Source: an optimization exercise on an open RTL-to-GDS flow (aim: small area). Production flows keep margins and buffers that such runs may drop. Function was checked by simulation only, so behaviour that the tests miss may differ from the original. Some runs may be left out. An edit can pass the tests and still lose a function that they never use.

Fig. 1: run 1, placement density heat map
Scale bar: 100 um. 22 x 22 tiles, from dark blue (low) to red (high), 0 to 100% covered.
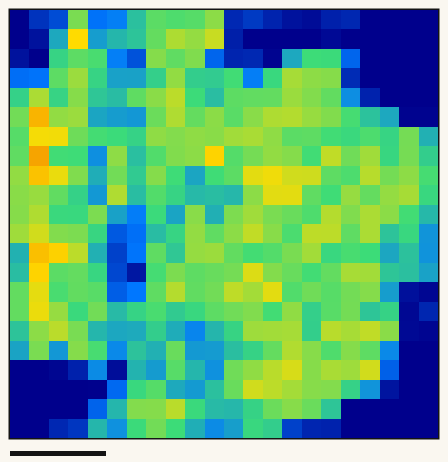
Fig. 2: run 1, placement by cell class
Scale bar: 100 um. Fill, decap, tap and diode cells in gray.
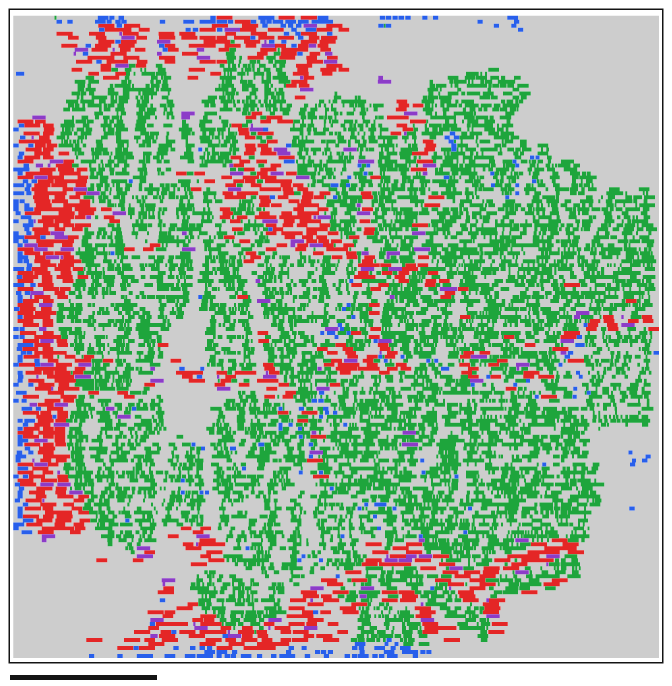
Fig. 3: run 1, track usage over the die
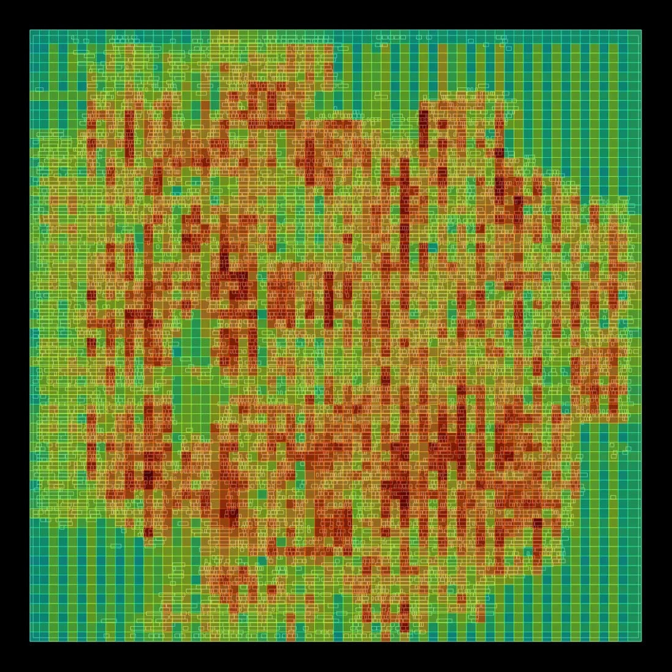
[flow/run.sh]
#!/bin/bash
# synth_recipe.tcl (not shown) runs the flow's synth.tcl, then flattens the netlist and writes it again
# the make line also repeats each setting of config.mk as NAME=value (left out here)
make -C /OpenROAD-flow-scripts/flow DESIGN_CONFIG=/design/flow/config.mk WORK_HOME=/design/flow/orfs CLKGATE_MAP_FILE= SYNTH_SCRIPT=/design/flow/synth_recipe.tcl finish
[flow/config.mk]
export PLATFORM = sky130hd
export DESIGN_NAME = top
export DESIGN_NICKNAME = top
export VERILOG_FILES = /design/flow/design.v
export SDC_FILE = /design/flow/constraint.sdc
export NUM_CORES = 4
export LEC_CHECK = 0
export CAP_MARGIN = 20
export CORE_MARGIN = 2
export CORE_UTILIZATION = 40
export SLEW_MARGIN = 20
[flow/constraint.sdc]
create_clock -name core_clock -period 36.0 [get_ports {clk}]
set_input_delay 7.2000 -clock core_clock [delete_from_list [all_inputs] [get_ports {clk}]]
set_output_delay 7.2000 -clock core_clock [all_outputs]
set_load 0.01 [all_outputs]
[flow/design.v]
module mux( in0, in1, select, out );
input select;
input [7:0] in0, in1;
output reg [7:0] out;
always @(*)
	out = (select)?in1:in0;
endmodule
module min_of_3(in_a, in_b, in_c, out);
input [7:0] in_a, in_b, in_c;
output reg [7:0] out;
always @(*)
begin
	if(in_a > in_b)
		begin
			if(in_b > in_c)
				out = in_c;
			else
				out = in_b;
		end
	else
		begin
			if(in_a > in_c)
				out = in_c;
			else
				out = in_a;
		end
end
endmodule
module min_of_3_20b(in_a, in_b, in_c, out);
input [19:0] in_a, in_b, in_c;
output reg [19:0] out;
always @(*)
begin
	if(in_a > in_b)
		begin
			if(in_a > in_c)
				out = in_a;
			else
				out = in_c;
		end
	else
		begin
			if(in_b > in_c)
				out = in_b;
			else
				out = in_c;
		end
end
endmodule
module p(d,clk,q);
input [7:0]d;
input clk;
output reg [7:0]q;
always @(posedge clk)
	q <= d;
endmodule
module p_en(d,clk,en,q);
input [7:0]d;
input clk, en;
output reg [7:0]q;
always @(posedge clk)
	if (en)
		q <= d;
endmodule
module lut(number,inverse);
 input [7:0] number;
 output reg [11:0] inverse;
always @(*)
begin
case(number)
8'b00000001 : inverse = 12'b111111111111;
8'b00000010 : inverse = 12'b100000000000;
8'b00000011 : inverse = 12'b010101010101;
8'b00000100 : inverse = 12'b010000000000;
8'b00000101 : inverse = 12'b001100110011;
8'b00000110 : inverse = 12'b001010101010;
8'b00000111 : inverse = 12'b001001001001;
8'b00001000 : inverse = 12'b001000000000;
8'b00001001 : inverse = 12'b000111000111;
8'b00001010 : inverse = 12'b000110011001;
8'b00001011 : inverse = 12'b000101110100;
8'b00001100 : inverse = 12'b000101010101;
8'b00001101 : inverse = 12'b000100111011;
8'b00001110 : inverse = 12'b000100100100;
8'b00001111 : inverse = 12'b000100010001;
8'b00010000 : inverse = 12'b000100000000;
8'b00010001 : inverse = 12'b000011110000;
8'b00010010 : inverse = 12'b000011100011;
8'b00010011 : inverse = 12'b000011010111;
8'b00010100 : inverse = 12'b000011001100;
8'b00010101 : inverse = 12'b000011000011;
8'b00010110 : inverse = 12'b000010111010;
8'b00010111 : inverse = 12'b000010110010;
8'b00011000 : inverse = 12'b000010101010;
8'b00011001 : inverse = 12'b000010100011;
8'b00011010 : inverse = 12'b000010011101;
8'b00011011 : inverse = 12'b000010010111;
8'b00011100 : inverse = 12'b000010010010;
8'b00011101 : inverse = 12'b000010001101;
8'b00011110 : inverse = 12'b000010001000;
8'b00011111 : inverse = 12'b000010000100;
8'b00100000 : inverse = 12'b000010000000;
8'b00100001 : inverse = 12'b000001111100;
8'b00100010 : inverse = 12'b000001111000;
8'b00100011 : inverse = 12'b000001110101;
8'b00100100 : inverse = 12'b000001110001;
8'b00100101 : inverse = 12'b000001101110;
8'b00100110 : inverse = 12'b000001101011;
8'b00100111 : inverse = 12'b000001101001;
8'b00101000 : inverse = 12'b000001100110;
8'b00101001 : inverse = 12'b000001100011;
8'b00101010 : inverse = 12'b000001100001;
8'b00101011 : inverse = 12'b000001011111;
8'b00101100 : inverse = 12'b000001011101;
8'b00101101 : inverse = 12'b000001011011;
8'b00101110 : inverse = 12'b000001011001;
8'b00101111 : inverse = 12'b000001010111;
8'b00110000 : inverse = 12'b000001010101;
8'b00110001 : inverse = 12'b000001010011;
8'b00110010 : inverse = 12'b000001010001;
8'b00110011 : inverse = 12'b000001010000;
8'b00110100 : inverse = 12'b000001001110;
8'b00110101 : inverse = 12'b000001001101;
8'b00110110 : inverse = 12'b000001001011;
8'b00110111 : inverse = 12'b000001001010;
8'b00111000 : inverse = 12'b000001001001;
8'b00111001 : inverse = 12'b000001000111;
8'b00111010 : inverse = 12'b000001000110;
8'b00111011 : inverse = 12'b000001000101;
8'b00111100 : inverse = 12'b000001000100;
8'b00111101 : inverse = 12'b000001000011;
8'b00111110 : inverse = 12'b000001000010;
8'b00111111 : inverse = 12'b000001000001;
8'b01000000 : inverse = 12'b000001000000;
8'b01000001 : inverse = 12'b000000111111;
8'b01000010 : inverse = 12'b000000111110;
8'b01000011 : inverse = 12'b000000111101;
8'b01000100 : inverse = 12'b000000111100;
8'b01000101 : inverse = 12'b000000111011;
8'b01000110 : inverse = 12'b000000111010;
8'b01000111 : inverse = 12'b000000111001;
8'b01001000 : inverse = 12'b000000111000;
8'b01001001 : inverse = 12'b000000111000;
8'b01001010 : inverse = 12'b000000110111;
8'b01001011 : inverse = 12'b000000110110;
8'b01001100 : inverse = 12'b000000110101;
8'b01001101 : inverse = 12'b000000110101;
8'b01001110 : inverse = 12'b000000110100;
8'b01001111 : inverse = 12'b000000110011;
8'b01010000 : inverse = 12'b000000110011;
8'b01010001 : inverse = 12'b000000110010;
8'b01010010 : inverse = 12'b000000110001;
8'b01010011 : inverse = 12'b000000110001;
8'b01010100 : inverse = 12'b000000110000;
8'b01010101 : inverse = 12'b000000110000;
8'b01010110 : inverse = 12'b000000101111;
8'b01010111 : inverse = 12'b000000101111;
8'b01011000 : inverse = 12'b000000101110;
8'b01011001 : inverse = 12'b000000101110;
8'b01011010 : inverse = 12'b000000101101;
8'b01011011 : inverse = 12'b000000101101;
8'b01011100 : inverse = 12'b000000101100;
8'b01011101 : inverse = 12'b000000101100;
8'b01011110 : inverse = 12'b000000101011;
8'b01011111 : inverse = 12'b000000101011;
8'b01100000 : inverse = 12'b000000101010;
8'b01100001 : inverse = 12'b000000101010;
8'b01100010 : inverse = 12'b000000101001;
8'b01100011 : inverse = 12'b000000101001;
8'b01100100 : inverse = 12'b000000101000;
8'b01100101 : inverse = 12'b000000101000;
8'b01100110 : inverse = 12'b000000101000;
8'b01100111 : inverse = 12'b000000100111;
8'b01101000 : inverse = 12'b000000100111;
8'b01101001 : inverse = 12'b000000100111;
8'b01101010 : inverse = 12'b000000100110;
8'b01101011 : inverse = 12'b000000100110;
8'b01101100 : inverse = 12'b000000100101;
8'b01101101 : inverse = 12'b000000100101;
8'b01101110 : inverse = 12'b000000100101;
8'b01101111 : inverse = 12'b000000100100;
8'b01110000 : inverse = 12'b000000100100;
8'b01110001 : inverse = 12'b000000100100;
8'b01110010 : inverse = 12'b000000100011;
8'b01110011 : inverse = 12'b000000100011;
8'b01110100 : inverse = 12'b000000100011;
8'b01110101 : inverse = 12'b000000100011;
8'b01110110 : inverse = 12'b000000100010;
8'b01110111 : inverse = 12'b000000100010;
8'b01111000 : inverse = 12'b000000100010;
8'b01111001 : inverse = 12'b000000100001;
8'b01111010 : inverse = 12'b000000100001;
8'b01111011 : inverse = 12'b000000100001;
8'b01111100 : inverse = 12'b000000100001;
8'b01111101 : inverse = 12'b000000100000;
8'b01111110 : inverse = 12'b000000100000;
8'b01111111 : inverse = 12'b000000100000;
8'b10000000 : inverse = 12'b000000100000;
8'b10000001 : inverse = 12'b000000011111;
8'b10000010 : inverse = 12'b000000011111;
8'b10000011 : inverse = 12'b000000011111;
8'b10000100 : inverse = 12'b000000011111;
8'b10000101 : inverse = 12'b000000011110;
8'b10000110 : inverse = 12'b000000011110;
8'b10000111 : inverse = 12'b000000011110;
8'b10001000 : inverse = 12'b000000011110;
8'b10001001 : inverse = 12'b000000011101;
8'b10001010 : inverse = 12'b000000011101;
8'b10001011 : inverse = 12'b000000011101;
8'b10001100 : inverse = 12'b000000011101;
8'b10001101 : inverse = 12'b000000011101;
8'b10001110 : inverse = 12'b000000011100;
8'b10001111 : inverse = 12'b000000011100;
8'b10010000 : inverse = 12'b000000011100;
8'b10010001 : inverse = 12'b000000011100;
8'b10010010 : inverse = 12'b000000011100;
8'b10010011 : inverse = 12'b000000011011;
8'b10010100 : inverse = 12'b000000011011;
8'b10010101 : inverse = 12'b000000011011;
8'b10010110 : inverse = 12'b000000011011;
8'b10010111 : inverse = 12'b000000011011;
8'b10011000 : inverse = 12'b000000011010;
8'b10011001 : inverse = 12'b000000011010;
8'b10011010 : inverse = 12'b000000011010;
8'b10011011 : inverse = 12'b000000011010;
8'b10011100 : inverse = 12'b000000011010;
8'b10011101 : inverse = 12'b000000011010;
8'b10011110 : inverse = 12'b000000011001;
8'b10011111 : inverse = 12'b000000011001;
8'b10100000 : inverse = 12'b000000011001;
8'b10100001 : inverse = 12'b000000011001;
8'b10100010 : inverse = 12'b000000011001;
8'b10100011 : inverse = 12'b000000011001;
8'b10100100 : inverse = 12'b000000011000;
8'b10100101 : inverse = 12'b000000011000;
8'b10100110 : inverse = 12'b000000011000;
8'b10100111 : inverse = 12'b000000011000;
8'b10101000 : inverse = 12'b000000011000;
8'b10101001 : inverse = 12'b000000011000;
8'b10101010 : inverse = 12'b000000011000;
8'b10101011 : inverse = 12'b000000010111;
8'b10101100 : inverse = 12'b000000010111;
8'b10101101 : inverse = 12'b000000010111;
8'b10101110 : inverse = 12'b000000010111;
8'b10101111 : inverse = 12'b000000010111;
8'b10110000 : inverse = 12'b000000010111;
8'b10110001 : inverse = 12'b000000010111;
8'b10110010 : inverse = 12'b000000010111;
8'b10110011 : inverse = 12'b000000010110;
8'b10110100 : inverse = 12'b000000010110;
8'b10110101 : inverse = 12'b000000010110;
8'b10110110 : inverse = 12'b000000010110;
8'b10110111 : inverse = 12'b000000010110;
8'b10111000 : inverse = 12'b000000010110;
8'b10111001 : inverse = 12'b000000010110;
8'b10111010 : inverse = 12'b000000010110;
8'b10111011 : inverse = 12'b000000010101;
8'b10111100 : inverse = 12'b000000010101;
8'b10111101 : inverse = 12'b000000010101;
8'b10111110 : inverse = 12'b000000010101;
8'b10111111 : inverse = 12'b000000010101;
8'b11000000 : inverse = 12'b000000010101;
8'b11000001 : inverse = 12'b000000010101;
8'b11000010 : inverse = 12'b000000010101;
8'b11000011 : inverse = 12'b000000010101;
8'b11000100 : inverse = 12'b000000010100;
8'b11000101 : inverse = 12'b000000010100;
8'b11000110 : inverse = 12'b000000010100;
8'b11000111 : inverse = 12'b000000010100;
8'b11001000 : inverse = 12'b000000010100;
8'b11001001 : inverse = 12'b000000010100;
8'b11001010 : inverse = 12'b000000010100;
8'b11001011 : inverse = 12'b000000010100;
8'b11001100 : inverse = 12'b000000010100;
8'b11001101 : inverse = 12'b000000010011;
8'b11001110 : inverse = 12'b000000010011;
8'b11001111 : inverse = 12'b000000010011;
8'b11010000 : inverse = 12'b000000010011;
8'b11010001 : inverse = 12'b000000010011;
8'b11010010 : inverse = 12'b000000010011;
8'b11010011 : inverse = 12'b000000010011;
8'b11010100 : inverse = 12'b000000010011;
8'b11010101 : inverse = 12'b000000010011;
8'b11010110 : inverse = 12'b000000010011;
8'b11010111 : inverse = 12'b000000010011;
8'b11011000 : inverse = 12'b000000010010;
8'b11011001 : inverse = 12'b000000010010;
8'b11011010 : inverse = 12'b000000010010;
8'b11011011 : inverse = 12'b000000010010;
8'b11011100 : inverse = 12'b000000010010;
8'b11011101 : inverse = 12'b000000010010;
8'b11011110 : inverse = 12'b000000010010;
8'b11011111 : inverse = 12'b000000010010;
8'b11100000 : inverse = 12'b000000010010;
8'b11100001 : inverse = 12'b000000010010;
8'b11100010 : inverse = 12'b000000010010;
8'b11100011 : inverse = 12'b000000010010;
8'b11100100 : inverse = 12'b000000010001;
8'b11100101 : inverse = 12'b000000010001;
8'b11100110 : inverse = 12'b000000010001;
8'b11100111 : inverse = 12'b000000010001;
8'b11101000 : inverse = 12'b000000010001;
8'b11101001 : inverse = 12'b000000010001;
8'b11101010 : inverse = 12'b000000010001;
8'b11101011 : inverse = 12'b000000010001;
8'b11101100 : inverse = 12'b000000010001;
8'b11101101 : inverse = 12'b000000010001;
8'b11101110 : inverse = 12'b000000010001;
8'b11101111 : inverse = 12'b000000010001;
8'b11110000 : inverse = 12'b000000010001;
8'b11110001 : inverse = 12'b000000010000;
8'b11110010 : inverse = 12'b000000010000;
8'b11110011 : inverse = 12'b000000010000;
8'b11110100 : inverse = 12'b000000010000;
8'b11110101 : inverse = 12'b000000010000;
8'b11110110 : inverse = 12'b000000010000;
8'b11110111 : inverse = 12'b000000010000;
8'b11111000 : inverse = 12'b000000010000;
8'b11111001 : inverse = 12'b000000010000;
8'b11111010 : inverse = 12'b000000010000;
8'b11111011 : inverse = 12'b000000010000;
8'b11111100 : inverse = 12'b000000010000;
8'b11111101 : inverse = 12'b000000010000;
8'b11111110 : inverse = 12'b000000010000;
default : inverse = 12'b1111_1111_1111;
endcase 
end
endmodule
module ED(en, a, b, c, d, e, f, g, h, i, out);
input [7:0] a,b,c,d,e,f,g,h,i;
input en;
output reg out;
reg [7:0] edge_1, edge_2, edge_3, edge_4;
always @(*)
	begin
			edge_1 = (a>i)?(a-i):(i-a);
			edge_2 = (b>h)?(b-h):(h-b);
			edge_3 = (c>g)?(c-g):(g-c);
			edge_4 = (d>f)?(d-f):(f-d);
			out = ( (edge_1 > 'd50) || (edge_2 > 'd50) || (edge_3 > 'd50) || (edge_4 > 'd50) );
	end
endmodule
module alpha_calculation(dark_diff,denom,alpha);
input [7:0] dark_diff, denom;
output reg [6:0] alpha;
reg [15:0] temp;
integer i;
always @(*)
	begin
		temp = dark_diff<<1;
		for(i=6;i>=1;i=i-1)
			begin
				alpha[i] = temp>=denom;
				temp = (temp>=denom)?((temp-denom)<<1):(temp<<1);	
			end 
		alpha[0] = temp>denom;
	end
endmodule
module three_channel_edge_detection(en,a,b,c,d,e,f,g,h,i,out);
input [23:0] a,b,c,d,e,f,g,h,i;
input en;
output reg out;
wire  EDr_o,EDg_o,EDb_o;
ED EDr(en, a[23:16],b[23:16],c[23:16],d[23:16],e[23:16],f[23:16],g[23:16],h[23:16],i[23:16],EDr_o);
ED EDg(en, a[15:8],b[15:8],c[15:8],d[15:8],e[15:8],f[15:8],g[15:8],h[15:8],i[15:8],EDg_o);
ED EDb(en, a[7:0],b[7:0],c[7:0],d[7:0],e[7:0],f[7:0],g[7:0],h[7:0],i[7:0],EDb_o);
always @(*) begin
if (en == 0 )
	out = EDr_o || EDg_o || EDb_o;
else
	out = 1'b0;
end
endmodule
module modified_dark_channel(ED_in, a, b, c, d, e, f, g, h, i, out,mr,mg,mb,min_all);  
input [23:0] a,b,c,d,e,f,g,h,i;
input ED_in;
output [7:0]out;  
wire [7:0] mr_1, mr_2, mr_3, mg_1, mg_2, mg_3,mb_1, mb_2, mb_3;
wire [7:0] dc_r, dc_g, dc_b;
output [7:0] mr, mg, mb, min_all;
		min_of_3 min_r_1(a[7:0],b[7:0],c[7:0],mr_1);
		min_of_3 min_r_2(d[7:0],e[7:0],f[7:0],mr_2);
		min_of_3 min_r_3(g[7:0],h[7:0],i[7:0],mr_3);
		min_of_3 min_r(mr_1, mr_2, mr_3, mr);
		min_of_3 min_g_1(a[15:8],b[15:8],c[15:8],mg_1);
		min_of_3 min_g_2(d[15:8],e[15:8],f[15:8],mg_2);
		min_of_3 min_g_3(g[15:8],h[15:8],i[15:8],mg_3);
		min_of_3 min_g(mg_1, mg_2, mg_3, mg);
		min_of_3 min_b_1(a[23:16],b[23:16],c[23:16],mb_1);
		min_of_3 min_b_2(d[23:16],e[23:16],f[23:16],mb_2);
		min_of_3 min_b_3(g[23:16],h[23:16],i[23:16],mb_3);
		min_of_3 min_b(mb_1, mb_2, mb_3, mb);
		min_of_3 min_all1(mr,mg,mb,min_all);
	mux mux_r(mr, e[7:0], ED_in, dc_r);
	mux mux_g(mg, e[15:8], ED_in, dc_g);
	mux mux_b(mb, e[23:16], ED_in, dc_b);
	min_of_3 dark_channel_op(dc_r,dc_g, dc_b, out);
endmodule
module transmission_calculation(en, I_dark, Ar_local, Ag_local, Ab_local,clk, tx_inv,w);  
input [7:0] Ar_local, Ag_local, Ab_local, I_dark;
input clk, en;
output reg [11:0] tx_inv;
wire [7:0]Ar_localo, Ag_localo, Ab_localo, wr, wg, wb,wro,wgo,wbo;
wire [19:0] min_r_in, min_g_in, min_b_in,shift_w;
input [4:0] w;
wire [11:0] wro_inv, wgo_inv, wbo_inv;
wire [7:0]shiftedwxI_dark;
wire [12:0] I_darkxw;
assign I_darkxw = (I_dark*w)>>5;
assign shiftedwxI_dark = I_darkxw[7:0];
assign wr = Ar_local - shiftedwxI_dark;
assign wg = Ag_local - shiftedwxI_dark;
assign wb = Ab_local - shiftedwxI_dark;
p p1(wr,clk,wro);
p p2(Ar_local,clk,Ar_localo);
p p3(wg,clk,wgo);
p_en p4(Ag_local,clk,en,Ag_localo);
p p5(wb,clk,wbo);
p_en p6(Ab_local,clk,en,Ab_localo);
lut lut1(wro,wro_inv);
lut lut2(wgo,wgo_inv);
lut lut3(wbo,wbo_inv);
assign min_r_in = wro_inv*Ar_localo;
assign min_g_in = wgo_inv*Ag_localo;
assign min_b_in = wbo_inv*Ab_localo;
min_of_3_20b min(min_r_in, min_g_in, min_b_in, shift_w);
always @(*)
begin
	if (en == 1)
	tx_inv = shift_w>>9;  
	else 
	tx_inv = min_r_in>>9;
end
endmodule
module local_atmospheric_light_calculation_alternate(Ar_global, Ag_global, Ab_global, I_dark, clk, clk_en, Ar_local,Ag_local, Ab_local);
input [7:0] Ar_global, Ag_global, Ab_global, I_dark;
input clk, clk_en;
output reg [7:0] Ar_local, Ag_local, Ab_local;
wire [7:0] Ar_go, Ag_go, Ab_go, Ar_dark, Ag_dark, Ab_dark, Ar_darko, Ag_darko, Ab_darko, Ar_go_o, Ag_go_o, Ab_go_o, w_min, w_mino;
wire [7:0] dark_diff, Th_dark;
wire [6:0] al;
wire [7:0] one_minus_al, Ar_alpha_o, Ag_alpha_o, Ab_alpha_o;
wire [15:0] Ar_alpha_s1, Ag_alpha_s1, Ab_alpha_s1;
wire [11:0] alt_varr, alt_varg, alt_varb;
min_of_3 min_rgb(Ar_global, Ag_global, Ab_global, w_min);
p_en p1(w_min,clk,clk_en,w_mino);
p_en p2(Ar_global, clk,clk_en, Ar_go);
p_en p3(Ag_global, clk,clk_en, Ag_go);
p_en p4(Ab_global, clk,clk_en, Ab_go);
assign  alt_varr = Ar_go*4'b1111;
assign  alt_varg = Ag_go*4'b1111;
assign  alt_varb = Ab_go*4'b1111;
assign Ar_dark = alt_varr [11:4];
assign Ag_dark = alt_varg [11:4];
assign Ab_dark = alt_varb [11:4];
p_en p5(Ar_dark, clk,clk_en, Ar_darko);
p_en p6(Ar_go, clk,clk_en, Ar_go_o);
p_en p7(Ag_dark, clk,clk_en, Ag_darko);
p_en p8(Ag_go, clk,clk_en, Ag_go_o);
p_en p9(Ab_dark, clk,clk_en, Ab_darko);
p_en p10(Ab_go, clk,clk_en, Ab_go_o);
assign Th_dark = w_mino>>1;
assign dark_diff = I_dark - Th_dark;
alpha_calculation alc1(dark_diff,Th_dark,al);
assign one_minus_al = 8'd128 - al;
assign Ar_alpha_s1 = ((Ar_go_o*al) + (one_minus_al*Ar_darko));
assign Ag_alpha_s1 = ((Ag_go_o*al) + (one_minus_al*Ag_darko));
assign Ab_alpha_s1 = ((Ab_go_o*al) + (one_minus_al*Ab_darko));
assign Ar_alpha_o = Ar_alpha_s1>>7;
assign Ag_alpha_o = Ag_alpha_s1>>7;
assign Ab_alpha_o = Ab_alpha_s1>>7;
always @(*)
	begin
		if(I_dark > 2'd2*Th_dark)
			begin
				Ar_local = Ar_go_o;
				Ag_local = Ag_go_o;
				Ab_local = Ab_go_o;
			end
		else if (2'd2*Th_dark > I_dark && I_dark >= Th_dark)
			begin
				Ar_local = Ar_alpha_o;	
				Ag_local = Ag_alpha_o;	
				Ab_local = Ab_alpha_o;	
			end
		else
			begin
				Ar_local = Ar_darko;
				Ag_local = Ag_darko;
				Ab_local = Ab_darko;
			end
	end
endmodule
module global_atmospheric_light_calculation(clk, rst, min_all, rmin, gmin, bmin, Ar_global, Ag_global, Ab_global);
input clk, rst;
input [7:0] min_all, rmin, gmin, bmin;
output reg [7:0] Ar_global, Ag_global, Ab_global;
reg [7:0] maxt, Ar_held, Ag_held, Ab_held;
always @(*)
	begin
		if(maxt > min_all)
			begin
				Ar_global = Ar_held;
				Ag_global = Ag_held;
				Ab_global = Ab_held;
			end
		else
			begin
				Ar_global = rmin;
				Ag_global = gmin;
				Ab_global = bmin;
			end 
	end
always @(posedge clk)
	begin
		if (rst)
			maxt <= 8'd0;
		else if (!(maxt > min_all))
			maxt <= min_all;
		Ar_held <= Ar_global;
		Ag_held <= Ag_global;
		Ab_held <= Ab_global;
	end
endmodule
module register_bank (load, w, clk, R_window, G_window, B_window);  
input  [215:0] w;
input load,clk;
output reg [71:0] R_window, G_window, B_window;
always @(posedge clk)
	begin
		if(load)
		begin
			R_window <= {w[215:208],w[191:184],w[167:160],w[143:136],w[119:112],w[95:88],w[71:64],w[47:40],w[23:16]};  
			G_window <= {w[207:200],w[183:176],w[159:152],w[135:128],w[111:104],w[87:80],w[63:56],w[39:32],w[15:8]};  
			B_window <= {w[199:192],w[175:168],w[151:144],w[127:120],w[103:96],w[79:72],w[55:48],w[31:24],w[7:0]};   
		end
		else 
		begin
			R_window <= R_window;
			G_window <= G_window;
			B_window <= B_window;
		end
	end
endmodule
module p_9bit(d,clk,q);
input [7:0]d;
input clk;
output reg [7:0]q;
always @(posedge clk)
	q <= d;
endmodule
module restoration(en, t_inv, clk, er, eg, eb, Ar_local, Ag_local, Ab_local, O_R, O_G, O_B);
input [11:0] t_inv;
input [7:0] er, eg, eb, Ar_local, Ag_local, Ab_local;
wire [7:0] Ag,Ab;
input clk, en;
output reg [7:0] O_R, O_G, O_B;
wire [7:0] wsrp, wsgp, wsbp, wsrop, wsgop, wsbop;
assign wsrp = Ar_local - er;
assign wsgp = Ag - eg;
assign wsbp = Ab - eb;
p_9bit p1(wsrp,clk,wsrop);
p_9bit p2(wsgp,clk,wsgop);
p_9bit p3(wsbp,clk,wsbop);
assign Ag = en?Ar_local:Ag_local;
assign Ab = en?Ar_local:Ab_local;
always @(*)
begin
  O_R = Ar_local - ((wsrop*t_inv)>>3);
  O_G = Ag - ((wsgop*t_inv)>>3);
  O_B = Ab - ((wsbop*t_inv)>>3);
end
endmodule
module Transmission_Map_Estimation (en,a,b,c,d,e,f,g,h,i,Ar_local, Ag_local, Ab_local,clk, tx_inv, mr, mg, mb, I_dark, min_all,w,w1);
input [23:0] a,b,c,d,e,f,g,h,i;
input clk, en;
input [4:0] w;
input [7:0] Ar_local, Ag_local, Ab_local;
output [7:0] mr, mg, mb, min_all, I_dark;  
output [11:0] tx_inv; 
output w1;
wire [7:0] I_dark_w, I_dark_tc;
wire en_inv, w2;
wire [7:0] Ag_local_en, Ab_local_en;
three_channel_edge_detection tced(en, a, b, c, d, e, f, g, h, i, w1);
and edge_output_control(w2, en_inv, w1);
modified_dark_channel mdc(w2,a,b,c,d,e,f,g,h,i,I_dark_w,mr,mg,mb,min_all);
p p_I_dark(I_dark_w,clk,I_dark);
p p_I_dark_to_tc(I_dark,clk,I_dark_tc);
assign Ag_local_en = en?Ar_local:Ag_local;
assign Ab_local_en = en?Ar_local:Ab_local;
assign en_inv = ~en;
transmission_calculation tc(en_inv,I_dark_tc, Ar_local, Ag_local_en, Ab_local_en,clk, tx_inv, w);
endmodule
module Dynamic_Atmosphere_Light_Estimation (en, rst, min_all, rmin, gmin, bmin,Ar_global_in, Ag_global_in, Ab_global_in,I_dark, clk, Ar_global_o, Ag_global_o, Ab_global_o,Ar_local_o, Ag_local_o, Ab_local_o);
input [7:0] Ar_global_in, Ag_global_in, Ab_global_in, I_dark, min_all, rmin, gmin, bmin;
input clk, en, rst;
output [7:0] Ar_local_o, Ag_local_o, Ab_local_o, Ar_global_o, Ag_global_o, Ab_global_o;
wire [7:0] min_all_o, rmin_o, gmin_o, bmin_o;
wire [7:0] Ar_global, Ag_global, Ab_global, Ar_local_tomux;
wire en_inv;
assign en_inv = ~en;
local_atmospheric_light_calculation_alternate lalc(Ar_global_in, Ag_global_in, Ab_global_in, I_dark, clk, en_inv, Ar_local_tomux, Ag_local_o, Ab_local_o);
assign Ar_local_o = en?Ar_global_in:Ar_local_tomux;
p p_DALE_to_GALC_1(min_all,clk,min_all_o);
p p_DALE_to_GALC_2(rmin,clk,rmin_o);
p p_DALE_to_GALC_3(gmin,clk,gmin_o);
p p_DALE_to_GALC_4(bmin,clk,bmin_o);
global_atmospheric_light_calculation galc(clk, rst, min_all_o, rmin_o, gmin_o, bmin_o, Ar_global, Ag_global, Ab_global);
p p_DALE_from_GALC_1(Ar_global,clk,Ar_global_o);
p_en p_DALE_from_GALC_2(Ag_global,clk,en_inv,Ag_global_o);
p_en p_DALE_from_GALC_3(Ab_global,clk,en_inv,Ab_global_o);
endmodule
module p_24_bit(d,clk,q);
input [23:0]d;
input clk;
output reg [23:0]q;
always @(posedge clk)
	q <= d;
endmodule
module p_72bit(in,clk,out);
input [71:0]in;
input clk;
output reg [71:0]out;
always @(posedge clk)
	out <= in;
endmodule
module top(mode, clk, rst, load, RGB_window, w, Ar_global_prev, Ag_global_prev, Ab_global_prev, Ar_global, Ag_global, Ab_global, O_R, O_G, O_B,tx_invxhundred, ed_bit);  
input clk, rst, load, mode;  
input [215:0] RGB_window;
input [7:0] Ar_global_prev, Ag_global_prev, Ab_global_prev;
input [4:0] w;
output [7:0] Ar_global, Ag_global, Ab_global, O_R, O_G, O_B;
output ed_bit;
wire [71:0] R_window, G_window, B_window, R_window_o, G_window_o, B_window_o;
wire [23:0] a,b,c,d,e,f,g,h,i,e3,e4,e5,e6;
wire [11:0] tx_inv; 
wire [7:0] mr, mg, mb, min_all, I_dark; 
wire [7:0] Ar_local, Ag_local, Ab_local;
output wire [11:0] tx_invxhundred;
assign tx_invxhundred = tx_inv;
register_bank  register_bank1(load,RGB_window, clk,R_window, G_window, B_window);
p_72bit p1_top_rwindow(R_window, clk, R_window_o);
p_72bit p2_top_gwindow(G_window, clk, G_window_o);
p_72bit p3_top_bwindow(B_window, clk, B_window_o);
Transmission_Map_Estimation tme (mode ,a,b,c,d,e,f,g,h,i,Ar_local,Ag_local,Ab_local,clk,tx_inv, mr,mg,mb,I_dark,min_all,w,ed_bit); 
Dynamic_Atmosphere_Light_Estimation dale(mode, rst, min_all,mr,mg,mb,Ar_global_prev, Ag_global_prev, Ab_global_prev, I_dark, clk, Ar_global, Ag_global, Ab_global, Ar_local, Ag_local, Ab_local);
restoration Scene_Recovery(mode ,tx_invxhundred, clk,e6[23:16], e6[15:8], e6[7:0], Ar_local, Ag_local, Ab_local, O_R, O_G, O_B);
assign a = {R_window_o[71:64], G_window_o[71:64], B_window_o[71:64]};
assign b = {R_window_o[63:56], G_window_o[63:56], B_window_o[63:56]};
assign c = {R_window_o[55:48], G_window_o[55:48], B_window_o[55:48]};
assign d = {R_window_o[47:40], G_window_o[47:40], B_window_o[47:40]};
assign e = {R_window_o[39:32], G_window_o[39:32], B_window_o[39:32]}; 
assign f = {R_window_o[31:24], G_window_o[31:24], B_window_o[31:24]};
assign g = {R_window_o[23:16], G_window_o[23:16], B_window_o[23:16]};
assign h = {R_window_o[15:8], G_window_o[15:8], B_window_o[15:8]};
assign i = {R_window_o[7:0], G_window_o[7:0], B_window_o[7:0]};
p_24_bit e23(e,clk,e3);
p_24_bit e34(e3,clk,e4);
p_24_bit e45(e4,clk,e5);
p_24_bit e56(e5,clk,e6);
endmodule
==> impl_metrics.py, run 1 <==
metrics = {
    "floorplanning": {
        "ioPinCount": 310,
        "taps": 2526,
    },
    "synth": {
        "yosysSeqAreaShare_pct": 24.6,
        "synth_edf_count": 335,
        "synth.mux.area_fraction_pct": 2.47,
        "synth_compound_area_share_pct": 14.3,
    },
    "finish": {
        "layout.cells.non_filler": 11200,
        "final_common_cell": "inv_1",
        "clkCellAreaFrac_pct": 3.46,
        "n_fill_cell": 18400,
    },
    "sta": {
        "worst_slew_pin_slew_ns": 1.13,
        "fin_crit_ns": 34.25,
        "drv_slew": 0,
        "rsz0062_at_grt": "no",
    },
    "setup_path": {
        "cp-end-kind": "primary output",
        "r2r_start": "dale.lalc.p1.q[2]",
        "worstSetupPathDepth": 108,
        "r2r_slack_ns": 9.12,
        "crit_buf_inv": 9,
    },
    "global_route": {
        "grt_max_degree": 88,
    },
    "place": {
        "port_buffers": 308,
    },
    "run_status": {
        "status": "no timing/DRC/antenna violations",
    },
    "route": {
        "drt_iter0_markers": 4443,
        "via_per_inst": 5.43,
    },
    "min_path": {
        "hold_class": "reg -> reg",
    },
}
Notes on Fig. 1 above:
mean over tiles: 42%
tiles over 75% full: 1.7%
nearly empty tiles: 13%
emptiest ninth of the die: top right
fullest tile: 81%
Initial Util: 40.3%
CORE AREA: 193000 um^2
Post-Route Utilization: 45.2%

Notes on Fig. 2 above:
[remaining buffers and delay cells] blue | cells: 417 | share of their area: 4.7%
[combinational and other logic] green | cells: 7340 | share of their area: 69%
[clock drivers and dummy loads] purple | cells: 167 | share of their area: 3.6%
[sequential cells] red | cells: 787 | share of their area: 23%

Notes on Fig. 3 above:
M1 GR Usage: 29.5%
met2 Track Usage GR: 40.4%
Wirelength per Cell: 20.5 um
GR Util All Layers: 23.3%

run 1: state kept, by name (all words and copies together), names as in the netlist, 24 cells and up:
name                     cells
register_bank1.G_window     72
register_bank1.R_window     72
p1_top_rwindow.out          72
e56.q                       24
p2_top_gwindow.out          72
register_bank1.B_window     72
p3_top_bwindow.out          72
e23.q                       24
e45.q                       24
e34.q                       24
run 1: what timing repair did:
action / 4_1_cts / 5_1_grt
endpoints found under the setup margin: 0 / 10
endpoints found under the hold margin: 0 / 0
buffers inserted: 0 / 10
resized for setup: 0 / 19
run 1: metrics by stage:
| stage | worst slack, ns | cell area, um^2 | util [%] | hold slack (ns) |
|---|---|---|---|---|
| 2_1_floorplan | 4.84 | 77700 | - | 0.310 |
| 3_3_place_gp | 2.05 | 83800 | 43.5 | 0.311 |
| 5_1_grt | 0.0292 | 87000 | 45.2 | 0.326 |
| 4_1_cts | 0.483 | 86900 | 45.1 | 0.323 |
| 3_5_place_dp | 1.41 | 83900 | 43.5 | 0.312 |
| 6_report | 1.75 | 87000 | 45.2 | 0.321 |
==> run 2: a larger rewrite; changed files in full <==
==> flow/design.v <==
module minN #(parameter N = 3) (input [8*N-1:0] v, output reg [7:0] m);
	reg [N-1:0] alive;
	integer i, k;
	always @(*) begin
		alive = {N{1'b1}};
		for (k = 7; k >= 0; k = k - 1) begin
			m[k] = 1'b1;
			for (i = 0; i < N; i = i + 1) m[k] = m[k] & (~alive[i] | v[8*i+k]);
			for (i = 0; i < N; i = i + 1) alive[i] = alive[i] & (~v[8*i+k] | m[k]);
		end
	end
endmodule
module maxN #(parameter N = 3, parameter W = 11) (input [W*N-1:0] v, output reg [W-1:0] m);
	reg [N-1:0] alive;
	integer i, k;
	always @(*) begin
		alive = {N{1'b1}};
		for (k = W-1; k >= 0; k = k - 1) begin
			m[k] = 1'b0;
			for (i = 0; i < N; i = i + 1) m[k] = m[k] | (alive[i] & v[W*i+k]);
			for (i = 0; i < N; i = i + 1) alive[i] = alive[i] & (v[W*i+k] | ~m[k]);
		end
	end
endmodule
module subW #(parameter W = 8) (input [W-1:0] x, input [W-1:0] y, output reg [W-1:0] d, output reg b);
	integer i;
	reg c;
	always @(*) begin
		c = 1'b1;
		for (i = 0; i < W; i = i + 1) begin
			d[i] = x[i] ^ ~y[i] ^ c;
			c = (x[i] & ~y[i]) | (x[i] & c) | (~y[i] & c);
		end
		b = ~c;
	end
endmodule
module addW #(parameter W = 8) (input [W-1:0] x, input [W-1:0] y, output reg [W-1:0] s);
	integer i;
	reg c;
	always @(*) begin
		c = 1'b0;
		for (i = 0; i < W; i = i + 1) begin
			s[i] = x[i] ^ y[i] ^ c;
			c = (x[i] & y[i]) | (x[i] & c) | (y[i] & c);
		end
	end
endmodule
module ltW #(parameter W = 8) (input [W-1:0] x, input [W-1:0] y, output reg lt);
	integer i;
	always @(*) begin
		lt = 1'b0;
		for (i = 0; i < W; i = i + 1)
			lt = (~x[i] & y[i]) | (~x[i] & lt) | (y[i] & lt);
	end
endmodule
module edge1 (input [7:0] x, input [7:0] y, output e);
	wire [7:0] d;
	wire b;
	subW #(8) s (x, y, d, b);
	assign e = b ? (d < 8'd206) : (d > 8'd50);
endmodule
module ed_ch (input [71:0] v, output e);
	wire e1, e2, e3, e4;
	edge1 u1 (v[71:64], v[7:0], e1);
	edge1 u2 (v[63:56], v[15:8], e2);
	edge1 u3 (v[55:48], v[23:16], e3);
	edge1 u4 (v[47:40], v[31:24], e4);
	assign e = e1 | e2 | e3 | e4;
endmodule
module inv_lut (input [7:0] x, output reg [11:0] inv);
	always @(*)
		case (x)
		8'd2: inv = 12'd2048;
		8'd3: inv = 12'd1365;
		8'd4: inv = 12'd1024;
		8'd5: inv = 12'd819;
		8'd6: inv = 12'd682;
		8'd7: inv = 12'd585;
		8'd8: inv = 12'd512;
		8'd9: inv = 12'd455;
		8'd10: inv = 12'd409;
		8'd11: inv = 12'd372;
		8'd12: inv = 12'd341;
		8'd13: inv = 12'd315;
		8'd14: inv = 12'd292;
		8'd15: inv = 12'd273;
		8'd16: inv = 12'd256;
		8'd17: inv = 12'd240;
		8'd18: inv = 12'd227;
		8'd19: inv = 12'd215;
		8'd20: inv = 12'd204;
		8'd21: inv = 12'd195;
		8'd22: inv = 12'd186;
		8'd23: inv = 12'd178;
		8'd24: inv = 12'd170;
		8'd25: inv = 12'd163;
		8'd26: inv = 12'd157;
		8'd27: inv = 12'd151;
		8'd28: inv = 12'd146;
		8'd29: inv = 12'd141;
		8'd30: inv = 12'd136;
		8'd31: inv = 12'd132;
		8'd32: inv = 12'd128;
		8'd33: inv = 12'd124;
		8'd34: inv = 12'd120;
		8'd35: inv = 12'd117;
		8'd36: inv = 12'd113;
		8'd37: inv = 12'd110;
		8'd38: inv = 12'd107;
		8'd39: inv = 12'd105;
		8'd40: inv = 12'd102;
		8'd41: inv = 12'd99;
		8'd42: inv = 12'd97;
		8'd43: inv = 12'd95;
		8'd44: inv = 12'd93;
		8'd45: inv = 12'd91;
		8'd46: inv = 12'd89;
		8'd47: inv = 12'd87;
		8'd48: inv = 12'd85;
		8'd49: inv = 12'd83;
		8'd50: inv = 12'd81;
		8'd51: inv = 12'd80;
		8'd52: inv = 12'd78;
		8'd53: inv = 12'd77;
		8'd54: inv = 12'd75;
		8'd55: inv = 12'd74;
		8'd56: inv = 12'd73;
		8'd57: inv = 12'd71;
		8'd58: inv = 12'd70;
		8'd59: inv = 12'd69;
		8'd60: inv = 12'd68;
		8'd61: inv = 12'd67;
		8'd62: inv = 12'd66;
		8'd63: inv = 12'd65;
		8'd64: inv = 12'd64;
		8'd65: inv = 12'd63;
		8'd66: inv = 12'd62;
		8'd67: inv = 12'd61;
		8'd68: inv = 12'd60;
		8'd69: inv = 12'd59;
		8'd70: inv = 12'd58;
		8'd71: inv = 12'd57;
		8'd72: inv = 12'd56;
		8'd73: inv = 12'd56;
		8'd74: inv = 12'd55;
		8'd75: inv = 12'd54;
		8'd76: inv = 12'd53;
		8'd77: inv = 12'd53;
		8'd78: inv = 12'd52;
		8'd79: inv = 12'd51;
		8'd80: inv = 12'd51;
		8'd81: inv = 12'd50;
		8'd82: inv = 12'd49;
		8'd83: inv = 12'd49;
		8'd84: inv = 12'd48;
		8'd85: inv = 12'd48;
		8'd86: inv = 12'd47;
		8'd87: inv = 12'd47;
		8'd88: inv = 12'd46;
		8'd89: inv = 12'd46;
		8'd90: inv = 12'd45;
		8'd91: inv = 12'd45;
		8'd92: inv = 12'd44;
		8'd93: inv = 12'd44;
		8'd94: inv = 12'd43;
		8'd95: inv = 12'd43;
		8'd96: inv = 12'd42;
		8'd97: inv = 12'd42;
		8'd98: inv = 12'd41;
		8'd99: inv = 12'd41;
		8'd100: inv = 12'd40;
		8'd101: inv = 12'd40;
		8'd102: inv = 12'd40;
		8'd103: inv = 12'd39;
		8'd104: inv = 12'd39;
		8'd105: inv = 12'd39;
		8'd106: inv = 12'd38;
		8'd107: inv = 12'd38;
		8'd108: inv = 12'd37;
		8'd109: inv = 12'd37;
		8'd110: inv = 12'd37;
		8'd111: inv = 12'd36;
		8'd112: inv = 12'd36;
		8'd113: inv = 12'd36;
		8'd114: inv = 12'd35;
		8'd115: inv = 12'd35;
		8'd116: inv = 12'd35;
		8'd117: inv = 12'd35;
		8'd118: inv = 12'd34;
		8'd119: inv = 12'd34;
		8'd120: inv = 12'd34;
		8'd121: inv = 12'd33;
		8'd122: inv = 12'd33;
		8'd123: inv = 12'd33;
		8'd124: inv = 12'd33;
		8'd125: inv = 12'd32;
		8'd126: inv = 12'd32;
		8'd127: inv = 12'd32;
		8'd128: inv = 12'd32;
		8'd129: inv = 12'd31;
		8'd130: inv = 12'd31;
		8'd131: inv = 12'd31;
		8'd132: inv = 12'd31;
		8'd133: inv = 12'd30;
		8'd134: inv = 12'd30;
		8'd135: inv = 12'd30;
		8'd136: inv = 12'd30;
		8'd137: inv = 12'd29;
		8'd138: inv = 12'd29;
		8'd139: inv = 12'd29;
		8'd140: inv = 12'd29;
		8'd141: inv = 12'd29;
		8'd142: inv = 12'd28;
		8'd143: inv = 12'd28;
		8'd144: inv = 12'd28;
		8'd145: inv = 12'd28;
		8'd146: inv = 12'd28;
		8'd147: inv = 12'd27;
		8'd148: inv = 12'd27;
		8'd149: inv = 12'd27;
		8'd150: inv = 12'd27;
		8'd151: inv = 12'd27;
		8'd152: inv = 12'd26;
		8'd153: inv = 12'd26;
		8'd154: inv = 12'd26;
		8'd155: inv = 12'd26;
		8'd156: inv = 12'd26;
		8'd157: inv = 12'd26;
		8'd158: inv = 12'd25;
		8'd159: inv = 12'd25;
		8'd160: inv = 12'd25;
		8'd161: inv = 12'd25;
		8'd162: inv = 12'd25;
		8'd163: inv = 12'd25;
		8'd164: inv = 12'd24;
		8'd165: inv = 12'd24;
		8'd166: inv = 12'd24;
		8'd167: inv = 12'd24;
		8'd168: inv = 12'd24;
		8'd169: inv = 12'd24;
		8'd170: inv = 12'd24;
		8'd171: inv = 12'd23;
		8'd172: inv = 12'd23;
		8'd173: inv = 12'd23;
		8'd174: inv = 12'd23;
		8'd175: inv = 12'd23;
		8'd176: inv = 12'd23;
		8'd177: inv = 12'd23;
		8'd178: inv = 12'd23;
		8'd179: inv = 12'd22;
		8'd180: inv = 12'd22;
		8'd181: inv = 12'd22;
		8'd182: inv = 12'd22;
		8'd183: inv = 12'd22;
		8'd184: inv = 12'd22;
		8'd185: inv = 12'd22;
		8'd186: inv = 12'd22;
		8'd187: inv = 12'd21;
		8'd188: inv = 12'd21;
		8'd189: inv = 12'd21;
		8'd190: inv = 12'd21;
		8'd191: inv = 12'd21;
		8'd192: inv = 12'd21;
		8'd193: inv = 12'd21;
		8'd194: inv = 12'd21;
		8'd195: inv = 12'd21;
		8'd196: inv = 12'd20;
		8'd197: inv = 12'd20;
		8'd198: inv = 12'd20;
		8'd199: inv = 12'd20;
		8'd200: inv = 12'd20;
		8'd201: inv = 12'd20;
		8'd202: inv = 12'd20;
		8'd203: inv = 12'd20;
		8'd204: inv = 12'd20;
		8'd205: inv = 12'd19;
		8'd206: inv = 12'd19;
		8'd207: inv = 12'd19;
		8'd208: inv = 12'd19;
		8'd209: inv = 12'd19;
		8'd210: inv = 12'd19;
		8'd211: inv = 12'd19;
		8'd212: inv = 12'd19;
		8'd213: inv = 12'd19;
		8'd214: inv = 12'd19;
		8'd215: inv = 12'd19;
		8'd216: inv = 12'd18;
		8'd217: inv = 12'd18;
		8'd218: inv = 12'd18;
		8'd219: inv = 12'd18;
		8'd220: inv = 12'd18;
		8'd221: inv = 12'd18;
		8'd222: inv = 12'd18;
		8'd223: inv = 12'd18;
		8'd224: inv = 12'd18;
		8'd225: inv = 12'd18;
		8'd226: inv = 12'd18;
		8'd227: inv = 12'd18;
		8'd228: inv = 12'd17;
		8'd229: inv = 12'd17;
		8'd230: inv = 12'd17;
		8'd231: inv = 12'd17;
		8'd232: inv = 12'd17;
		8'd233: inv = 12'd17;
		8'd234: inv = 12'd17;
		8'd235: inv = 12'd17;
		8'd236: inv = 12'd17;
		8'd237: inv = 12'd17;
		8'd238: inv = 12'd17;
		8'd239: inv = 12'd17;
		8'd240: inv = 12'd17;
		8'd241: inv = 12'd16;
		8'd242: inv = 12'd16;
		8'd243: inv = 12'd16;
		8'd244: inv = 12'd16;
		8'd245: inv = 12'd16;
		8'd246: inv = 12'd16;
		8'd247: inv = 12'd16;
		8'd248: inv = 12'd16;
		8'd249: inv = 12'd16;
		8'd250: inv = 12'd16;
		8'd251: inv = 12'd16;
		8'd252: inv = 12'd16;
		8'd253: inv = 12'd16;
		8'd254: inv = 12'd16;
		default: inv = 12'd4095;
		endcase
endmodule
module tx_chan (input [7:0] wv, input [7:0] a, output [10:0] q);
	wire [11:0] l;
	inv_lut u (wv, l);
	wire [19:0] p = l * a;
	assign q = p[19:9];
endmodule
module restore_chan (input [7:0] a, input [7:0] ws, input [10:0] t, output [7:0] o);
	wire [10:0] p = ws * t;
	wire [7:0] d;
	wire b;
	subW #(8) s (a, p[10:3], d, b);
	assign o = d;
endmodule
module local_chan (input [7:0] x, input [6:0] al, input sg, input sa, output [7:0] o);
	wire [4:0] c = x[7:4] + (x[3:0] != 4'd0);
	wire [7:0] xd;
	wire bb;
	subW #(8) s (x, {3'd0, c}, xd, bb);
	wire [11:0] pr = al * c;
	wire [7:0] xa;
	addW #(8) a (xd, {3'd0, pr[11:7]}, xa);
	assign o = sg ? x : sa ? xa : xd;
endmodule
module top(mode, clk, rst, load, RGB_window, w, Ar_global_prev, Ag_global_prev, Ab_global_prev,
           Ar_global, Ag_global, Ab_global, O_R, O_G, O_B, tx_invxhundred, ed_bit);
input clk, rst, load, mode;
input [215:0] RGB_window;
input [7:0] Ar_global_prev, Ag_global_prev, Ab_global_prev;
input [4:0] w;
output [7:0] Ar_global, Ag_global, Ab_global, O_R, O_G, O_B;
output [11:0] tx_invxhundred;
output ed_bit;
wire [71:0] ch0, ch1, ch2;
genvar n;
generate
	for (n = 0; n < 9; n = n + 1) begin : g_px
		assign ch2[71-8*n -: 8] = RGB_window[215 - 24*n -: 8];
		assign ch1[71-8*n -: 8] = RGB_window[207 - 24*n -: 8];
		assign ch0[71-8*n -: 8] = RGB_window[199 - 24*n -: 8];
	end
endgenerate
wire [7:0] mn0, mn1, mn2;
minN #(9) u_mn0 (ch0, mn0);
minN #(9) u_mn1 (ch1, mn1);
minN #(9) u_mn2 (ch2, mn2);
wire ed0, ed1, ed2;
ed_ch u_ed0 (ch0, ed0);
ed_ch u_ed1 (ch1, ed1);
ed_ch u_ed2 (ch2, ed2);
reg [7:0] m0_1, m1_1, m2_1, m0_2, m1_2, m2_2;
reg [23:0] e_1, e_2, e_3, e_4, e_5, e_6;
reg ed_1, ed_2;
always @(posedge clk) begin
	if (load) begin
		m0_1 <= mn0;
		m1_1 <= mn1;
		m2_1 <= mn2;
		e_1 <= RGB_window[119:96];
		ed_1 <= ed0 | ed1 | ed2;
	end
	m0_2 <= m0_1; m1_2 <= m1_1; m2_2 <= m2_1;
	e_2 <= e_1; ed_2 <= ed_1;
	e_3 <= e_2; e_4 <= e_3; e_5 <= e_4; e_6 <= e_5;
end
assign ed_bit = ~mode & ed_2;
wire [7:0] min_all2, min_e2;
minN #(3) u_mall (ed_bit ? e_2 : {m2_2, m1_2, m0_2}, min_all2);
wire [7:0] I_dark_w = min_all2;
reg [7:0] I_dark, I_dark_tc, Dr, Dg, Db;
always @(posedge clk) begin
	I_dark <= I_dark_w;
	I_dark_tc <= I_dark;
	Dr <= m0_2; Dg <= m1_2; Db <= m2_2;
end
wire [7:0] Dall;
minN #(3) u_dall ({Dr, Dg, Db}, Dall);
reg [7:0] maxt, Ar_g, Ag_h, Ab_h, Ag_g, Ab_g;
wire keep;
ltW #(8) u_keep (Dall, maxt, keep);
wire [7:0] Ar_c = keep ? Ar_g : Dr;
wire [7:0] Ag_c = keep ? Ag_h : Dg;
wire [7:0] Ab_c = keep ? Ab_h : Db;
always @(posedge clk) begin
	if (rst) maxt <= 8'd0;
	else if (!keep) maxt <= Dall;
	Ar_g <= Ar_c;
	Ag_h <= Ag_c;
	Ab_h <= Ab_c;
	if (!mode) begin
		Ag_g <= Ag_c;
		Ab_g <= Ab_c;
	end
end
assign Ar_global = Ar_g;
assign Ag_global = Ag_g;
assign Ab_global = Ab_g;
reg [7:0] Ar_go, Ag_go, Ab_go, Ar_go2, Ag_go2, Ab_go2;
always @(posedge clk)
	if (!mode) begin
		Ar_go <= Ar_global_prev; Ag_go <= Ag_global_prev; Ab_go <= Ab_global_prev;
		Ar_go2 <= Ar_go; Ag_go2 <= Ag_go; Ab_go2 <= Ab_go;
	end
wire [7:0] wmin;
minN #(3) u_wmin ({Ar_go, Ag_go, Ab_go}, wmin);
wire [6:0] Th = wmin[7:1];
wire [7:0] Th2 = {Th, 1'b0};
wire [7:0] dd;
wire i_lt_th;
subW #(8) u_dd (I_dark, {1'b0, Th}, dd, i_lt_th);
wire i_gt_th2, th2_gt_i;
ltW #(8) u_c1 (Th2, I_dark, i_gt_th2);
ltW #(8) u_c2 (I_dark, Th2, th2_gt_i);
wire sel_go = i_gt_th2;
wire sel_al = th2_gt_i & ~i_lt_th;
wire [6:0] al;
wire [7:0] t6 = {dd[6:0], 1'b0};
wire [7:0] r6, r5, r4, r3, r2, r1;
wire b6, b5, b4, b3, b2, b1;
subW #(8) u_q6 (t6, {1'b0, Th}, r6, b6);
wire [7:0] t5 = {(b6 ? t6[6:0] : r6[6:0]), 1'b0};
subW #(8) u_q5 (t5, {1'b0, Th}, r5, b5);
wire [7:0] t4 = {(b5 ? t5[6:0] : r5[6:0]), 1'b0};
subW #(8) u_q4 (t4, {1'b0, Th}, r4, b4);
wire [7:0] t3 = {(b4 ? t4[6:0] : r4[6:0]), 1'b0};
subW #(8) u_q3 (t3, {1'b0, Th}, r3, b3);
wire [7:0] t2 = {(b3 ? t3[6:0] : r3[6:0]), 1'b0};
subW #(8) u_q2 (t2, {1'b0, Th}, r2, b2);
wire [7:0] t1 = {(b2 ? t2[6:0] : r2[6:0]), 1'b0};
subW #(8) u_q1 (t1, {1'b0, Th}, r1, b1);
wire [7:0] t0 = {(b1 ? t1[6:0] : r1[6:0]), 1'b0};
wire b0;
ltW #(8) u_q0 ({1'b0, Th}, t0, b0);
assign al = {~b6, ~b5, ~b4, ~b3, ~b2, ~b1, b0};
wire [7:0] Ar_ll, Ag_ll, Ab_ll;
local_chan u_lr (Ar_go2, al, sel_go, sel_al, Ar_ll);
local_chan u_lg (Ag_go2, al, sel_go, sel_al, Ag_ll);
local_chan u_lb (Ab_go2, al, sel_go, sel_al, Ab_ll);
wire [7:0] Ar_local = mode ? Ar_global_prev : Ar_ll;
wire [7:0] Ag_m = mode ? Ar_local : Ag_ll;
wire [7:0] Ab_m = mode ? Ar_local : Ab_ll;
wire [12:0] Ixw = I_dark_tc * w;
wire [7:0] s = Ixw[12:5];
wire [7:0] wr, wg, wb;
wire xr, xg, xb;
subW #(8) u_wr (Ar_local, s, wr, xr);
subW #(8) u_wg (Ag_m, s, wg, xg);
subW #(8) u_wb (Ab_m, s, wb, xb);
reg [7:0] wro, wgo, wbo, Arlo, Aglo, Ablo;
always @(posedge clk) begin
	wro <= wr;
	wgo <= wg;
	wbo <= wb;
	Arlo <= Ar_local;
	if (!mode) begin
		Aglo <= Ag_ll;
		Ablo <= Ab_ll;
	end
end
wire [10:0] Qr, Qg, Qb, Qmax;
tx_chan u_tr (wro, Arlo, Qr);
tx_chan u_tg (wgo, Aglo, Qg);
tx_chan u_tb (wbo, Ablo, Qb);
maxN #(3, 11) u_qmax ({Qr, Qg, Qb}, Qmax);
wire [10:0] tx = mode ? Qr : Qmax;
assign tx_invxhundred = {1'b0, tx};
wire [7:0] sr, sg, sb;
wire yr, yg, yb;
subW #(8) u_sr (Ar_local, e_6[23:16], sr, yr);
subW #(8) u_sg (Ag_m, e_6[15:8], sg, yg);
subW #(8) u_sb (Ab_m, e_6[7:0], sb, yb);
reg [7:0] wsro, wsgo, wsbo;
always @(posedge clk) begin
	wsro <= sr;
	wsgo <= sg;
	wsbo <= sb;
end
restore_chan u_or (Ar_local, wsro, tx, O_R);
restore_chan u_og (Ag_m, wsgo, tx, O_G);
restore_chan u_ob (Ab_m, wsbo, tx, O_B);
endmodule
==> flow/config.mk <==
export PLATFORM = sky130hd
export DESIGN_NAME = top
export DESIGN_NICKNAME = top
export VERILOG_FILES = /design/flow/design.v
export SDC_FILE = /design/flow/constraint.sdc
export NUM_CORES = 4
export LEC_CHECK = 0
export CAP_MARGIN = 20
export CORE_MARGIN = 2
export CORE_UTILIZATION = 60
export SLEW_MARGIN = 20
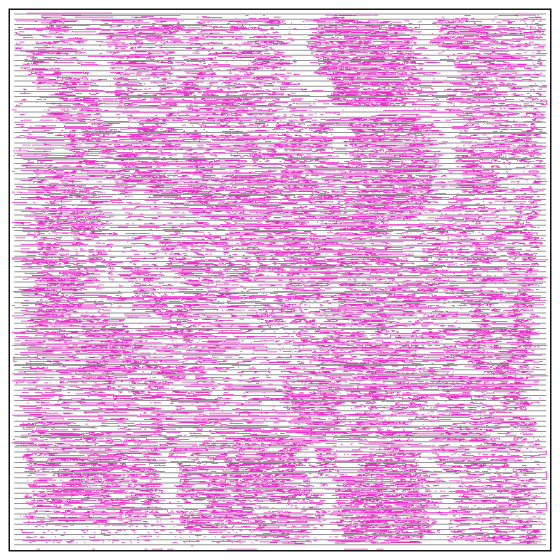
Fig. 4. Signal wires on met1 (run 2).
Supply wires on this layer in gray.
wire length on this layer: 59.9 mm
share of all routed wire: 41%
WL final: 147000 um
M1 GR Usage: 48.0%
vias: 42400

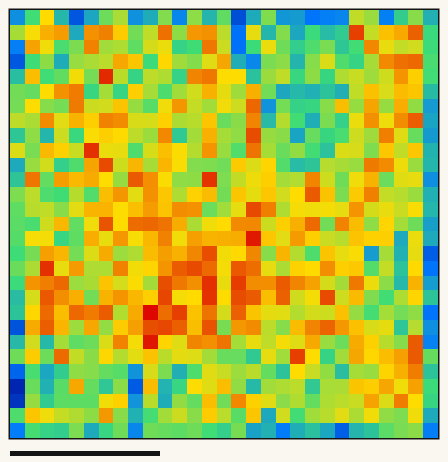
Fig. 5. Placement density heat map (run 2).
Scale bar: 100 um. 29 x 29 tiles, from dark blue (low) to red (high), 0 to 100% covered.
fullest tile: 99%
tiles over 75% full: 33%
densest ninth of the die: middle
mean over tiles: 66%
CORE AREA: 78600 um^2
Post-Route Utilization: 69.3%
Initial Util: 60.3%

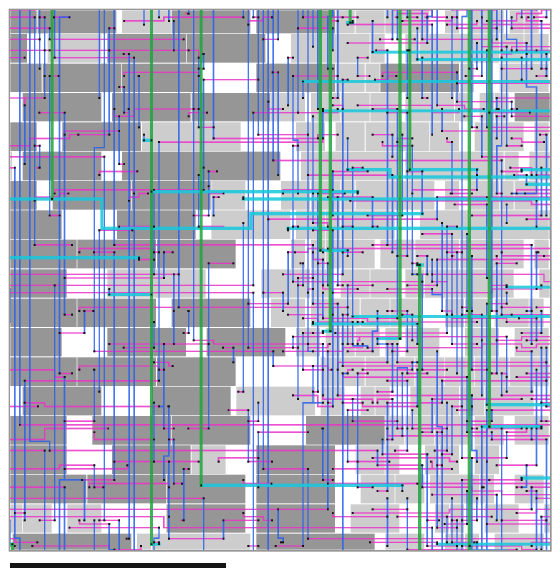
Fig. 6. Layout detail (run 2).
Scale bar: 20 um. Region (118, 61) to (168, 111) um. Cells in gray, sequential cells in the stronger gray; small squares are vias.
[metal 4] green
[metal 1] magenta
[metal 2] blue
[metal 3] cyan
most frequent: dfxtp_1 (44), inv_1 (21), buf_4 (21)
sequential cells in the window: 50
cells with their middle in the window: 177
netlist names of flops here include: `e_5` (12), `e_6` (11), `e_4` (9)

==> run 2 against run 1 <==
- sequential share of layout area down 4.2 points
- global-route usage rose by 12 points
- area after synthesis down 39%
- critical path depth grew 12
- register-to-register slack lost 0.81 ns
- worst hold slack worse by 0.016 ns
- synthesized cell count shrank 36%
- still clean
- die area decreased by 59%
- count of clock-buffer cells in the layout fell by 65
==> impl_metrics.py, run 2 <==
metrics = {
    "global_route": {
        "grt_usage_pct": 35.6,
        "grt_max_degree": 60,
    },
    "sta": {
        "fin_crit_ns": 35.04,
        "worst_slew_pin_slew_ns": 1.07,
        "holdWs_ns": 0.305,
        "setup_slack_ns": 0.963,
    },
    "route": {
        "via_per_inst": 6.23,
        "post_drt_wl_per_cell_um": 21.5,
        "drt_iter0_markers": 4462,
    },
    "synth": {
        "synth_edf_count": 137,
        "yosysSeqAreaShare_pct": 20.4,
    },
    "min_path": {
        "hold_class": "reg -> reg",
    },
    "finish": {
        "layout.cells.non_filler": 6817,
        "postLayoutCellArea_um2": 54500,
        "n_fill_cell": 6406,
    },
    "place": {
        "placed_area_um2": 52500,
        "port_buffers": 308,
        "post-place-ws_ns": -1.19,
    },
    "setup_path": {
        "cp-end-kind": "primary output",
    },
    "run_status": {
        "status": "no timing/DRC/antenna violations",
    },
    "clock_network": {
        "cts_setup_buffers": 3,
        "cts_resized": 43,
    },
}
-- run 2: cell types whose count changed after synthesis, moves of 118 or more --
cell	previous run	this run
a21o_1	187	66
a21oi_1	451	229
and2_1	444	266
dfxtp_1	452	277
edfxtp_1	335	137
fa_1	616	489
ha_1	1125	349
inv_1	1180	677
nand2_1	737	599
nor2_1	374	256
o21ai_0	369	199
-- run 2: logic make-up after synthesis --
| group | after synthesis | share of synthesized area, % |
|---|---|---|
| fa+ha+maj | 847 | 30.1 |
| xor+xnor | 200 | 3.84 |
| mux | 76 | 1.70 |
| flops | 414 | 20.4 |
| other cells | 1 | 0.00791 |
| compound gates | 1263 | 18.9 |
| buf+inv | 905 | 7.38 |
| simple gates | 1691 | 17.7 |
-- run 2: final timing paths --
kind,start,end,slack (ns),cells after the start
min reg2reg,e_4[15],e_5[15],0.30,0
max reg2reg,Ag_go[6],u_tg.l[5],8.31,116
min,e_4[15],e_5[15],0.30,0
max,Ag_go[6],O_G[7],0.96,120
-- run 2: critical path, delay by kind of cell (launching register included) --
family	cells	cell delay [ns]
compound gates	19	3.18
xor+xnor	14	2.26
fa+ha+maj	48	16.77
buf+inv	20	1.67
flops	1	0.41
mux	1	0.19
simple gates	18	2.69
## Run 3: large edit since run 2, in outline
flow/design.v: 508 -> 925 lines; modules unchanged: 6
  alpha: new, 19 lines
  tx_chan: edited, 6 -> 429 lines
  restore_chan: edited, 7 -> 127 lines
  local_chan: edited, 10 -> 78 lines
  ixw: new, 67 lines
  top: edited, 157 -> 147 lines
  removed: addW, inv_lut
==> module restore_chan as of run 3 <==
module restore_chan (input [7:0] a, input [7:0] ws, input [10:0] t, output [7:0] o);
	wire r_1 = ~(ws[0] & t[8]) ^ ~(ws[1] & t[7]);
	wire r_2 = ~(ws[0] & t[8]) & ~(ws[1] & t[7]);
	wire r_3 = ~(ws[0] & t[9]) ^ ~(ws[1] & t[8]);
	wire r_4 = ~(ws[0] & t[9]) & ~(ws[1] & t[8]);
	wire r_5 = ~(ws[0] & t[10]) ^ ~(ws[1] & t[9]);
	wire r_6 = ~(ws[0] & t[10]) & ~(ws[1] & t[9]);
	wire r_7 = ~(ws[0] & t[5]) ^ ~(ws[1] & t[4]);
	wire r_8 = ~(ws[0] & t[5]) & ~(ws[1] & t[4]);
	wire r_9 = ~(ws[0] & t[6]) ^ ~(ws[1] & t[5]) ^ ~(ws[2] & t[4]);
	wire r_10 = (~(ws[0] & t[6]) & ~(ws[1] & t[5])) | (~(ws[0] & t[6]) & ~(ws[2] & t[4])) | (~(ws[1] & t[5]) & ~(ws[2] & t[4]));
	wire r_11 = ~(ws[3] & t[3]) ^ ~(ws[4] & t[2]);
	wire r_12 = ~(ws[3] & t[3]) & ~(ws[4] & t[2]);
	wire r_13 = ~(ws[0] & t[7]) ^ ~(ws[1] & t[6]) ^ ~(ws[2] & t[5]);
	wire r_14 = (~(ws[0] & t[7]) & ~(ws[1] & t[6])) | (~(ws[0] & t[7]) & ~(ws[2] & t[5])) | (~(ws[1] & t[6]) & ~(ws[2] & t[5]));
	wire r_15 = ~(ws[3] & t[4]) ^ ~(ws[4] & t[3]) ^ ~(ws[5] & t[2]);
	wire r_16 = (~(ws[3] & t[4]) & ~(ws[4] & t[3])) | (~(ws[3] & t[4]) & ~(ws[5] & t[2])) | (~(ws[4] & t[3]) & ~(ws[5] & t[2]));
	wire r_17 = ~(ws[6] & t[1]) ^ ~(ws[7] & t[0]);
	wire r_18 = ~(ws[6] & t[1]) & ~(ws[7] & t[0]);
	wire r_19 = ~(ws[2] & t[6]) ^ ~(ws[3] & t[5]) ^ ~(ws[4] & t[4]);
	wire r_20 = (~(ws[2] & t[6]) & ~(ws[3] & t[5])) | (~(ws[2] & t[6]) & ~(ws[4] & t[4])) | (~(ws[3] & t[5]) & ~(ws[4] & t[4]));
	wire r_21 = ~(ws[5] & t[3]) ^ ~(ws[6] & t[2]) ^ ~(ws[7] & t[1]);
	wire r_22 = (~(ws[5] & t[3]) & ~(ws[6] & t[2])) | (~(ws[5] & t[3]) & ~(ws[7] & t[1])) | (~(ws[6] & t[2]) & ~(ws[7] & t[1]));
	wire r_23 = a[5] ^ 1'b1 ^ r_1;
	wire r_24 = (a[5] & 1'b1) | (a[5] & r_1) | (1'b1 & r_1);
	wire r_25 = ~(ws[2] & t[7]) ^ ~(ws[3] & t[6]) ^ ~(ws[4] & t[5]);
	wire r_26 = (~(ws[2] & t[7]) & ~(ws[3] & t[6])) | (~(ws[2] & t[7]) & ~(ws[4] & t[5])) | (~(ws[3] & t[6]) & ~(ws[4] & t[5]));
	wire r_27 = ~(ws[5] & t[4]) ^ ~(ws[6] & t[3]) ^ ~(ws[7] & t[2]);
	wire r_28 = (~(ws[5] & t[4]) & ~(ws[6] & t[3])) | (~(ws[5] & t[4]) & ~(ws[7] & t[2])) | (~(ws[6] & t[3]) & ~(ws[7] & t[2]));
	wire r_29 = a[6] ^ r_2 ^ r_3;
	wire r_30 = (a[6] & r_2) | (a[6] & r_3) | (r_2 & r_3);
	wire r_31 = ~(ws[2] & t[8]) ^ ~(ws[3] & t[7]) ^ ~(ws[4] & t[6]);
	wire r_32 = (~(ws[2] & t[8]) & ~(ws[3] & t[7])) | (~(ws[2] & t[8]) & ~(ws[4] & t[6])) | (~(ws[3] & t[7]) & ~(ws[4] & t[6]));
	wire r_33 = ~(ws[5] & t[5]) ^ ~(ws[6] & t[4]) ^ ~(ws[7] & t[3]);
	wire r_34 = (~(ws[5] & t[5]) & ~(ws[6] & t[4])) | (~(ws[5] & t[5]) & ~(ws[7] & t[3])) | (~(ws[6] & t[4]) & ~(ws[7] & t[3]));
	wire r_35 = a[7] ^ r_4 ^ r_5;
	wire r_36 = (a[7] & r_4) | (a[7] & r_5) | (r_4 & r_5);
	wire r_37 = ~(ws[0] & t[3]) ^ ~(ws[1] & t[2]);
	wire r_38 = ~(ws[0] & t[3]) & ~(ws[1] & t[2]);
	wire r_39 = ~(ws[0] & t[4]) ^ ~(ws[1] & t[3]) ^ ~(ws[2] & t[2]);
	wire r_40 = (~(ws[0] & t[4]) & ~(ws[1] & t[3])) | (~(ws[0] & t[4]) & ~(ws[2] & t[2])) | (~(ws[1] & t[3]) & ~(ws[2] & t[2]));
	wire r_41 = ~(ws[3] & t[1]) ^ ~(ws[4] & t[0]);
	wire r_42 = ~(ws[3] & t[1]) & ~(ws[4] & t[0]);
	wire r_43 = ~(ws[2] & t[3]) ^ ~(ws[3] & t[2]) ^ ~(ws[4] & t[1]);
	wire r_44 = (~(ws[2] & t[3]) & ~(ws[3] & t[2])) | (~(ws[2] & t[3]) & ~(ws[4] & t[1])) | (~(ws[3] & t[2]) & ~(ws[4] & t[1]));
	wire r_45 = ~(ws[5] & t[0]) ^ a[2] ^ r_7;
	wire r_46 = (~(ws[5] & t[0]) & a[2]) | (~(ws[5] & t[0]) & r_7) | (a[2] & r_7);
	wire r_47 = ~(ws[5] & t[1]) ^ ~(ws[6] & t[0]) ^ a[3];
	wire r_48 = (~(ws[5] & t[1]) & ~(ws[6] & t[0])) | (~(ws[5] & t[1]) & a[3]) | (~(ws[6] & t[0]) & a[3]);
	wire r_49 = r_8 ^ r_9 ^ r_11;
	wire r_50 = (r_8 & r_9) | (r_8 & r_11) | (r_9 & r_11);
	wire r_51 = a[4] ^ r_10 ^ r_12;
	wire r_52 = (a[4] & r_10) | (a[4] & r_12) | (r_10 & r_12);
	wire r_53 = r_13 ^ r_15 ^ r_17;
	wire r_54 = (r_13 & r_15) | (r_13 & r_17) | (r_15 & r_17);
	wire r_55 = r_14 ^ r_16 ^ r_18;
	wire r_56 = (r_14 & r_16) | (r_14 & r_18) | (r_16 & r_18);
	wire r_57 = r_19 ^ r_21 ^ r_23;
	wire r_58 = (r_19 & r_21) | (r_19 & r_23) | (r_21 & r_23);
	wire r_59 = r_20 ^ r_22 ^ r_24;
	wire r_60 = (r_20 & r_22) | (r_20 & r_24) | (r_22 & r_24);
	wire r_61 = r_25 ^ r_27 ^ r_29;
	wire r_62 = (r_25 & r_27) | (r_25 & r_29) | (r_27 & r_29);
	wire r_63 = r_26 ^ r_28 ^ r_30;
	wire r_64 = (r_26 & r_28) | (r_26 & r_30) | (r_28 & r_30);
	wire r_65 = r_31 ^ r_33 ^ r_35;
	wire r_66 = (r_31 & r_33) | (r_31 & r_35) | (r_33 & r_35);
	wire r_67 = ~(ws[0] & t[2]) ^ ~(ws[1] & t[1]);
	wire r_68 = ~(ws[0] & t[2]) & ~(ws[1] & t[1]);
	wire r_69 = ~(ws[2] & t[1]) ^ ~(ws[3] & t[0]) ^ a[0];
	wire r_70 = (~(ws[2] & t[1]) & ~(ws[3] & t[0])) | (~(ws[2] & t[1]) & a[0]) | (~(ws[3] & t[0]) & a[0]);
	wire r_71 = a[1] ^ r_38 ^ r_39;
	wire r_72 = (a[1] & r_38) | (a[1] & r_39) | (r_38 & r_39);
	wire r_73 = r_40 ^ r_42 ^ r_43;
	wire r_74 = (r_40 & r_42) | (r_40 & r_43) | (r_42 & r_43);
	wire r_75 = r_44 ^ r_46 ^ r_47;
	wire r_76 = (r_44 & r_46) | (r_44 & r_47) | (r_46 & r_47);
	wire r_77 = r_48 ^ r_50 ^ r_51;
	wire r_78 = (r_48 & r_50) | (r_48 & r_51) | (r_50 & r_51);
	wire r_79 = r_52 ^ r_54 ^ r_55;
	wire r_80 = (r_52 & r_54) | (r_52 & r_55) | (r_54 & r_55);
	wire r_81 = r_56 ^ r_58 ^ r_59;
	wire r_82 = (r_56 & r_58) | (r_56 & r_59) | (r_58 & r_59);
	wire r_83 = r_60 ^ r_62 ^ r_63;
	wire r_84 = (r_60 & r_62) | (r_60 & r_63) | (r_62 & r_63);
	wire r_85 = ~(ws[0] & t[1]) ^ ~(ws[1] & t[0]);
	wire r_86 = ~(ws[0] & t[1]) & ~(ws[1] & t[0]);
	wire r_87 = ~(ws[2] & t[0]) ^ 1'b1 ^ r_67;
	wire r_88 = (~(ws[2] & t[0]) & 1'b1) | (~(ws[2] & t[0]) & r_67) | (1'b1 & r_67);
	wire r_89 = r_37 ^ r_68 ^ r_69;
	wire r_90 = (r_37 & r_68) | (r_37 & r_69) | (r_68 & r_69);
	wire r_91 = r_41 ^ r_70 ^ r_71;
	wire r_92 = (r_41 & r_70) | (r_41 & r_71) | (r_70 & r_71);
	wire r_93 = r_45 ^ r_72 ^ r_73;
	wire r_94 = (r_45 & r_72) | (r_45 & r_73) | (r_72 & r_73);
	wire r_95 = r_49 ^ r_74 ^ r_75;
	wire r_96 = (r_49 & r_74) | (r_49 & r_75) | (r_74 & r_75);
	wire r_97 = r_53 ^ r_76 ^ r_77;
	wire r_98 = (r_53 & r_76) | (r_53 & r_77) | (r_76 & r_77);
	wire r_99 = r_57 ^ r_78 ^ r_79;
	wire r_100 = (r_57 & r_78) | (r_57 & r_79) | (r_78 & r_79);
	wire r_101 = r_61 ^ r_80 ^ r_81;
	wire r_102 = (r_61 & r_80) | (r_61 & r_81) | (r_80 & r_81);
	wire r_103 = r_65 ^ r_82 ^ r_83;
	wire r_104 = (r_65 & r_82) | (r_65 & r_83) | (r_82 & r_83);
	wire r_105 = 1'b1 ^ r_85;
	wire r_106 = 1'b1 & r_85;
	wire r_107 = r_86 ^ r_87 ^ r_106;
	wire r_108 = (r_86 & r_87) | (r_86 & r_106) | (r_87 & r_106);
	wire r_109 = r_88 ^ r_89 ^ r_108;
	wire r_110 = (r_88 & r_89) | (r_88 & r_108) | (r_89 & r_108);
	wire r_111 = r_90 ^ r_91 ^ r_110;
	wire r_112 = (r_90 & r_91) | (r_90 & r_110) | (r_91 & r_110);
	wire r_113 = r_92 ^ r_93 ^ r_112;
	wire r_114 = (r_92 & r_93) | (r_92 & r_112) | (r_93 & r_112);
	wire r_115 = r_94 ^ r_95 ^ r_114;
	wire r_116 = (r_94 & r_95) | (r_94 & r_114) | (r_95 & r_114);
	wire r_117 = r_96 ^ r_97 ^ r_116;
	wire r_118 = (r_96 & r_97) | (r_96 & r_116) | (r_97 & r_116);
	wire r_119 = r_98 ^ r_99 ^ r_118;
	wire r_120 = (r_98 & r_99) | (r_98 & r_118) | (r_99 & r_118);
	wire r_121 = r_100 ^ r_101 ^ r_120;
	wire r_122 = (r_100 & r_101) | (r_100 & r_120) | (r_101 & r_120);
	wire r_123 = r_102 ^ r_103 ^ r_122;
	wire r_124 = (r_102 & r_103) | (r_102 & r_122) | (r_103 & r_122);
	assign o = {r_123, r_121, r_119, r_117, r_115, r_113, r_111, r_109};
endmodule
==> module top as of run 3 <==
module top(mode, clk, rst, load, RGB_window, w, Ar_global_prev, Ag_global_prev, Ab_global_prev,
           Ar_global, Ag_global, Ab_global, O_R, O_G, O_B, tx_invxhundred, ed_bit);
input clk, rst, load, mode;
input [215:0] RGB_window;
input [7:0] Ar_global_prev, Ag_global_prev, Ab_global_prev;
input [4:0] w;
output [7:0] Ar_global, Ag_global, Ab_global, O_R, O_G, O_B;
output [11:0] tx_invxhundred;
output ed_bit;
wire [71:0] ch0, ch1, ch2;
genvar n;
generate
	for (n = 0; n < 9; n = n + 1) begin : g_px
		assign ch2[71-8*n -: 8] = RGB_window[215 - 24*n -: 8];
		assign ch1[71-8*n -: 8] = RGB_window[207 - 24*n -: 8];
		assign ch0[71-8*n -: 8] = RGB_window[199 - 24*n -: 8];
	end
endgenerate
wire [7:0] mn0, mn1, mn2;
minN #(9) u_mn0 (ch0, mn0);
minN #(9) u_mn1 (ch1, mn1);
minN #(9) u_mn2 (ch2, mn2);
wire ed0, ed1, ed2;
ed_ch u_ed0 (ch0, ed0);
ed_ch u_ed1 (ch1, ed1);
ed_ch u_ed2 (ch2, ed2);
reg [7:0] m0_1, m1_1, m2_1, m0_2, m1_2, m2_2;
reg [23:0] e_1, e_2, e_3, e_4, e_5, e_6;
reg ed_1, ed_2;
always @(posedge clk) begin
	if (load) begin
		m0_1 <= mn0;
		m1_1 <= mn1;
		m2_1 <= mn2;
		e_1 <= RGB_window[119:96];
		ed_1 <= ed0 | ed1 | ed2;
	end
	m0_2 <= m0_1; m1_2 <= m1_1; m2_2 <= m2_1;
	e_2 <= e_1; ed_2 <= ed_1;
	e_3 <= e_2; e_4 <= e_3; e_5 <= e_4; e_6 <= e_5;
end
assign ed_bit = ~mode & ed_2;
wire [7:0] I_dark_w;
minN #(3) u_idark (ed_bit ? e_2 : {m2_2, m1_2, m0_2}, I_dark_w);
reg [7:0] I_dark, I_dark_tc, Dr, Dg, Db;
always @(posedge clk) begin
	I_dark <= I_dark_w;
	I_dark_tc <= I_dark;
	Dr <= m0_2; Dg <= m1_2; Db <= m2_2;
end
wire [7:0] Dall;
minN #(3) u_dall ({Dr, Dg, Db}, Dall);
reg [7:0] maxt, Ar_g, Ag_h, Ab_h, Ag_g, Ab_g;
wire keep;
ltW #(8) u_keep (Dall, maxt, keep);
wire [7:0] Ar_c = keep ? Ar_g : Dr;
wire [7:0] Ag_c = keep ? Ag_h : Dg;
wire [7:0] Ab_c = keep ? Ab_h : Db;
always @(posedge clk) begin
	if (rst) maxt <= 8'd0;
	else if (!keep) maxt <= Dall;
	Ar_g <= Ar_c;
	Ag_h <= Ag_c;
	Ab_h <= Ab_c;
	if (!mode) begin
		Ag_g <= Ag_c;
		Ab_g <= Ab_c;
	end
end
assign Ar_global = Ar_g;
assign Ag_global = Ag_g;
assign Ab_global = Ab_g;
reg [7:0] Ar_go, Ag_go, Ab_go, Ar_go2, Ag_go2, Ab_go2;
always @(posedge clk)
	if (!mode) begin
		Ar_go <= Ar_global_prev; Ag_go <= Ag_global_prev; Ab_go <= Ab_global_prev;
		Ar_go2 <= Ar_go; Ag_go2 <= Ag_go; Ab_go2 <= Ab_go;
	end
wire [7:0] wmin_n;
minN #(3) u_wmin (mode ? {Ar_go, Ag_go, Ab_go} : {Ar_global_prev, Ag_global_prev, Ab_global_prev}, wmin_n);
wire [6:0] th_n = wmin_n[7:1];
wire [7:0] th2_n = {th_n, 1'b0};
wire [7:0] dd_n;
wire i_lt_th_n, i_gt_th2_n, th2_gt_i_n;
subW #(8) u_dd (I_dark_w, {1'b0, th_n}, dd_n, i_lt_th_n);
ltW #(8) u_c1 (th2_n, I_dark_w, i_gt_th2_n);
ltW #(8) u_c2 (I_dark_w, th2_n, th2_gt_i_n);
wire [6:0] al_n;
alpha u_alpha (dd_n[6:0], th_n, al_n);
reg [6:0] al;
reg sel_go, sel_al;
always @(posedge clk) begin
	al <= al_n;
	sel_go <= i_gt_th2_n;
	sel_al <= th2_gt_i_n & ~i_lt_th_n;
end
wire [7:0] Ar_ll, Ag_ll, Ab_ll;
local_chan u_lr (Ar_go2, al, sel_go, sel_al, Ar_ll);
local_chan u_lg (Ag_go2, al, sel_go, sel_al, Ag_ll);
local_chan u_lb (Ab_go2, al, sel_go, sel_al, Ab_ll);
wire [7:0] Ar_local = mode ? Ar_global_prev : Ar_ll;
wire [7:0] Ag_m = mode ? Ar_local : Ag_ll;
wire [7:0] Ab_m = mode ? Ar_local : Ab_ll;
wire [7:0] s;
ixw u_ixw (I_dark_tc, w, s);
wire [7:0] wr, wg, wb;
wire xr, xg, xb;
subW #(8) u_wr (Ar_local, s, wr, xr);
subW #(8) u_wg (Ag_m, s, wg, xg);
subW #(8) u_wb (Ab_m, s, wb, xb);
reg [7:0] Aglo, Ablo;
wire [7:0] Ag_n = mode ? Aglo : Ag_ll;
wire [7:0] Ab_n = mode ? Ablo : Ab_ll;
always @(posedge clk)
	if (!mode) begin
		Aglo <= Ag_ll;
		Ablo <= Ab_ll;
	end
wire [10:0] Qr_n, Qg_n, Qb_n;
tx_chan u_tr (wr, Ar_local, Qr_n);
tx_chan u_tg (wg, Ag_n, Qg_n);
tx_chan u_tb (wb, Ab_n, Qb_n);
reg [10:0] Qr, Qg, Qb;
always @(posedge clk) begin
	Qr <= Qr_n;
	Qg <= Qg_n;
	Qb <= Qb_n;
end
wire [10:0] Qmax;
maxN #(3, 11) u_qmax ({Qr, Qg, Qb}, Qmax);
wire [10:0] tx = mode ? Qr : Qmax;
assign tx_invxhundred = {1'b0, tx};
wire [7:0] sr, sg, sb;
wire yr, yg, yb;
subW #(8) u_sr (Ar_local, e_6[23:16], sr, yr);
subW #(8) u_sg (Ag_m, e_6[15:8], sg, yg);
subW #(8) u_sb (Ab_m, e_6[7:0], sb, yb);
reg [7:0] wsro, wsgo, wsbo;
always @(posedge clk) begin
	wsro <= sr;
	wsgo <= sg;
	wsbo <= sb;
end
restore_chan u_or (Ar_local, wsro, tx, O_R);
restore_chan u_og (Ag_m, wsgo, tx, O_G);
restore_chan u_ob (Ab_m, wsbo, tx, O_B);
endmodule
==> flow/flow/run.sh (new file) <==
#!/bin/bash
# Own flow: the standard synthesis, then the combinational logic between
# the registers (and full adders) is re-mapped by ABC with an area script;
# registers keep their cells and names. The rest is the standard layout.
set -euo pipefail
W=$(pwd)
F=$W/flow
R=$W/orfs/results/${FLOW_PLATFORM}/top/base
L=$W/orfs/logs/${FLOW_PLATFORM}/top/base
LIB=$FLOW_HOME/platforms/${FLOW_PLATFORM}/lib/sky130_fd_sc_hd__tt_025C_1v80.lib

bash standard.sh synth > $W/std_synth.log 2>&1

cp $R/1_2_yosys.v $W/std_1_2_yosys.v
python3 $F/mkmap.py $LIB $W/comb_map.v > $W/mkmap.log 2>&1
DU=$(grep -o -- '-dont_use [A-Za-z0-9_]*' $L/1_2_yosys.log | sort -u | tr '\n' ' ')
SCRIPT=$(cat $F/abc.script)
cat > $W/reopt.ys <<EOF
read_liberty -lib $LIB
read_verilog $W/std_1_2_yosys.v
hierarchy -top $FLOW_TOP
techmap -map $W/comb_map.v
techmap
opt -fast
abc -liberty $LIB $DU -script "+$SCRIPT"
opt_clean -purge
hilomap -singleton -hicell sky130_fd_sc_hd__conb_1 HI -locell sky130_fd_sc_hd__conb_1 LO
insbuf -buf sky130_fd_sc_hd__buf_4 A X
stat -liberty $LIB
check -assert
write_verilog -noattr -nohex -nodec $W/reopt_1_2_yosys.v
EOF
yosys -s $W/reopt.ys > $W/reopt.log 2>&1
cp $W/reopt_1_2_yosys.v $R/1_2_yosys.v
rm -f $R/1_synth.odb $R/1_synth.sdc
touch $R/1_2_yosys.v
bash standard.sh > $W/std_layout.log 2>&1
==> flow/flow/abc.script (new file) <==
strash;&get,-n;&deepsyn,-T,60;&put;dch,-f;map,-a;topo
==> flow/flow/mkmap.py (new file) <==
# Writes a Yosys techmap file that turns each combinational cell of the
# liberty file (except full adders and tie cells) back into logic.
import re, sys
lib = open(sys.argv[1]).read()
keep_fa = True
out = []

def block(s, i):
    d = 1
    while d:
        c = s[i]
        if c == '{': d += 1
        elif c == '}': d -= 1
        i += 1
    return i

def conv(f):
    f = f.replace('!', '~').replace('*', '&').replace('+', '|')
    f = re.sub(r'\)\s*\(', ')&(', f)
    f = re.sub(r'(\w|\))\s+(?=[\w~(])', r'\1&', f)
    return f

for m in re.finditer(r'\n\s*cell\s*\(\s*"?(\w+)"?\s*\)\s*\{', lib):
    name = m.group(1)
    body = lib[m.end():block(lib, m.end())]
    if re.search(r'\b(ff|latch|statetable)\s*\(', body):
        continue
    if re.search(r'__(fa|fah|fahcin|fahcon)_\d', name) or 'conb' in name:
        continue
    pins = []
    for pm in re.finditer(r'\n\s*pin\s*\(\s*"?(\w+)"?\s*\)\s*\{', body):
        pb = body[pm.end():block(body, pm.end())]
        dm = re.search(r'direction\s*:\s*"?(\w+)"?', pb)
        fm = re.search(r'function\s*:\s*"([^"]*)"', pb)
        pins.append((pm.group(1), dm.group(1) if dm else None, fm.group(1) if fm else None))
    ins = [p for p in pins if p[1] == 'input']
    outs = [p for p in pins if p[1] == 'output']
    if not outs or any(o[2] is None for o in outs):
        continue
    s = '(* techmap_celltype = "%s" *)\nmodule _tm_%s(%s);\n' % (name, name, ",".join(p[0] for p in ins + outs))
    for p in ins:
        s += "input %s;\n" % p[0]
    for p in outs:
        s += "output %s;\nassign %s = %s;\n" % (p[0], p[0], conv(p[2]))
    s += "endmodule\n"
    out.append(s)
open(sys.argv[2], 'w').write("\n".join(out))
==> flow/standard.sh (new file) <==
#!/bin/bash
# synth_recipe.tcl (not shown) runs the flow's synth.tcl, then flattens the netlist and writes it again
# the make line also repeats each setting of config.mk as NAME=value (left out here)
make -C /OpenROAD-flow-scripts/flow DESIGN_CONFIG=/design/flow/config.mk WORK_HOME=/design/flow/orfs CLKGATE_MAP_FILE= SYNTH_SCRIPT=/design/flow/synth_recipe.tcl "${@:-finish}"
--- a/flow/config.mk
+++ b/flow/config.mk
@@ -8,4 +8,4 @@
 export CAP_MARGIN = 20
 export CORE_MARGIN = 2
-export CORE_UTILIZATION = 60
+export CORE_UTILIZATION = 75
 export SLEW_MARGIN = 20
removed: flow/run.sh
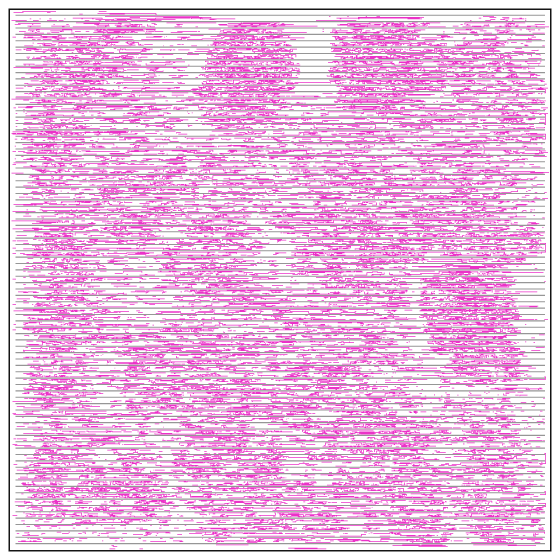
Fig. 7. Signal wires on met1 (run 3).
Supply wires on this layer in gray.
wire length on this layer: 40.8 mm
share of all routed wire: 31%
M1 GR Usage: 56.5%
vias: 38500
WL final: 134000 um

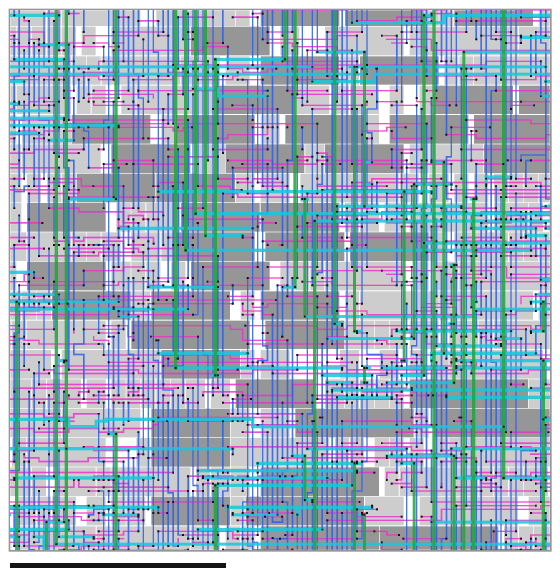
Fig. 8. Layout detail (run 3).
Scale bar: 20 um. Region (90, 44) to (140, 94) um. Cells in gray, sequential cells in the stronger gray; small squares are vias.
[metal 4] green
[metal 1] magenta
[metal 3] cyan
[metal 2] blue
netlist names of flops here include: `e_5` (7), `e_6` (7), `e_3` (5)
most frequent: clkinv_1 (51), dfxtp_1 (35), nand2_1 (33)
sequential cells in the window: 44
cells with their middle in the window: 246

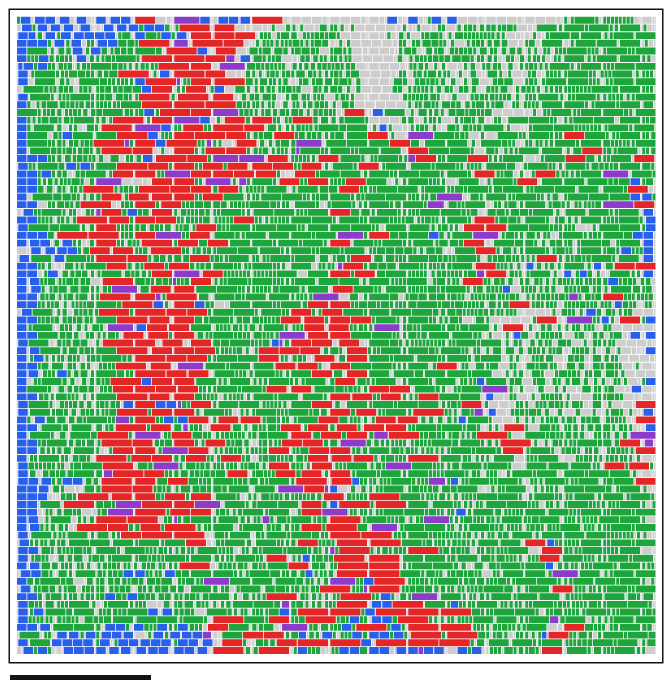
Fig. 9. Placement by cell class (run 3).
Scale bar: 50 um. Fill, decap, tap and diode cells in gray.
[combinational and other logic] green | cells: 4332 | share of their area: 67%
[clock drivers and dummy loads] purple | cells: 78 | share of their area: 3.2%
[remaining buffers and delay cells] blue | cells: 333 | share of their area: 7.6%
[sequential cells] red | cells: 412 | share of their area: 22%
Post-Route Utilization: 85.8%
Final Cell Area: 43800 um^2

==> run 3 against run 2 <==
- first-iteration DRC count up 32%
- sequential cell count shrank 2
- count of clock-buffer cells in the layout decreased by 4
- synthesized cell count shrank 12%
- critical path type is now in -> reg
- register-to-register slack improved by 1.3 ns
- still clean on timing, DRC and antenna
- sequential share of layout area is 3.9 points higher
- global-route usage increased by 15 points
- via count shrank 9.3%
==> impl_metrics.py, run 3 <==
metrics = {
    "global_route": {
        "grt-ovfl-total": 0,
        "grt_max_degree": 50,
        "grt_usage_pct": 50.8,
    },
    "setup_path": {
        "r2r_slack_ns": 9.60,
        "r2r_cells": 104,
        "cp-end-kind": "flip-flop",
        "critical_path_required_ns": 36.47,
    },
    "sta": {
        "fin_crit_ns": 33.65,
        "holdWs_ns": 0.316,
        "drv_slew": 0,
        "setup_viol": 0,
        "clock.fmax_ghz": 0.0297,
        "setup_slack_ns": 2.35,
        "worst_slew_pin_slew_ns": 1.21,
    },
    "route": {
        "drt_iter0_markers": 5911,
        "via_per_inst": 6.59,
        "wl_met3_um": 19100,
        "post_drt_wl_per_cell_um": 22.9,
    },
    "synth": {
        "syn_inst": 4774,
    },
    "floorplanning": {
        "start_util_pct": 75.5,
        "core-area_um2": 51100,
    },
    "finish": {
        "multi_input_gates": 3256,
        "layout.cells.non_filler": 5839,
        "n_fill_cell": 2763,
    },
    "place": {
        "post-place-ws_ns": 2.77,
        "port_buffers": 308,
    },
    "min_path": {
        "hold_class": "reg -> reg",
        "min_path_cells": 0,
    },
    "clock_network": {
        "cts_setup_buffers": 0,
        "cts_resized": 0,
    },
    "run_status": {
        "status": "no timing/DRC/antenna violations",
    },
}
[run 3: cell count changes in the layout (fill, tap and decap cells not counted), sizes merged, moves of 56 or more]
cell,before,now
clkinv,13,1089
inv,689,6
nor2,256,776
ha,349,0
and2,266,4
buf,208,27
xnor2,138,24
fa,489,590
nand2,599,675
nand2b,65,0
a21o,66,2
nor2b,62,0
nor3,106,50
[run 3: critical path: cells and delay by family]
kind / cells / cell delay (ns)
adders and majority gates: 34 / 12.73
xor gates and xnor gates: 1 / 0.25
AOI/OAI and AO/OA: 23 / 4.13
and+or+nand+nor: 23 / 4.82
buffers and inverters: 25 / 4.85
[run 3: final timing paths]
path	end	start
worst min-delay path	e_5[10]	e_4[10]
worst max register to register	al[0]	Ab_go[7]
worst max-delay path	al[0]	mode
worst min register to register	e_5[10]	e_4[10]
[run 3: stage by stage]
stage | area [um^2] | util [%]
finish | 43800 | 85.8
global route | 43800 | 85.7
floorplan | 38600 | -
detailed placement | 42400 | 83.1
CTS | 43800 | 85.7
global placement | 42400 | 83.1
==> inputs of run 4 (changes only) <==
--- a/flow/config.mk
+++ b/flow/config.mk
@@ -7,5 +7,5 @@
 export LEC_CHECK = 0
 export CAP_MARGIN = 20
 export CORE_MARGIN = 2
-export CORE_UTILIZATION = 75
+export CORE_UTILIZATION = 60
 export SLEW_MARGIN = 20
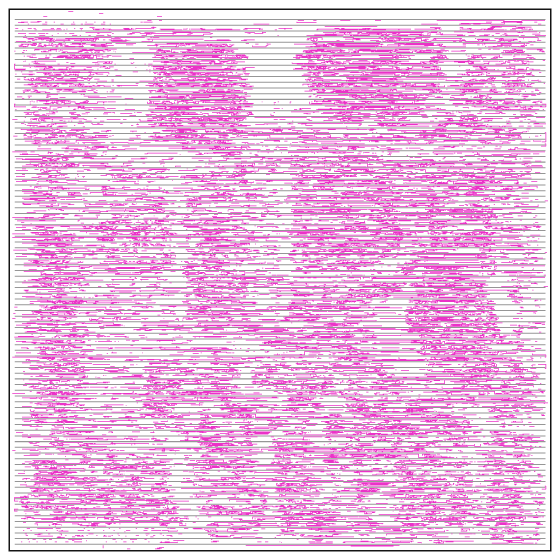
Fig. 10. Signal wires on met1 (run 4).
Supply wires on this layer in gray.
wire length on this layer: 45.5 mm
main direction: horizontal
longest straight run: 132 um
share of all routed wire: 37%

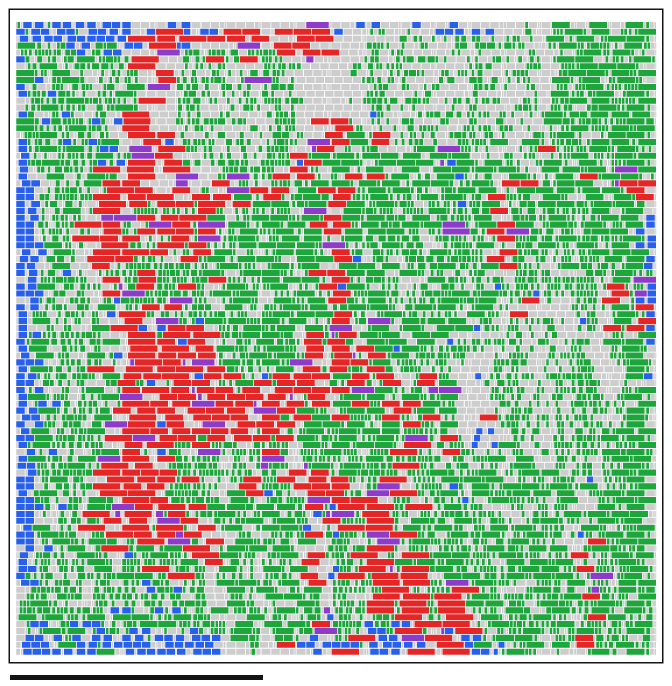
Fig. 11. Placement by cell class (run 4).
Scale bar: 100 um. Fill, decap, tap and diode cells in gray.
[clock drivers and dummy loads] purple | cells: 82 | share of their area: 3.6%
[remaining buffers and delay cells] blue | cells: 334 | share of their area: 7.6%
[combinational and other logic] green | cells: 4332 | share of their area: 67%
[sequential cells] red | cells: 412 | share of their area: 22%
Rows: 92
CORE AREA: 63300 um^2
fraction of area in registers: 21.4%

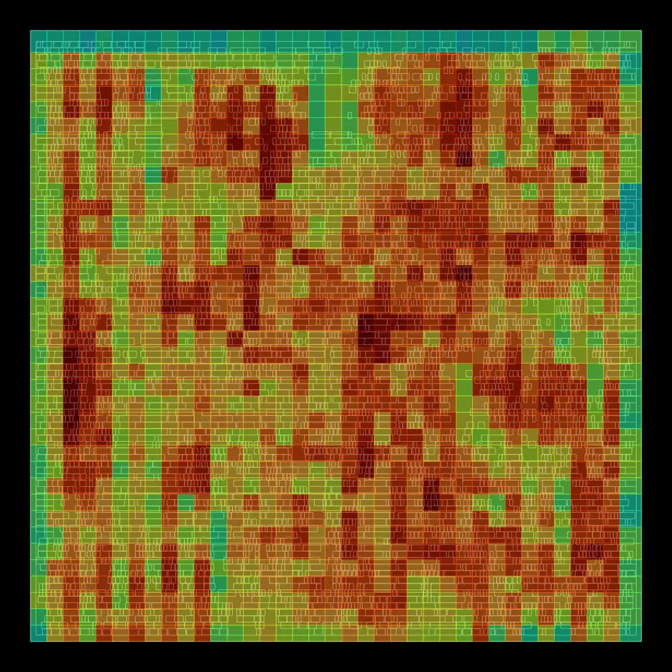
Fig. 12. Track usage over the die (run 4).
M3 GR Usage: 6.24%
Most Crowded Layer GR: met2

==> run 4 against run 3 <==
- still clean
- area after synthesis unchanged
- via count fell by 9.4%
- non-clock buffer count up 1
- count of clock-buffer cells in the layout grew 8
- worst hold slack got worse by 0.0059 ns
- sequential cell count stayed put
- critical endpoint unchanged
==> impl_metrics.py, run 4 <==
metrics = {
    "global_route": {
        "globalRouteMet1Util_pct": 46.7,
        "grt_max_degree": 59,
        "grt_pass1_vias": 35500,
        "grt-ovfl-total": 0,
        "grt_usage_pct": 37.2,
        "grt_pass1_wl_um": 192000,
    },
    "place": {
        "gp_congestion": 1.05,
        "port_buffers": 308,
        "place_inst": 5924,
    },
    "sta": {
        "drv_slew": 0,
        "fin_crit_ns": 32.61,
        "relSlewSlack_pct": 29.3,
        "setup_viol": 0,
        "worst_slew_pin_slew_ns": 1.05,
        "clock.fmax_ghz": 0.0307,
    },
    "clock_network": {
        "cts_resized": 0,
        "cts_setup_buffers": 0,
        "cts_inserted_buffers": 45,
    },
    "route": {
        "wl_met3_um": 11000,
        "drc": 0,
        "finalWirelength_um": 122000,
        "num_vias": 34900,
        "via_per_inst": 5.81,
        "post_drt_wl_per_cell_um": 20.3,
        "drt_iter0_markers": 3583,
    },
    "setup_path": {
        "crit_path_max_incr_delay_ns": 0.84,
        "crit_path_end": "al[0]",
        "worstSetupStartpointType": "input port",
        "r2r_slack_ns": 10.81,
        "cp-end-kind": "flip-flop",
        "r2r_start": "Ab_go[7]",
        "critPathLaunch": "mode",
        "critical_path_required_ns": 36.48,
        "r2r_end": "al[0]",
        "r2r_cells": 102,
        "crit_path_frequent_cell": "fa_1",
    },
    "finish": {
        "layout.cells.non_filler": 6006,
        "n_fill_cell": 5131,
    },
    "min_path": {
        "min_path_cells": 0,
        "hold_class": "reg -> reg",
        "min_to": "e_5[16]",
        "hold_start": "e_4[16]",
    },
    "run_status": {
        "status": "no timing/DRC/antenna violations",
    },
    "floorplanning": {
        "start_util_pct": 60.9,
    },
    "synth": {
        "syn_inst": 4774,
        "synth_warnings": 7,
    },
}
run 4: metrics by stage:
stage / hold WS, ns / util (%) / setup slack (ns) / instance area, um^2
2_1_floorplan: 0.310 / - / 3.50 / 38600
3_3_place_gp: 0.310 / 67.4 / 3.62 / 42700
3_5_place_dp: 0.312 / 67.4 / 3.07 / 42700
4_1_cts: 0.305 / 69.8 / 3.62 / 44200
5_1_grt: 0.323 / 69.8 / 1.36 / 44200
6_report: 0.310 / 69.8 / 3.39 / 44200
run 4: cell type report:
class	instances	area, um^2	area share [%]
Multi-Input combinational cell	3256	24800	56.1
Inverter	1076	4040	9.14
Timing Repair Buffer	334	3270	7.39
Clock inverter	21	206	0.467
Clock buffer	61	1370	3.09
Sequential cell	412	9460	21.4
Tap cell	846	1060	2.39
run 4: worst max-delay path: cells and delay by family:
family | cells | cell delay (ns)
buf+inv | 25 | 4.17
simple gates | 23 | 4.64
xor+xnor | 1 | 0.23
fa+ha+maj | 36 | 13.17
compound gates | 21 | 3.61
==> inputs of run 5 (changes only) <==
==> flow/flow/run.sh (replaced) <==
#!/bin/bash
# Own flow: the standard synthesis, then the combinational logic between
# the registers and full adders is re-mapped: full-adder polarities are chosen
# to drop inverters (fapol.py) and ABC maps the rest with an area script.
# Registers keep their cells and names. The rest is the standard layout.
set -euo pipefail
W=$(pwd)
F=$W/flow
R=$W/orfs/results/${FLOW_PLATFORM}/top/base
L=$W/orfs/logs/${FLOW_PLATFORM}/top/base
LIB=$FLOW_HOME/platforms/${FLOW_PLATFORM}/lib/sky130_fd_sc_hd__tt_025C_1v80.lib

bash standard.sh synth > $W/std_synth.log 2>&1

cp $R/1_2_yosys.v $W/std_1_2_yosys.v
python3 $F/mkmap.py $LIB $W/comb_map.v > $W/mkmap.log 2>&1
DU=$(grep -o -- '-dont_use [A-Za-z0-9_]*' $L/1_2_yosys.log | sort -u | tr '\n' ' ')
SCRIPT=$(cat $F/abc.script)
cat > $W/reopt_a.ys <<EOF
read_liberty -lib $LIB
read_verilog $W/std_1_2_yosys.v
hierarchy -top $FLOW_TOP
techmap -map $W/comb_map.v
techmap
opt -fast
write_json $W/reopt_a.json
EOF
yosys -s $W/reopt_a.ys > $W/reopt_a.log 2>&1
python3 $F/fapol.py $W/reopt_a.json $W/reopt_b.json $FLOW_TOP > $W/fapol.log 2>&1
cat > $W/reopt_b.ys <<EOF
read_liberty -lib $LIB
read_json $W/reopt_b.json
hierarchy -top $FLOW_TOP
opt_clean
abc -liberty $LIB $DU -script "+$SCRIPT"
opt_clean -purge
hilomap -singleton -hicell sky130_fd_sc_hd__conb_1 HI -locell sky130_fd_sc_hd__conb_1 LO
insbuf -buf sky130_fd_sc_hd__buf_4 A X
stat -liberty $LIB
check -assert
write_verilog -noattr -nohex -nodec $W/reopt_1_2_yosys.v
EOF
yosys -s $W/reopt_b.ys > $W/reopt_b.log 2>&1
cp $W/reopt_1_2_yosys.v $R/1_2_yosys.v
rm -f $R/1_synth.odb $R/1_synth.sdc
touch $R/1_2_yosys.v
# every port still gets a buffer, of the smallest buffer cell
export BUFFER_PORTS_ARGS="-buffer_cell sky130_fd_sc_hd__buf_1"
bash standard.sh > $W/std_layout.log 2>&1
==> flow/flow/fapol.py (new file) <==
# Chooses the polarity of each full-adder cell so that fewer inverters sit
# between full adders: fa(~a,~b,~c) = ~fa(a,b,c). Reads and writes Yosys JSON.
import json, sys
FA = ('sky130_fd_sc_hd__fa_1', 'sky130_fd_sc_hd__fa_2', 'sky130_fd_sc_hd__fa_4')
IN, OUT = ('A', 'B', 'CIN'), ('SUM', 'COUT')
d = json.load(open(sys.argv[1]))
top = [m for m in d['modules'].values() if m.get('attributes', {}).get('top')][0] \
    if any(m.get('attributes', {}).get('top') for m in d['modules'].values()) else d['modules'][sys.argv[3]]
cells = top['cells']
nxt = [max([b for n in top['netnames'].values() for b in n['bits'] if isinstance(b, int)] + [1]) + 1]
def newbit():
    nxt[0] += 1
    top['netnames']['$fapol_w%d' % nxt[0]] = {'hide_name': 1, 'bits': [nxt[0]], 'attributes': {}}
    return nxt[0]
LOGIC = lambda t: t.startswith('$_')
drv = {}
cons = {}
for name, c in cells.items():
    for p, bits in c['connections'].items():
        dirn = c.get('port_directions', {}).get(p)
        if dirn is None:
            dirn = 'output' if p in ('Y', 'X', 'Q', 'Q_N', 'SUM', 'COUT', 'HI', 'LO') else 'input'
        for b in bits:
            if not isinstance(b, int):
                continue
            if dirn == 'output':
                drv[b] = (name, p)
            else:
                cons.setdefault(b, []).append((name, p))
for pn, p in top['ports'].items():
    for b in p['bits']:
        if isinstance(b, int):
            if p['direction'] == 'input':
                drv[b] = ('$port', pn)
            else:
                cons.setdefault(b, []).append(('$port', pn))
# root of a bit through NOT gates: (root bit, inversion)
def root(b):
    q = 0
    while isinstance(b, int) and b in drv and cells.get(drv[b][0], {}).get('type') == '$_NOT_':
        b = cells[drv[b][0]]['connections']['A'][0]
        q ^= 1
    return b, q
fas = [n for n, c in cells.items() if c['type'] in FA]
f = {n: 0 for n in fas}
# for each fa input pin: (root, q)
pin = {}
users = {}  # root -> list of (fa, pin)
for n in fas:
    for p in IN:
        b = cells[n]['connections'][p][0]
        r, q = root(b)
        pin[(n, p)] = (r, q)
        users.setdefault(r, []).append((n, p))
# rigid consumers of a root (flops, ports, other black boxes) that read the root itself or via NOTs
def rigid_needs(r):
    # polarities needed by non-logic, non-fa consumers, following NOT chains
    need = set()
    stack = [(r, 0)]
    seen = set()
    while stack:
        b, q = stack.pop()
        if (b, q) in seen or not isinstance(b, int):
            continue
        seen.add((b, q))
        for (cn, p) in cons.get(b, []):
            if cn == '$port':
                need.add(q)
                continue
            t = cells[cn]['type']
            if t == '$_NOT_':
                stack.append((cells[cn]['connections']['Y'][0], q ^ 1))
            elif t in FA:
                pass
            elif LOGIC(t):
                pass
            else:
                need.add(q)
    return need
rig = {}
def produced(r):
    if isinstance(r, int) and r in drv:
        cn = drv[r][0]
        if cn != '$port':
            t = cells[cn]['type']
            if t in FA:
                return f[cn]
            if LOGIC(t):
                return None  # either
    return 0
def cost(r):
    if r not in rig:
        rig[r] = rigid_needs(r)
    needs = set(rig[r])
    for (n, p) in users.get(r, []):
        needs.add(pin[(n, p)][1] ^ f[n])
    pr = produced(r)
    if pr is None:
        return 1 if len(needs) == 2 else 0
    return 1 if (pr ^ 1) in needs else 0
def fa_roots(n):
    rs = set(pin[(n, p)][0] for p in IN)
    for p in OUT:
        rs.add(cells[n]['connections'][p][0])
    return rs
changed = True
it = 0
while changed and it < 50:
    changed = False
    it += 1
    for n in fas:
        rs = fa_roots(n)
        before = sum(cost(r) for r in rs)
        f[n] ^= 1
        after = sum(cost(r) for r in rs)
        if after < before:
            changed = True
        else:
            f[n] ^= 1
base = sum(1 for n in fas if f[n])
# rebuild: flipped fa outputs get new bits; old bits driven by NOT of the new ones
phys = {}  # root -> (bit carrying root ^ pol, pol)
k = [0]
def add_not(a):
    y = newbit()
    k[0] += 1
    cells['$fapol_not_%d' % k[0]] = {'hide_name': 1, 'type': '$_NOT_', 'parameters': {}, 'attributes': {},
                                     'port_directions': {'A': 'input', 'Y': 'output'},
                                     'connections': {'A': [a], 'Y': [y]}}
    return y
for n in fas:
    if f[n]:
        for p in OUT:
            old = cells[n]['connections'][p][0]
            nb = newbit()
            cells[n]['connections'][p] = [nb]
            k[0] += 1
            cells['$fapol_not_%d' % k[0]] = {'hide_name': 1, 'type': '$_NOT_', 'parameters': {}, 'attributes': {},
                                             'port_directions': {'A': 'input', 'Y': 'output'},
                                             'connections': {'A': [nb], 'Y': [old]}}
            phys[old] = (nb, 1)
inv_cache = {}
for n in fas:
    for p in IN:
        r, q = pin[(n, p)]
        want = q ^ f[n]
        if not isinstance(r, int):
            v = r if want == 0 else {'0': '1', '1': '0'}.get(r, r)
            cells[n]['connections'][p] = [v]
            continue
        b, pol = phys.get(r, (r, 0))
        if pol == want:
            cells[n]['connections'][p] = [b]
        else:
            if b not in inv_cache:
                inv_cache[b] = add_not(b)
            cells[n]['connections'][p] = [inv_cache[b]]
d['modules'] = {k: v for k, v in d['modules'].items() if v is top}
json.dump(d, open(sys.argv[2], 'w'))
print("fa cells %d, flipped %d, iterations %d" % (len(fas), base, it))
--- a/flow/config.mk
+++ b/flow/config.mk
@@ -7,5 +7,6 @@
 export LEC_CHECK = 0
 export CAP_MARGIN = 20
 export CORE_MARGIN = 2
-export CORE_UTILIZATION = 60
+export CORE_UTILIZATION = 70
+export CTS_BUF_LIST = sky130_fd_sc_hd__clkbuf_4 sky130_fd_sc_hd__clkbuf_8
 export SLEW_MARGIN = 20
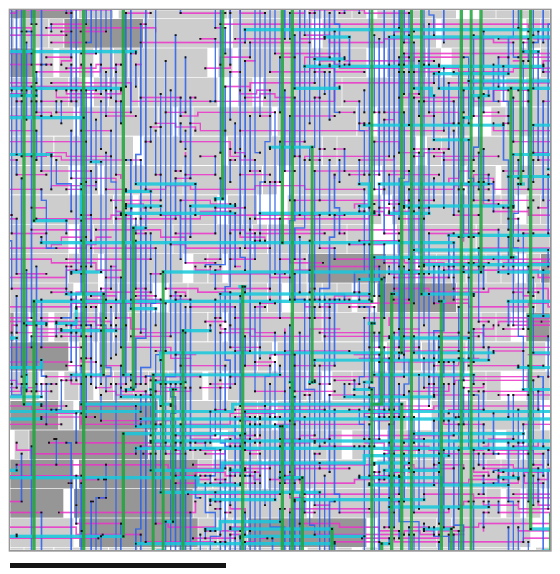
Fig. 13. Layout detail (run 5).
Scale bar: 20 um. Region (93, 46) to (143, 96) um. Cells in gray, sequential cells in the stronger gray; small squares are vias.
[metal 2] blue
[metal 1] magenta
[metal 4] green
[metal 3] cyan
netlist names of flops here include: `Ab_go2` (4), `Aglo` (2)
cells with their middle in the window: 225
most frequent: fa_1 (65), nand2_1 (61), clkinv_1 (32)
sequential cells in the window: 12

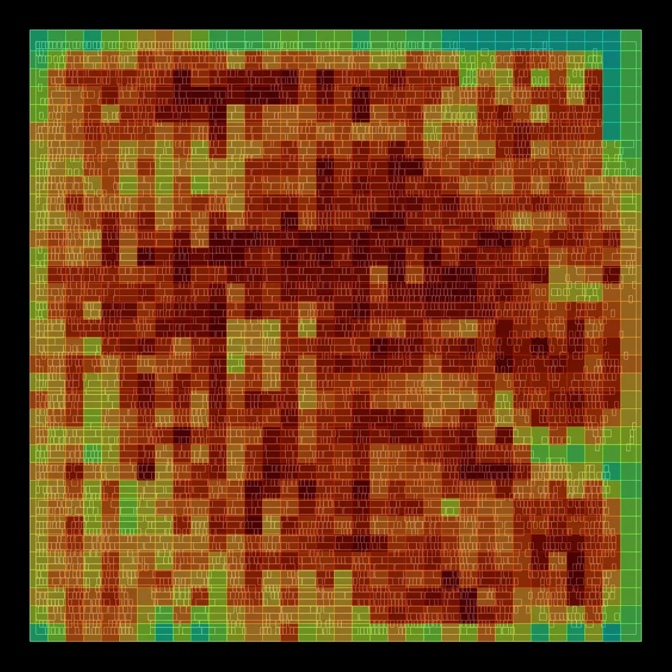
Fig. 14. Track usage over the die (run 5).
Post-Route Utilization: 77.6%
met2 Track Usage GR: 73.5%

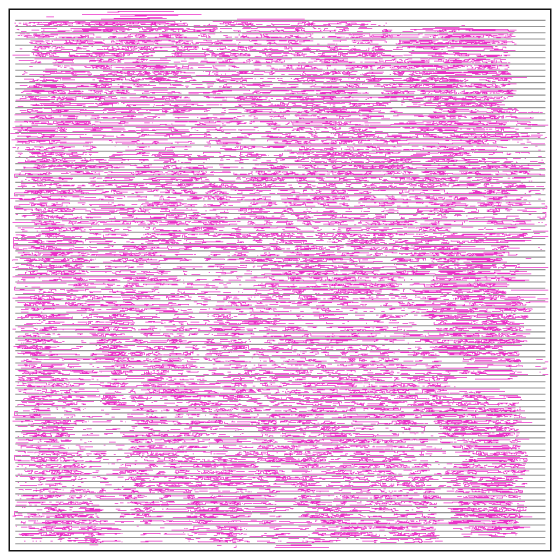
Fig. 15. Signal wires on met1 (run 5).
Supply wires on this layer in gray.
nets with wire on the layer: 5211
main direction: horizontal
wire length on this layer: 42.8 mm
longest straight run: 68.1 um
share of all routed wire: 31%

==> run 5 against run 4 <==
- utilization is 7.7 points higher
- highest routed layer unchanged
- global-route usage increased by 12 points
- cell count decreased by 6.4%
- area after synthesis is 2.5% lower
- sequential cell count is the same
- count of clock-buffer cells in the layout grew 17
- critical path depth grew 3
- first-iteration DRC count increased by 46%
- still clean on timing, DRC and antenna
- clock skew rose by 0.038 ns
- critical path type unchanged
- via count grew 7.1%
==> impl_metrics.py, run 5 <==
metrics = {
    "route": {
        "drt_iter0_markers": 5247,
        "num_vias": 37400,
        "finalWirelength_um": 137000,
    },
    "global_route": {
        "grt-ovfl-total": 0,
        "grt_pass1_vias": 37700,
        "grt_max_degree": 65,
        "grt_usage_pct": 49.7,
    },
    "sta": {
        "worst_slew_pin_slew_ns": 1.31,
    },
    "finish": {
        "largest_class": "multi-input combinational cells",
        "seq_cells": 412,
        "clock_buffers": 78,
        "n_fill_cell": 3439,
        "multi_input_area_share_pct": 60.6,
        "postLayoutCellArea_um2": 41000,
        "sh_seq_area_pct": 23.1,
    },
    "run_status": {
        "status": "no timing/DRC/antenna violations",
    },
    "min_path": {
        "hold_class": "reg -> reg",
    },
    "floorplanning": {
        "num_rows": 84,
        "core-area_um2": 52900,
        "start_util_pct": 71.1,
    },
    "setup_path": {
        "crit_path_frequent_cell": "fa_1",
        "crit_path_max_incr_delay_ns": 0.67,
        "worstSetupStartpointType": "input port",
        "cp-end-kind": "flip-flop",
        "critical_path_required_ns": 36.52,
    },
    "place": {
        "port_buffers": 308,
        "post-place-ws_ns": 2.38,
    },
    "synth": {
        "synth_warnings": 7,
    },
    "clock_network": {
        "cts_inserted_buffers": 59,
        "cts_setup_buffers": 0,
    },
}
run 5: through the flow:
stage	hold WS, ns	util [%]	instances
final	0.277	77.6	5624
after global routing	0.282	77.5	5621
after CTS	0.292	77.5	5614
after detailed placement	0.312	74.9	5505
after global placement	0.310	74.9	5504
after floorplan	0.310	-	4517
run 5: per-layer routing:
layer,global-route usage [%],routed length (um),vias up
li1,-,-,15400
met4,42.0,14900,14
met5,0.952,147,-
met2,73.5,58300,3528
met3,20.1,20600,1136
met1,56.4,42800,17300
run 5: path summary, 6_finish.rpt:
kind | from | end | slack [ns] | cells past startpoint
max reg2reg | Ag_go[7] | al[0] | 9.53 | 107
min reg2reg | e_5[12] | e_6[12] | 0.28 | 0
min | e_5[12] | e_6[12] | 0.28 | 0
max | mode | al[0] | 2.47 | 109
==> inputs of run 6 (changes only) <==
--- a/flow/design.v
+++ b/flow/design.v
@@ -898,14 +898,13 @@
 tx_chan u_tr (wr, Ar_local, Qr_n);
 tx_chan u_tg (wg, Ag_n, Qg_n);
 tx_chan u_tb (wb, Ab_n, Qb_n);
-reg [10:0] Qr, Qg, Qb;
+wire [10:0] Qmax_n;
+maxN #(3, 11) u_qmax ({Qr_n, Qg_n, Qb_n}, Qmax_n);
+reg [10:0] Qr, Qmax;
 always @(posedge clk) begin
 	Qr <= Qr_n;
-	Qg <= Qg_n;
-	Qb <= Qb_n;
+	Qmax <= Qmax_n;
 end
-wire [10:0] Qmax;
-maxN #(3, 11) u_qmax ({Qr, Qg, Qb}, Qmax);
 wire [10:0] tx = mode ? Qr : Qmax;
 assign tx_invxhundred = {1'b0, tx};
 wire [7:0] sr, sg, sb;
==> flow/flow/abc.script (replaced) <==
strash;&get,-n;&deepsyn,-T,300;&put;dch,-f;amap;topo
--- a/flow/config.mk
+++ b/flow/config.mk
@@ -7,6 +7,8 @@
 export LEC_CHECK = 0
 export CAP_MARGIN = 20
 export CORE_MARGIN = 2
-export CORE_UTILIZATION = 70
-export CTS_BUF_LIST = sky130_fd_sc_hd__clkbuf_4 sky130_fd_sc_hd__clkbuf_8
+export CORE_UTILIZATION = 50
+export CTS_BUF_LIST = sky130_fd_sc_hd__clkbuf_8
+export CTS_CLUSTER_DIAMETER = 60
+export CTS_CLUSTER_SIZE = 12
 export SLEW_MARGIN = 20
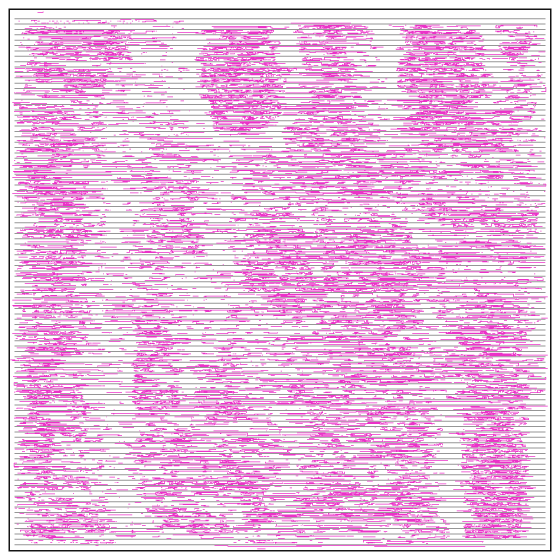
Fig. 16. Signal wires on met1 (run 6).
Supply wires on this layer in gray.
longest straight run: 75.9 um
main direction: horizontal
share of all routed wire: 40%
WL final: 118000 um
vias: 31700
M1 GR Usage: 40.2%

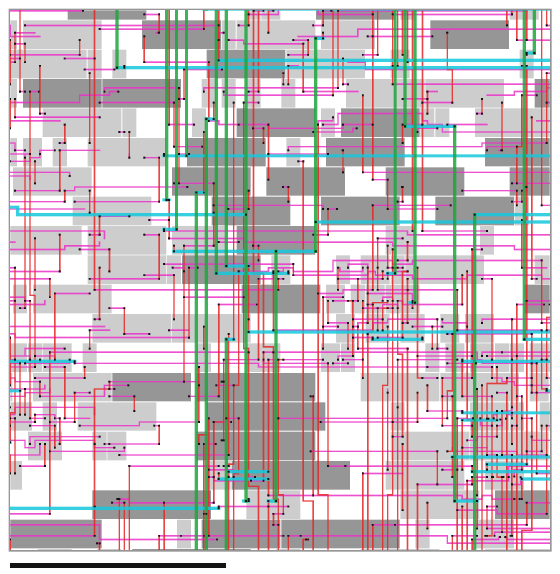
Fig. 17. Layout detail (run 6).
Scale bar: 20 um. Region (112, 57) to (162, 107) um. Cells in gray, sequential cells in the stronger gray; small squares are vias.
[metal 2] red
[metal 4] green
[metal 1] magenta
[metal 3] cyan
sequential cells in the window: 29
most frequent: fa_1 (26), dfxtp_1 (22), clkinv_1 (18)
netlist names of flops here include: `e_6` (6), `e_5` (5), `e_3` (4)
cells with their middle in the window: 122

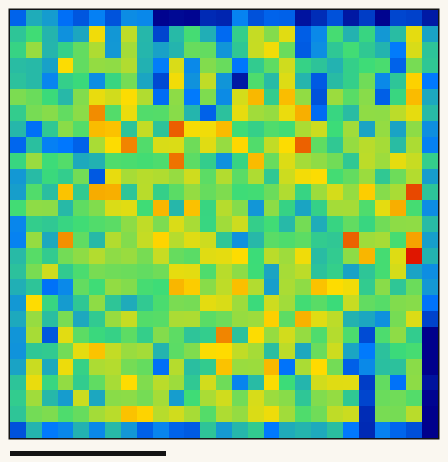
Fig. 18. Placement density heat map (run 6).
Scale bar: 100 um. 27 x 27 tiles, from dark blue (low) to red (high), 0 to 100% covered.
fullest tile: 98%
tiles over 75% full: 5.9%
mean over tiles: 51%
nearly empty tiles: 1.4%

==> run 6 against run 5 <==
- setup slack improved by 1.0 ns
- non-clock buffer count increased by 19
- global-route usage shrank 18 points
- utilization decreased by 22 points
- still clean
- die area grew 35%
- sequential share of layout area increased by 0.27 points
- largest cell class unchanged
- fmax is 3.1% higher
- synthesized cell count is 11% lower
- cell count down 4.5%
==> impl_metrics.py, run 6 <==
metrics = {
    "global_route": {
        "grt-ovfl-total": 0,
        "use_met3_pct": 5.52,
        "grt_pass1_vias": 32000,
        "grt_max_degree": 55,
        "busiest_layer": "met2",
        "grtUsageMet2_pct": 53.8,
        "grt_usage_pct": 31.8,
    },
    "finish": {
        "n_fill_cell": 6821,
        "non_clock_buffer_area_share_pct": 3.88,
        "seq_cells": 401,
        "multi_input_area_share_pct": 62.5,
        "n_all_inverters": 574,
        "largest_class": "multi-input combinational cells",
        "layout.cells.non_filler": 5373,
        "clock_buffers": 43,
    },
    "min_path": {
        "min_to": "e_5[3]",
        "hold_start": "e_4[3]",
        "min_path_cells": 0,
        "hold_class": "reg -> reg",
    },
    "setup_path": {
        "r2r_end": "al[0]",
        "r2r_start": "ed_2",
        "r2r_slack_ns": 10.20,
        "crit_path_frequent_cell": "fa_1",
        "crit_path_max_incr_delay_ns": 0.60,
        "cp-end-kind": "flip-flop",
        "worstSetupPathDepth": 103,
        "critical_path_required_ns": 36.57,
        "critPathLaunch": "mode",
    },
    "route": {
        "wl_met3_um": 9010,
        "drt-met1-wl_um": 46800,
        "met2_length_um": 56600,
        "highest_layer": "met4",
        "drt_iter0_markers": 2922,
    },
    "place": {
        "port_buffers": 308,
        "place_inst": 5301,
        "gp_congestion": 0.993,
    },
    "run_status": {
        "status": "no timing/DRC/antenna violations",
    },
    "clock_network": {
        "tritoncts": "done",
        "cts_setup_buffers": 0,
    },
    "sta": {
        "worst_slew_pin_slew_ns": 1.09,
        "relSlewSlack_pct": 26.7,
    },
    "floorplanning": {
        "core-area_um2": 71700,
        "num_rows": 98,
        "start_util_pct": 50.7,
    },
}
-- run 6: cell types whose count changed in the layout (fill, tap and decap cells not counted), sizes merged, moves of 35 or more --
cell / previous run / this run
or2: 25 / 153
xor2: 51 / 7
clkinv: 833 / 574
o21a: 6 / 58
o22ai: 91 / 164
clkbuf: 80 / 45
nand2: 757 / 332
a21oi: 234 / 198
nand3: 82 / 29
nor2b: 0 / 37
-- run 6: per-stage QoR --
stage          setup WS, ns  util, %  hold slack (ns)
2_1_floorplan          3.13        -            0.310
3_3_place_gp           3.06     54.2            0.310
3_5_place_dp           2.92     54.2            0.312
4_1_cts                3.53     55.2            0.323
5_1_grt                1.22     55.2            0.328
6_report               3.48     55.2            0.323
==> inputs of run 7 (changes only) <==
--- a/flow/flow/run.sh
+++ b/flow/flow/run.sh
@@ -46,4 +46,5 @@
 touch $R/1_2_yosys.v
 # every port still gets a buffer, of the smallest buffer cell
 export BUFFER_PORTS_ARGS="-buffer_cell sky130_fd_sc_hd__buf_1"
+export CTS_ARGS="-sink_clustering_enable -repair_clock_nets -dont_use_dummy_load -buf_list {sky130_fd_sc_hd__clkbuf_8} -sink_clustering_size 12 -sink_clustering_max_diameter 60"
 bash standard.sh > $W/std_layout.log 2>&1
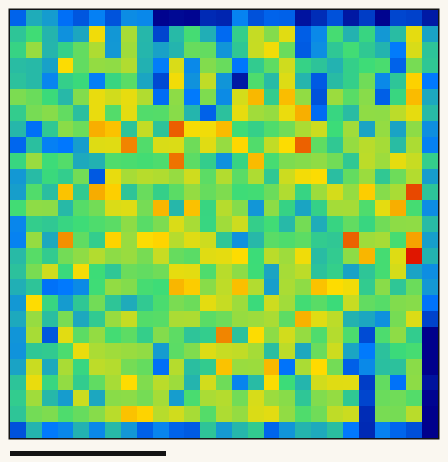
Fig. 19. Placement density heat map (run 7).
Scale bar: 100 um. 27 x 27 tiles, from dark blue (low) to red (high), 0 to 100% covered.
mean over tiles: 51%
tiles over 75% full: 5.5%
nearly empty tiles: 1.4%
fullest tile: 98%

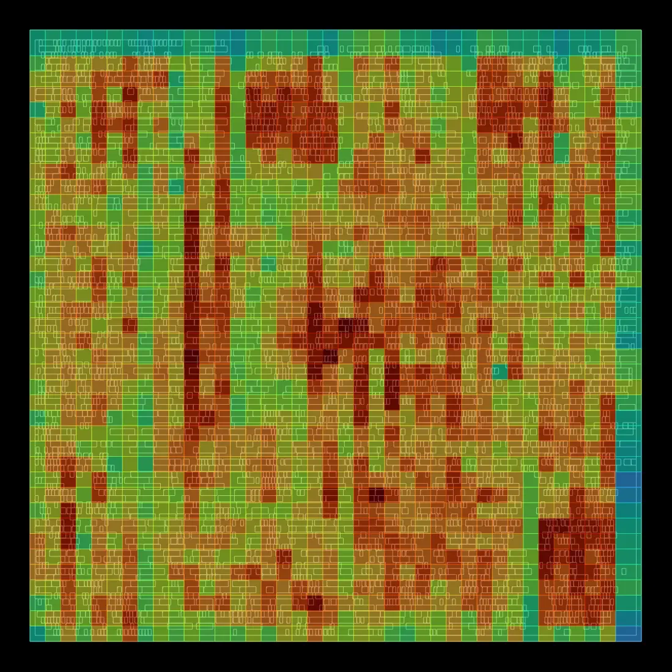
Fig. 20. Track usage over the die (run 7).
GR Util All Layers: 31.8%
M3 GR Usage: 5.54%
M1 GR Usage: 40.2%

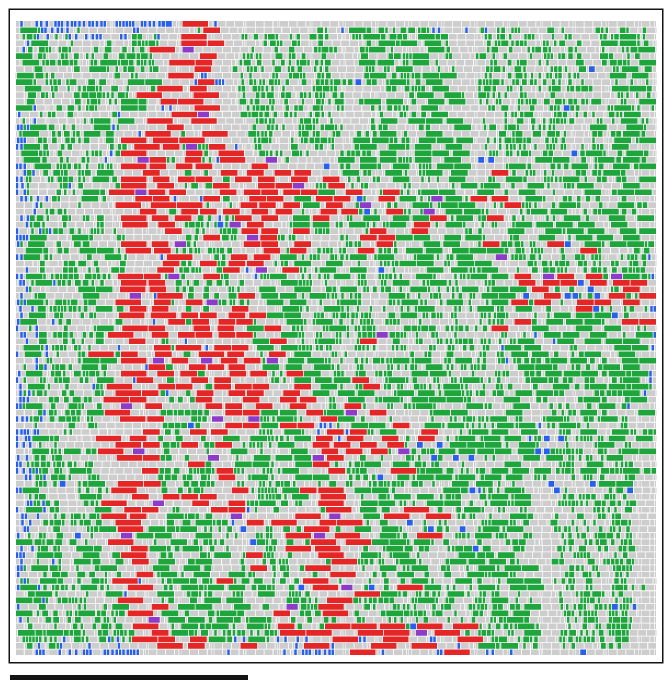
Fig. 21. Placement by cell class (run 7).
Scale bar: 100 um. Fill, decap, tap and diode cells in gray.
[combinational and other logic] green | cells: 3592 | share of their area: 70%
[sequential cells] red | cells: 401 | share of their area: 24%
[clock drivers] purple | cells: 41 | share of their area: 1.5%
[remaining buffers and delay cells] blue | cells: 358 | share of their area: 4.0%

==> run 7 against run 6 <==
- non-clock buffer count stayed put
- setup slack better by 0.0074 ns
- cell count is 0.50% lower
- first-iteration DRC count is 2.1% higher
- area after synthesis stayed put
- critical path depth stayed put
- largest cell class unchanged
==> impl_metrics.py, run 7 <==
metrics = {
    "global_route": {
        "busiest_layer": "met2",
        "grt_max_degree": 55,
        "grt_pass1_wl_um": 183000,
        "grt-ovfl-total": 0,
        "grtUsageMet2_pct": 53.6,
        "grt_pass1_vias": 32000,
    },
    "finish": {
        "n_fill_cell": 6816,
        "layout.cells.non_filler": 5346,
        "fin_util_pct": 55.0,
    },
    "setup_path": {
        "r2r_end": "al[0]",
        "cp-end-kind": "flip-flop",
        "crit_path_max_incr_delay_ns": 0.60,
        "r2r_slack_ns": 10.19,
        "worstSetupPathDepth": 103,
        "r2r_start": "ed_2",
        "crit_buf_inv": 21,
        "slowest_stage": "buf_4",
        "crit_path_end": "al[0]",
        "critical_path_required_ns": 36.55,
        "crit_path_frequent_cell": "fa_1",
        "critPathLaunch": "mode",
    },
    "sta": {
        "period_share_pct": 90.3,
        "holdWs_ns": 0.308,
        "rsz0062_at_grt": "no",
        "setup_slack_ns": 3.49,
        "clock.fmax_ghz": 0.0308,
        "relSlewSlack_pct": 24.8,
        "finalSetupTns_ns": 0,
        "worst_slew_pin_slew_ns": 1.12,
    },
    "clock_network": {
        "htree_num_levels": 2,
        "tritoncts": "done",
        "cts_setup_buffers": 0,
    },
    "min_path": {
        "hold_start": "e_4[13]",
        "min_path_cells": 0,
        "hold_class": "reg -> reg",
        "min_to": "e_5[13]",
    },
    "place": {
        "place_inst": 5301,
        "port_buffers": 308,
        "gp_congestion": 0.993,
        "post-place-ws_ns": 2.92,
    },
    "route": {
        "finalWirelength_um": 118000,
        "num_vias": 31700,
        "via_per_inst": 5.93,
        "drt_iter0_markers": 2983,
        "antenna_left": 0,
    },
    "run_status": {
        "status": "no timing/DRC/antenna violations",
    },
    "floorplanning": {
        "core-area_um2": 71700,
        "start_util_pct": 50.7,
        "num_rows": 98,
    },
}
==> run 7: per-layer routing <==
metal / share of wire [%] / up-vias
met4: 4.9 / 0
li1: - / 14500
met1: 39 / 15400
met5: 0 / -
met2: 48 / 1510
met3: 7.8 / 294
==> run 7: area by class of cell <==
cell class | instances | area, um^2 | share of cell area (%)
Timing Repair Buffer | 358 | 1530 | 3.89
Antenna cell | 4 | 10.0 | 0.0254
Tap cell | 950 | 1190 | 3.01
Sequential cell | 401 | 9240 | 23.4
Multi-Input combinational cell | 3018 | 24700 | 62.7
Clock buffer | 41 | 564 | 1.43
Inverter | 574 | 2160 | 5.47
==> run 7: worst register-to-register path, delay by kind of cell (launching register included) <==
family	cells	cell delay [ns]
buf+inv	14	2.77
flops	1	0.40
compound gates	35	6.94
simple gates	16	3.28
fa+ha+maj	34	12.39

## separate check: timing with driven ports
In the flow no input, the clock included, has a driving cell. The finished layouts below were timed again as built, in two steps. Step 1 sets driving cells, clkbuf_16 on the clock port and buf_2 on the other inputs (assumed; they add their load-dependent delay and slew). Step 2 times the ports against the registers' clock, not the clock port: input delays grow and output delays shrink by t, the midpoint of the rising clock arrivals with the driver on. a / b / c = no drivers / after step 1 / after step 2; a / b = the first two.
run	shift t [ns]	setup WS [ns]	worst hold slack (ns)	worst register clock-pin slew, ns	worst slew at a driven data input, ns
run 1	0.808	1.747 / 1.663 / 2.471	0.321 / 0.321 / 0.321	0.07 / 0.07	0.18
run 2	0.668	0.963 / 0.895 / 1.563	0.305 / 0.305 / 0.305	0.07 / 0.07	0.11
run 3	0.647	2.351 / 2.386 / 1.739	0.316 / 0.316 / 0.316	0.07 / 0.07	0.11
run 4	0.641	3.386 / 3.428 / 2.787	0.310 / 0.310 / 0.310	0.07 / 0.07	0.10
run 5	0.732	2.468 / 2.499 / 1.767	0.277 / 0.277 / 0.277	0.08 / 0.08	0.09
run 6	0.667	3.483 / 3.516 / 2.848	0.323 / 0.323 / 0.323	0.09 / 0.09	0.10
run 7	0.645	3.490 / 3.523 / 2.877	0.308 / 0.308 / 0.308	0.09 / 0.09	0.10
After both steps setup and hold are still met in every run listed. For run 5, which loses most, drivers alone change the setup slack by +0.031 ns; drivers and shift together by -0.701 ns.
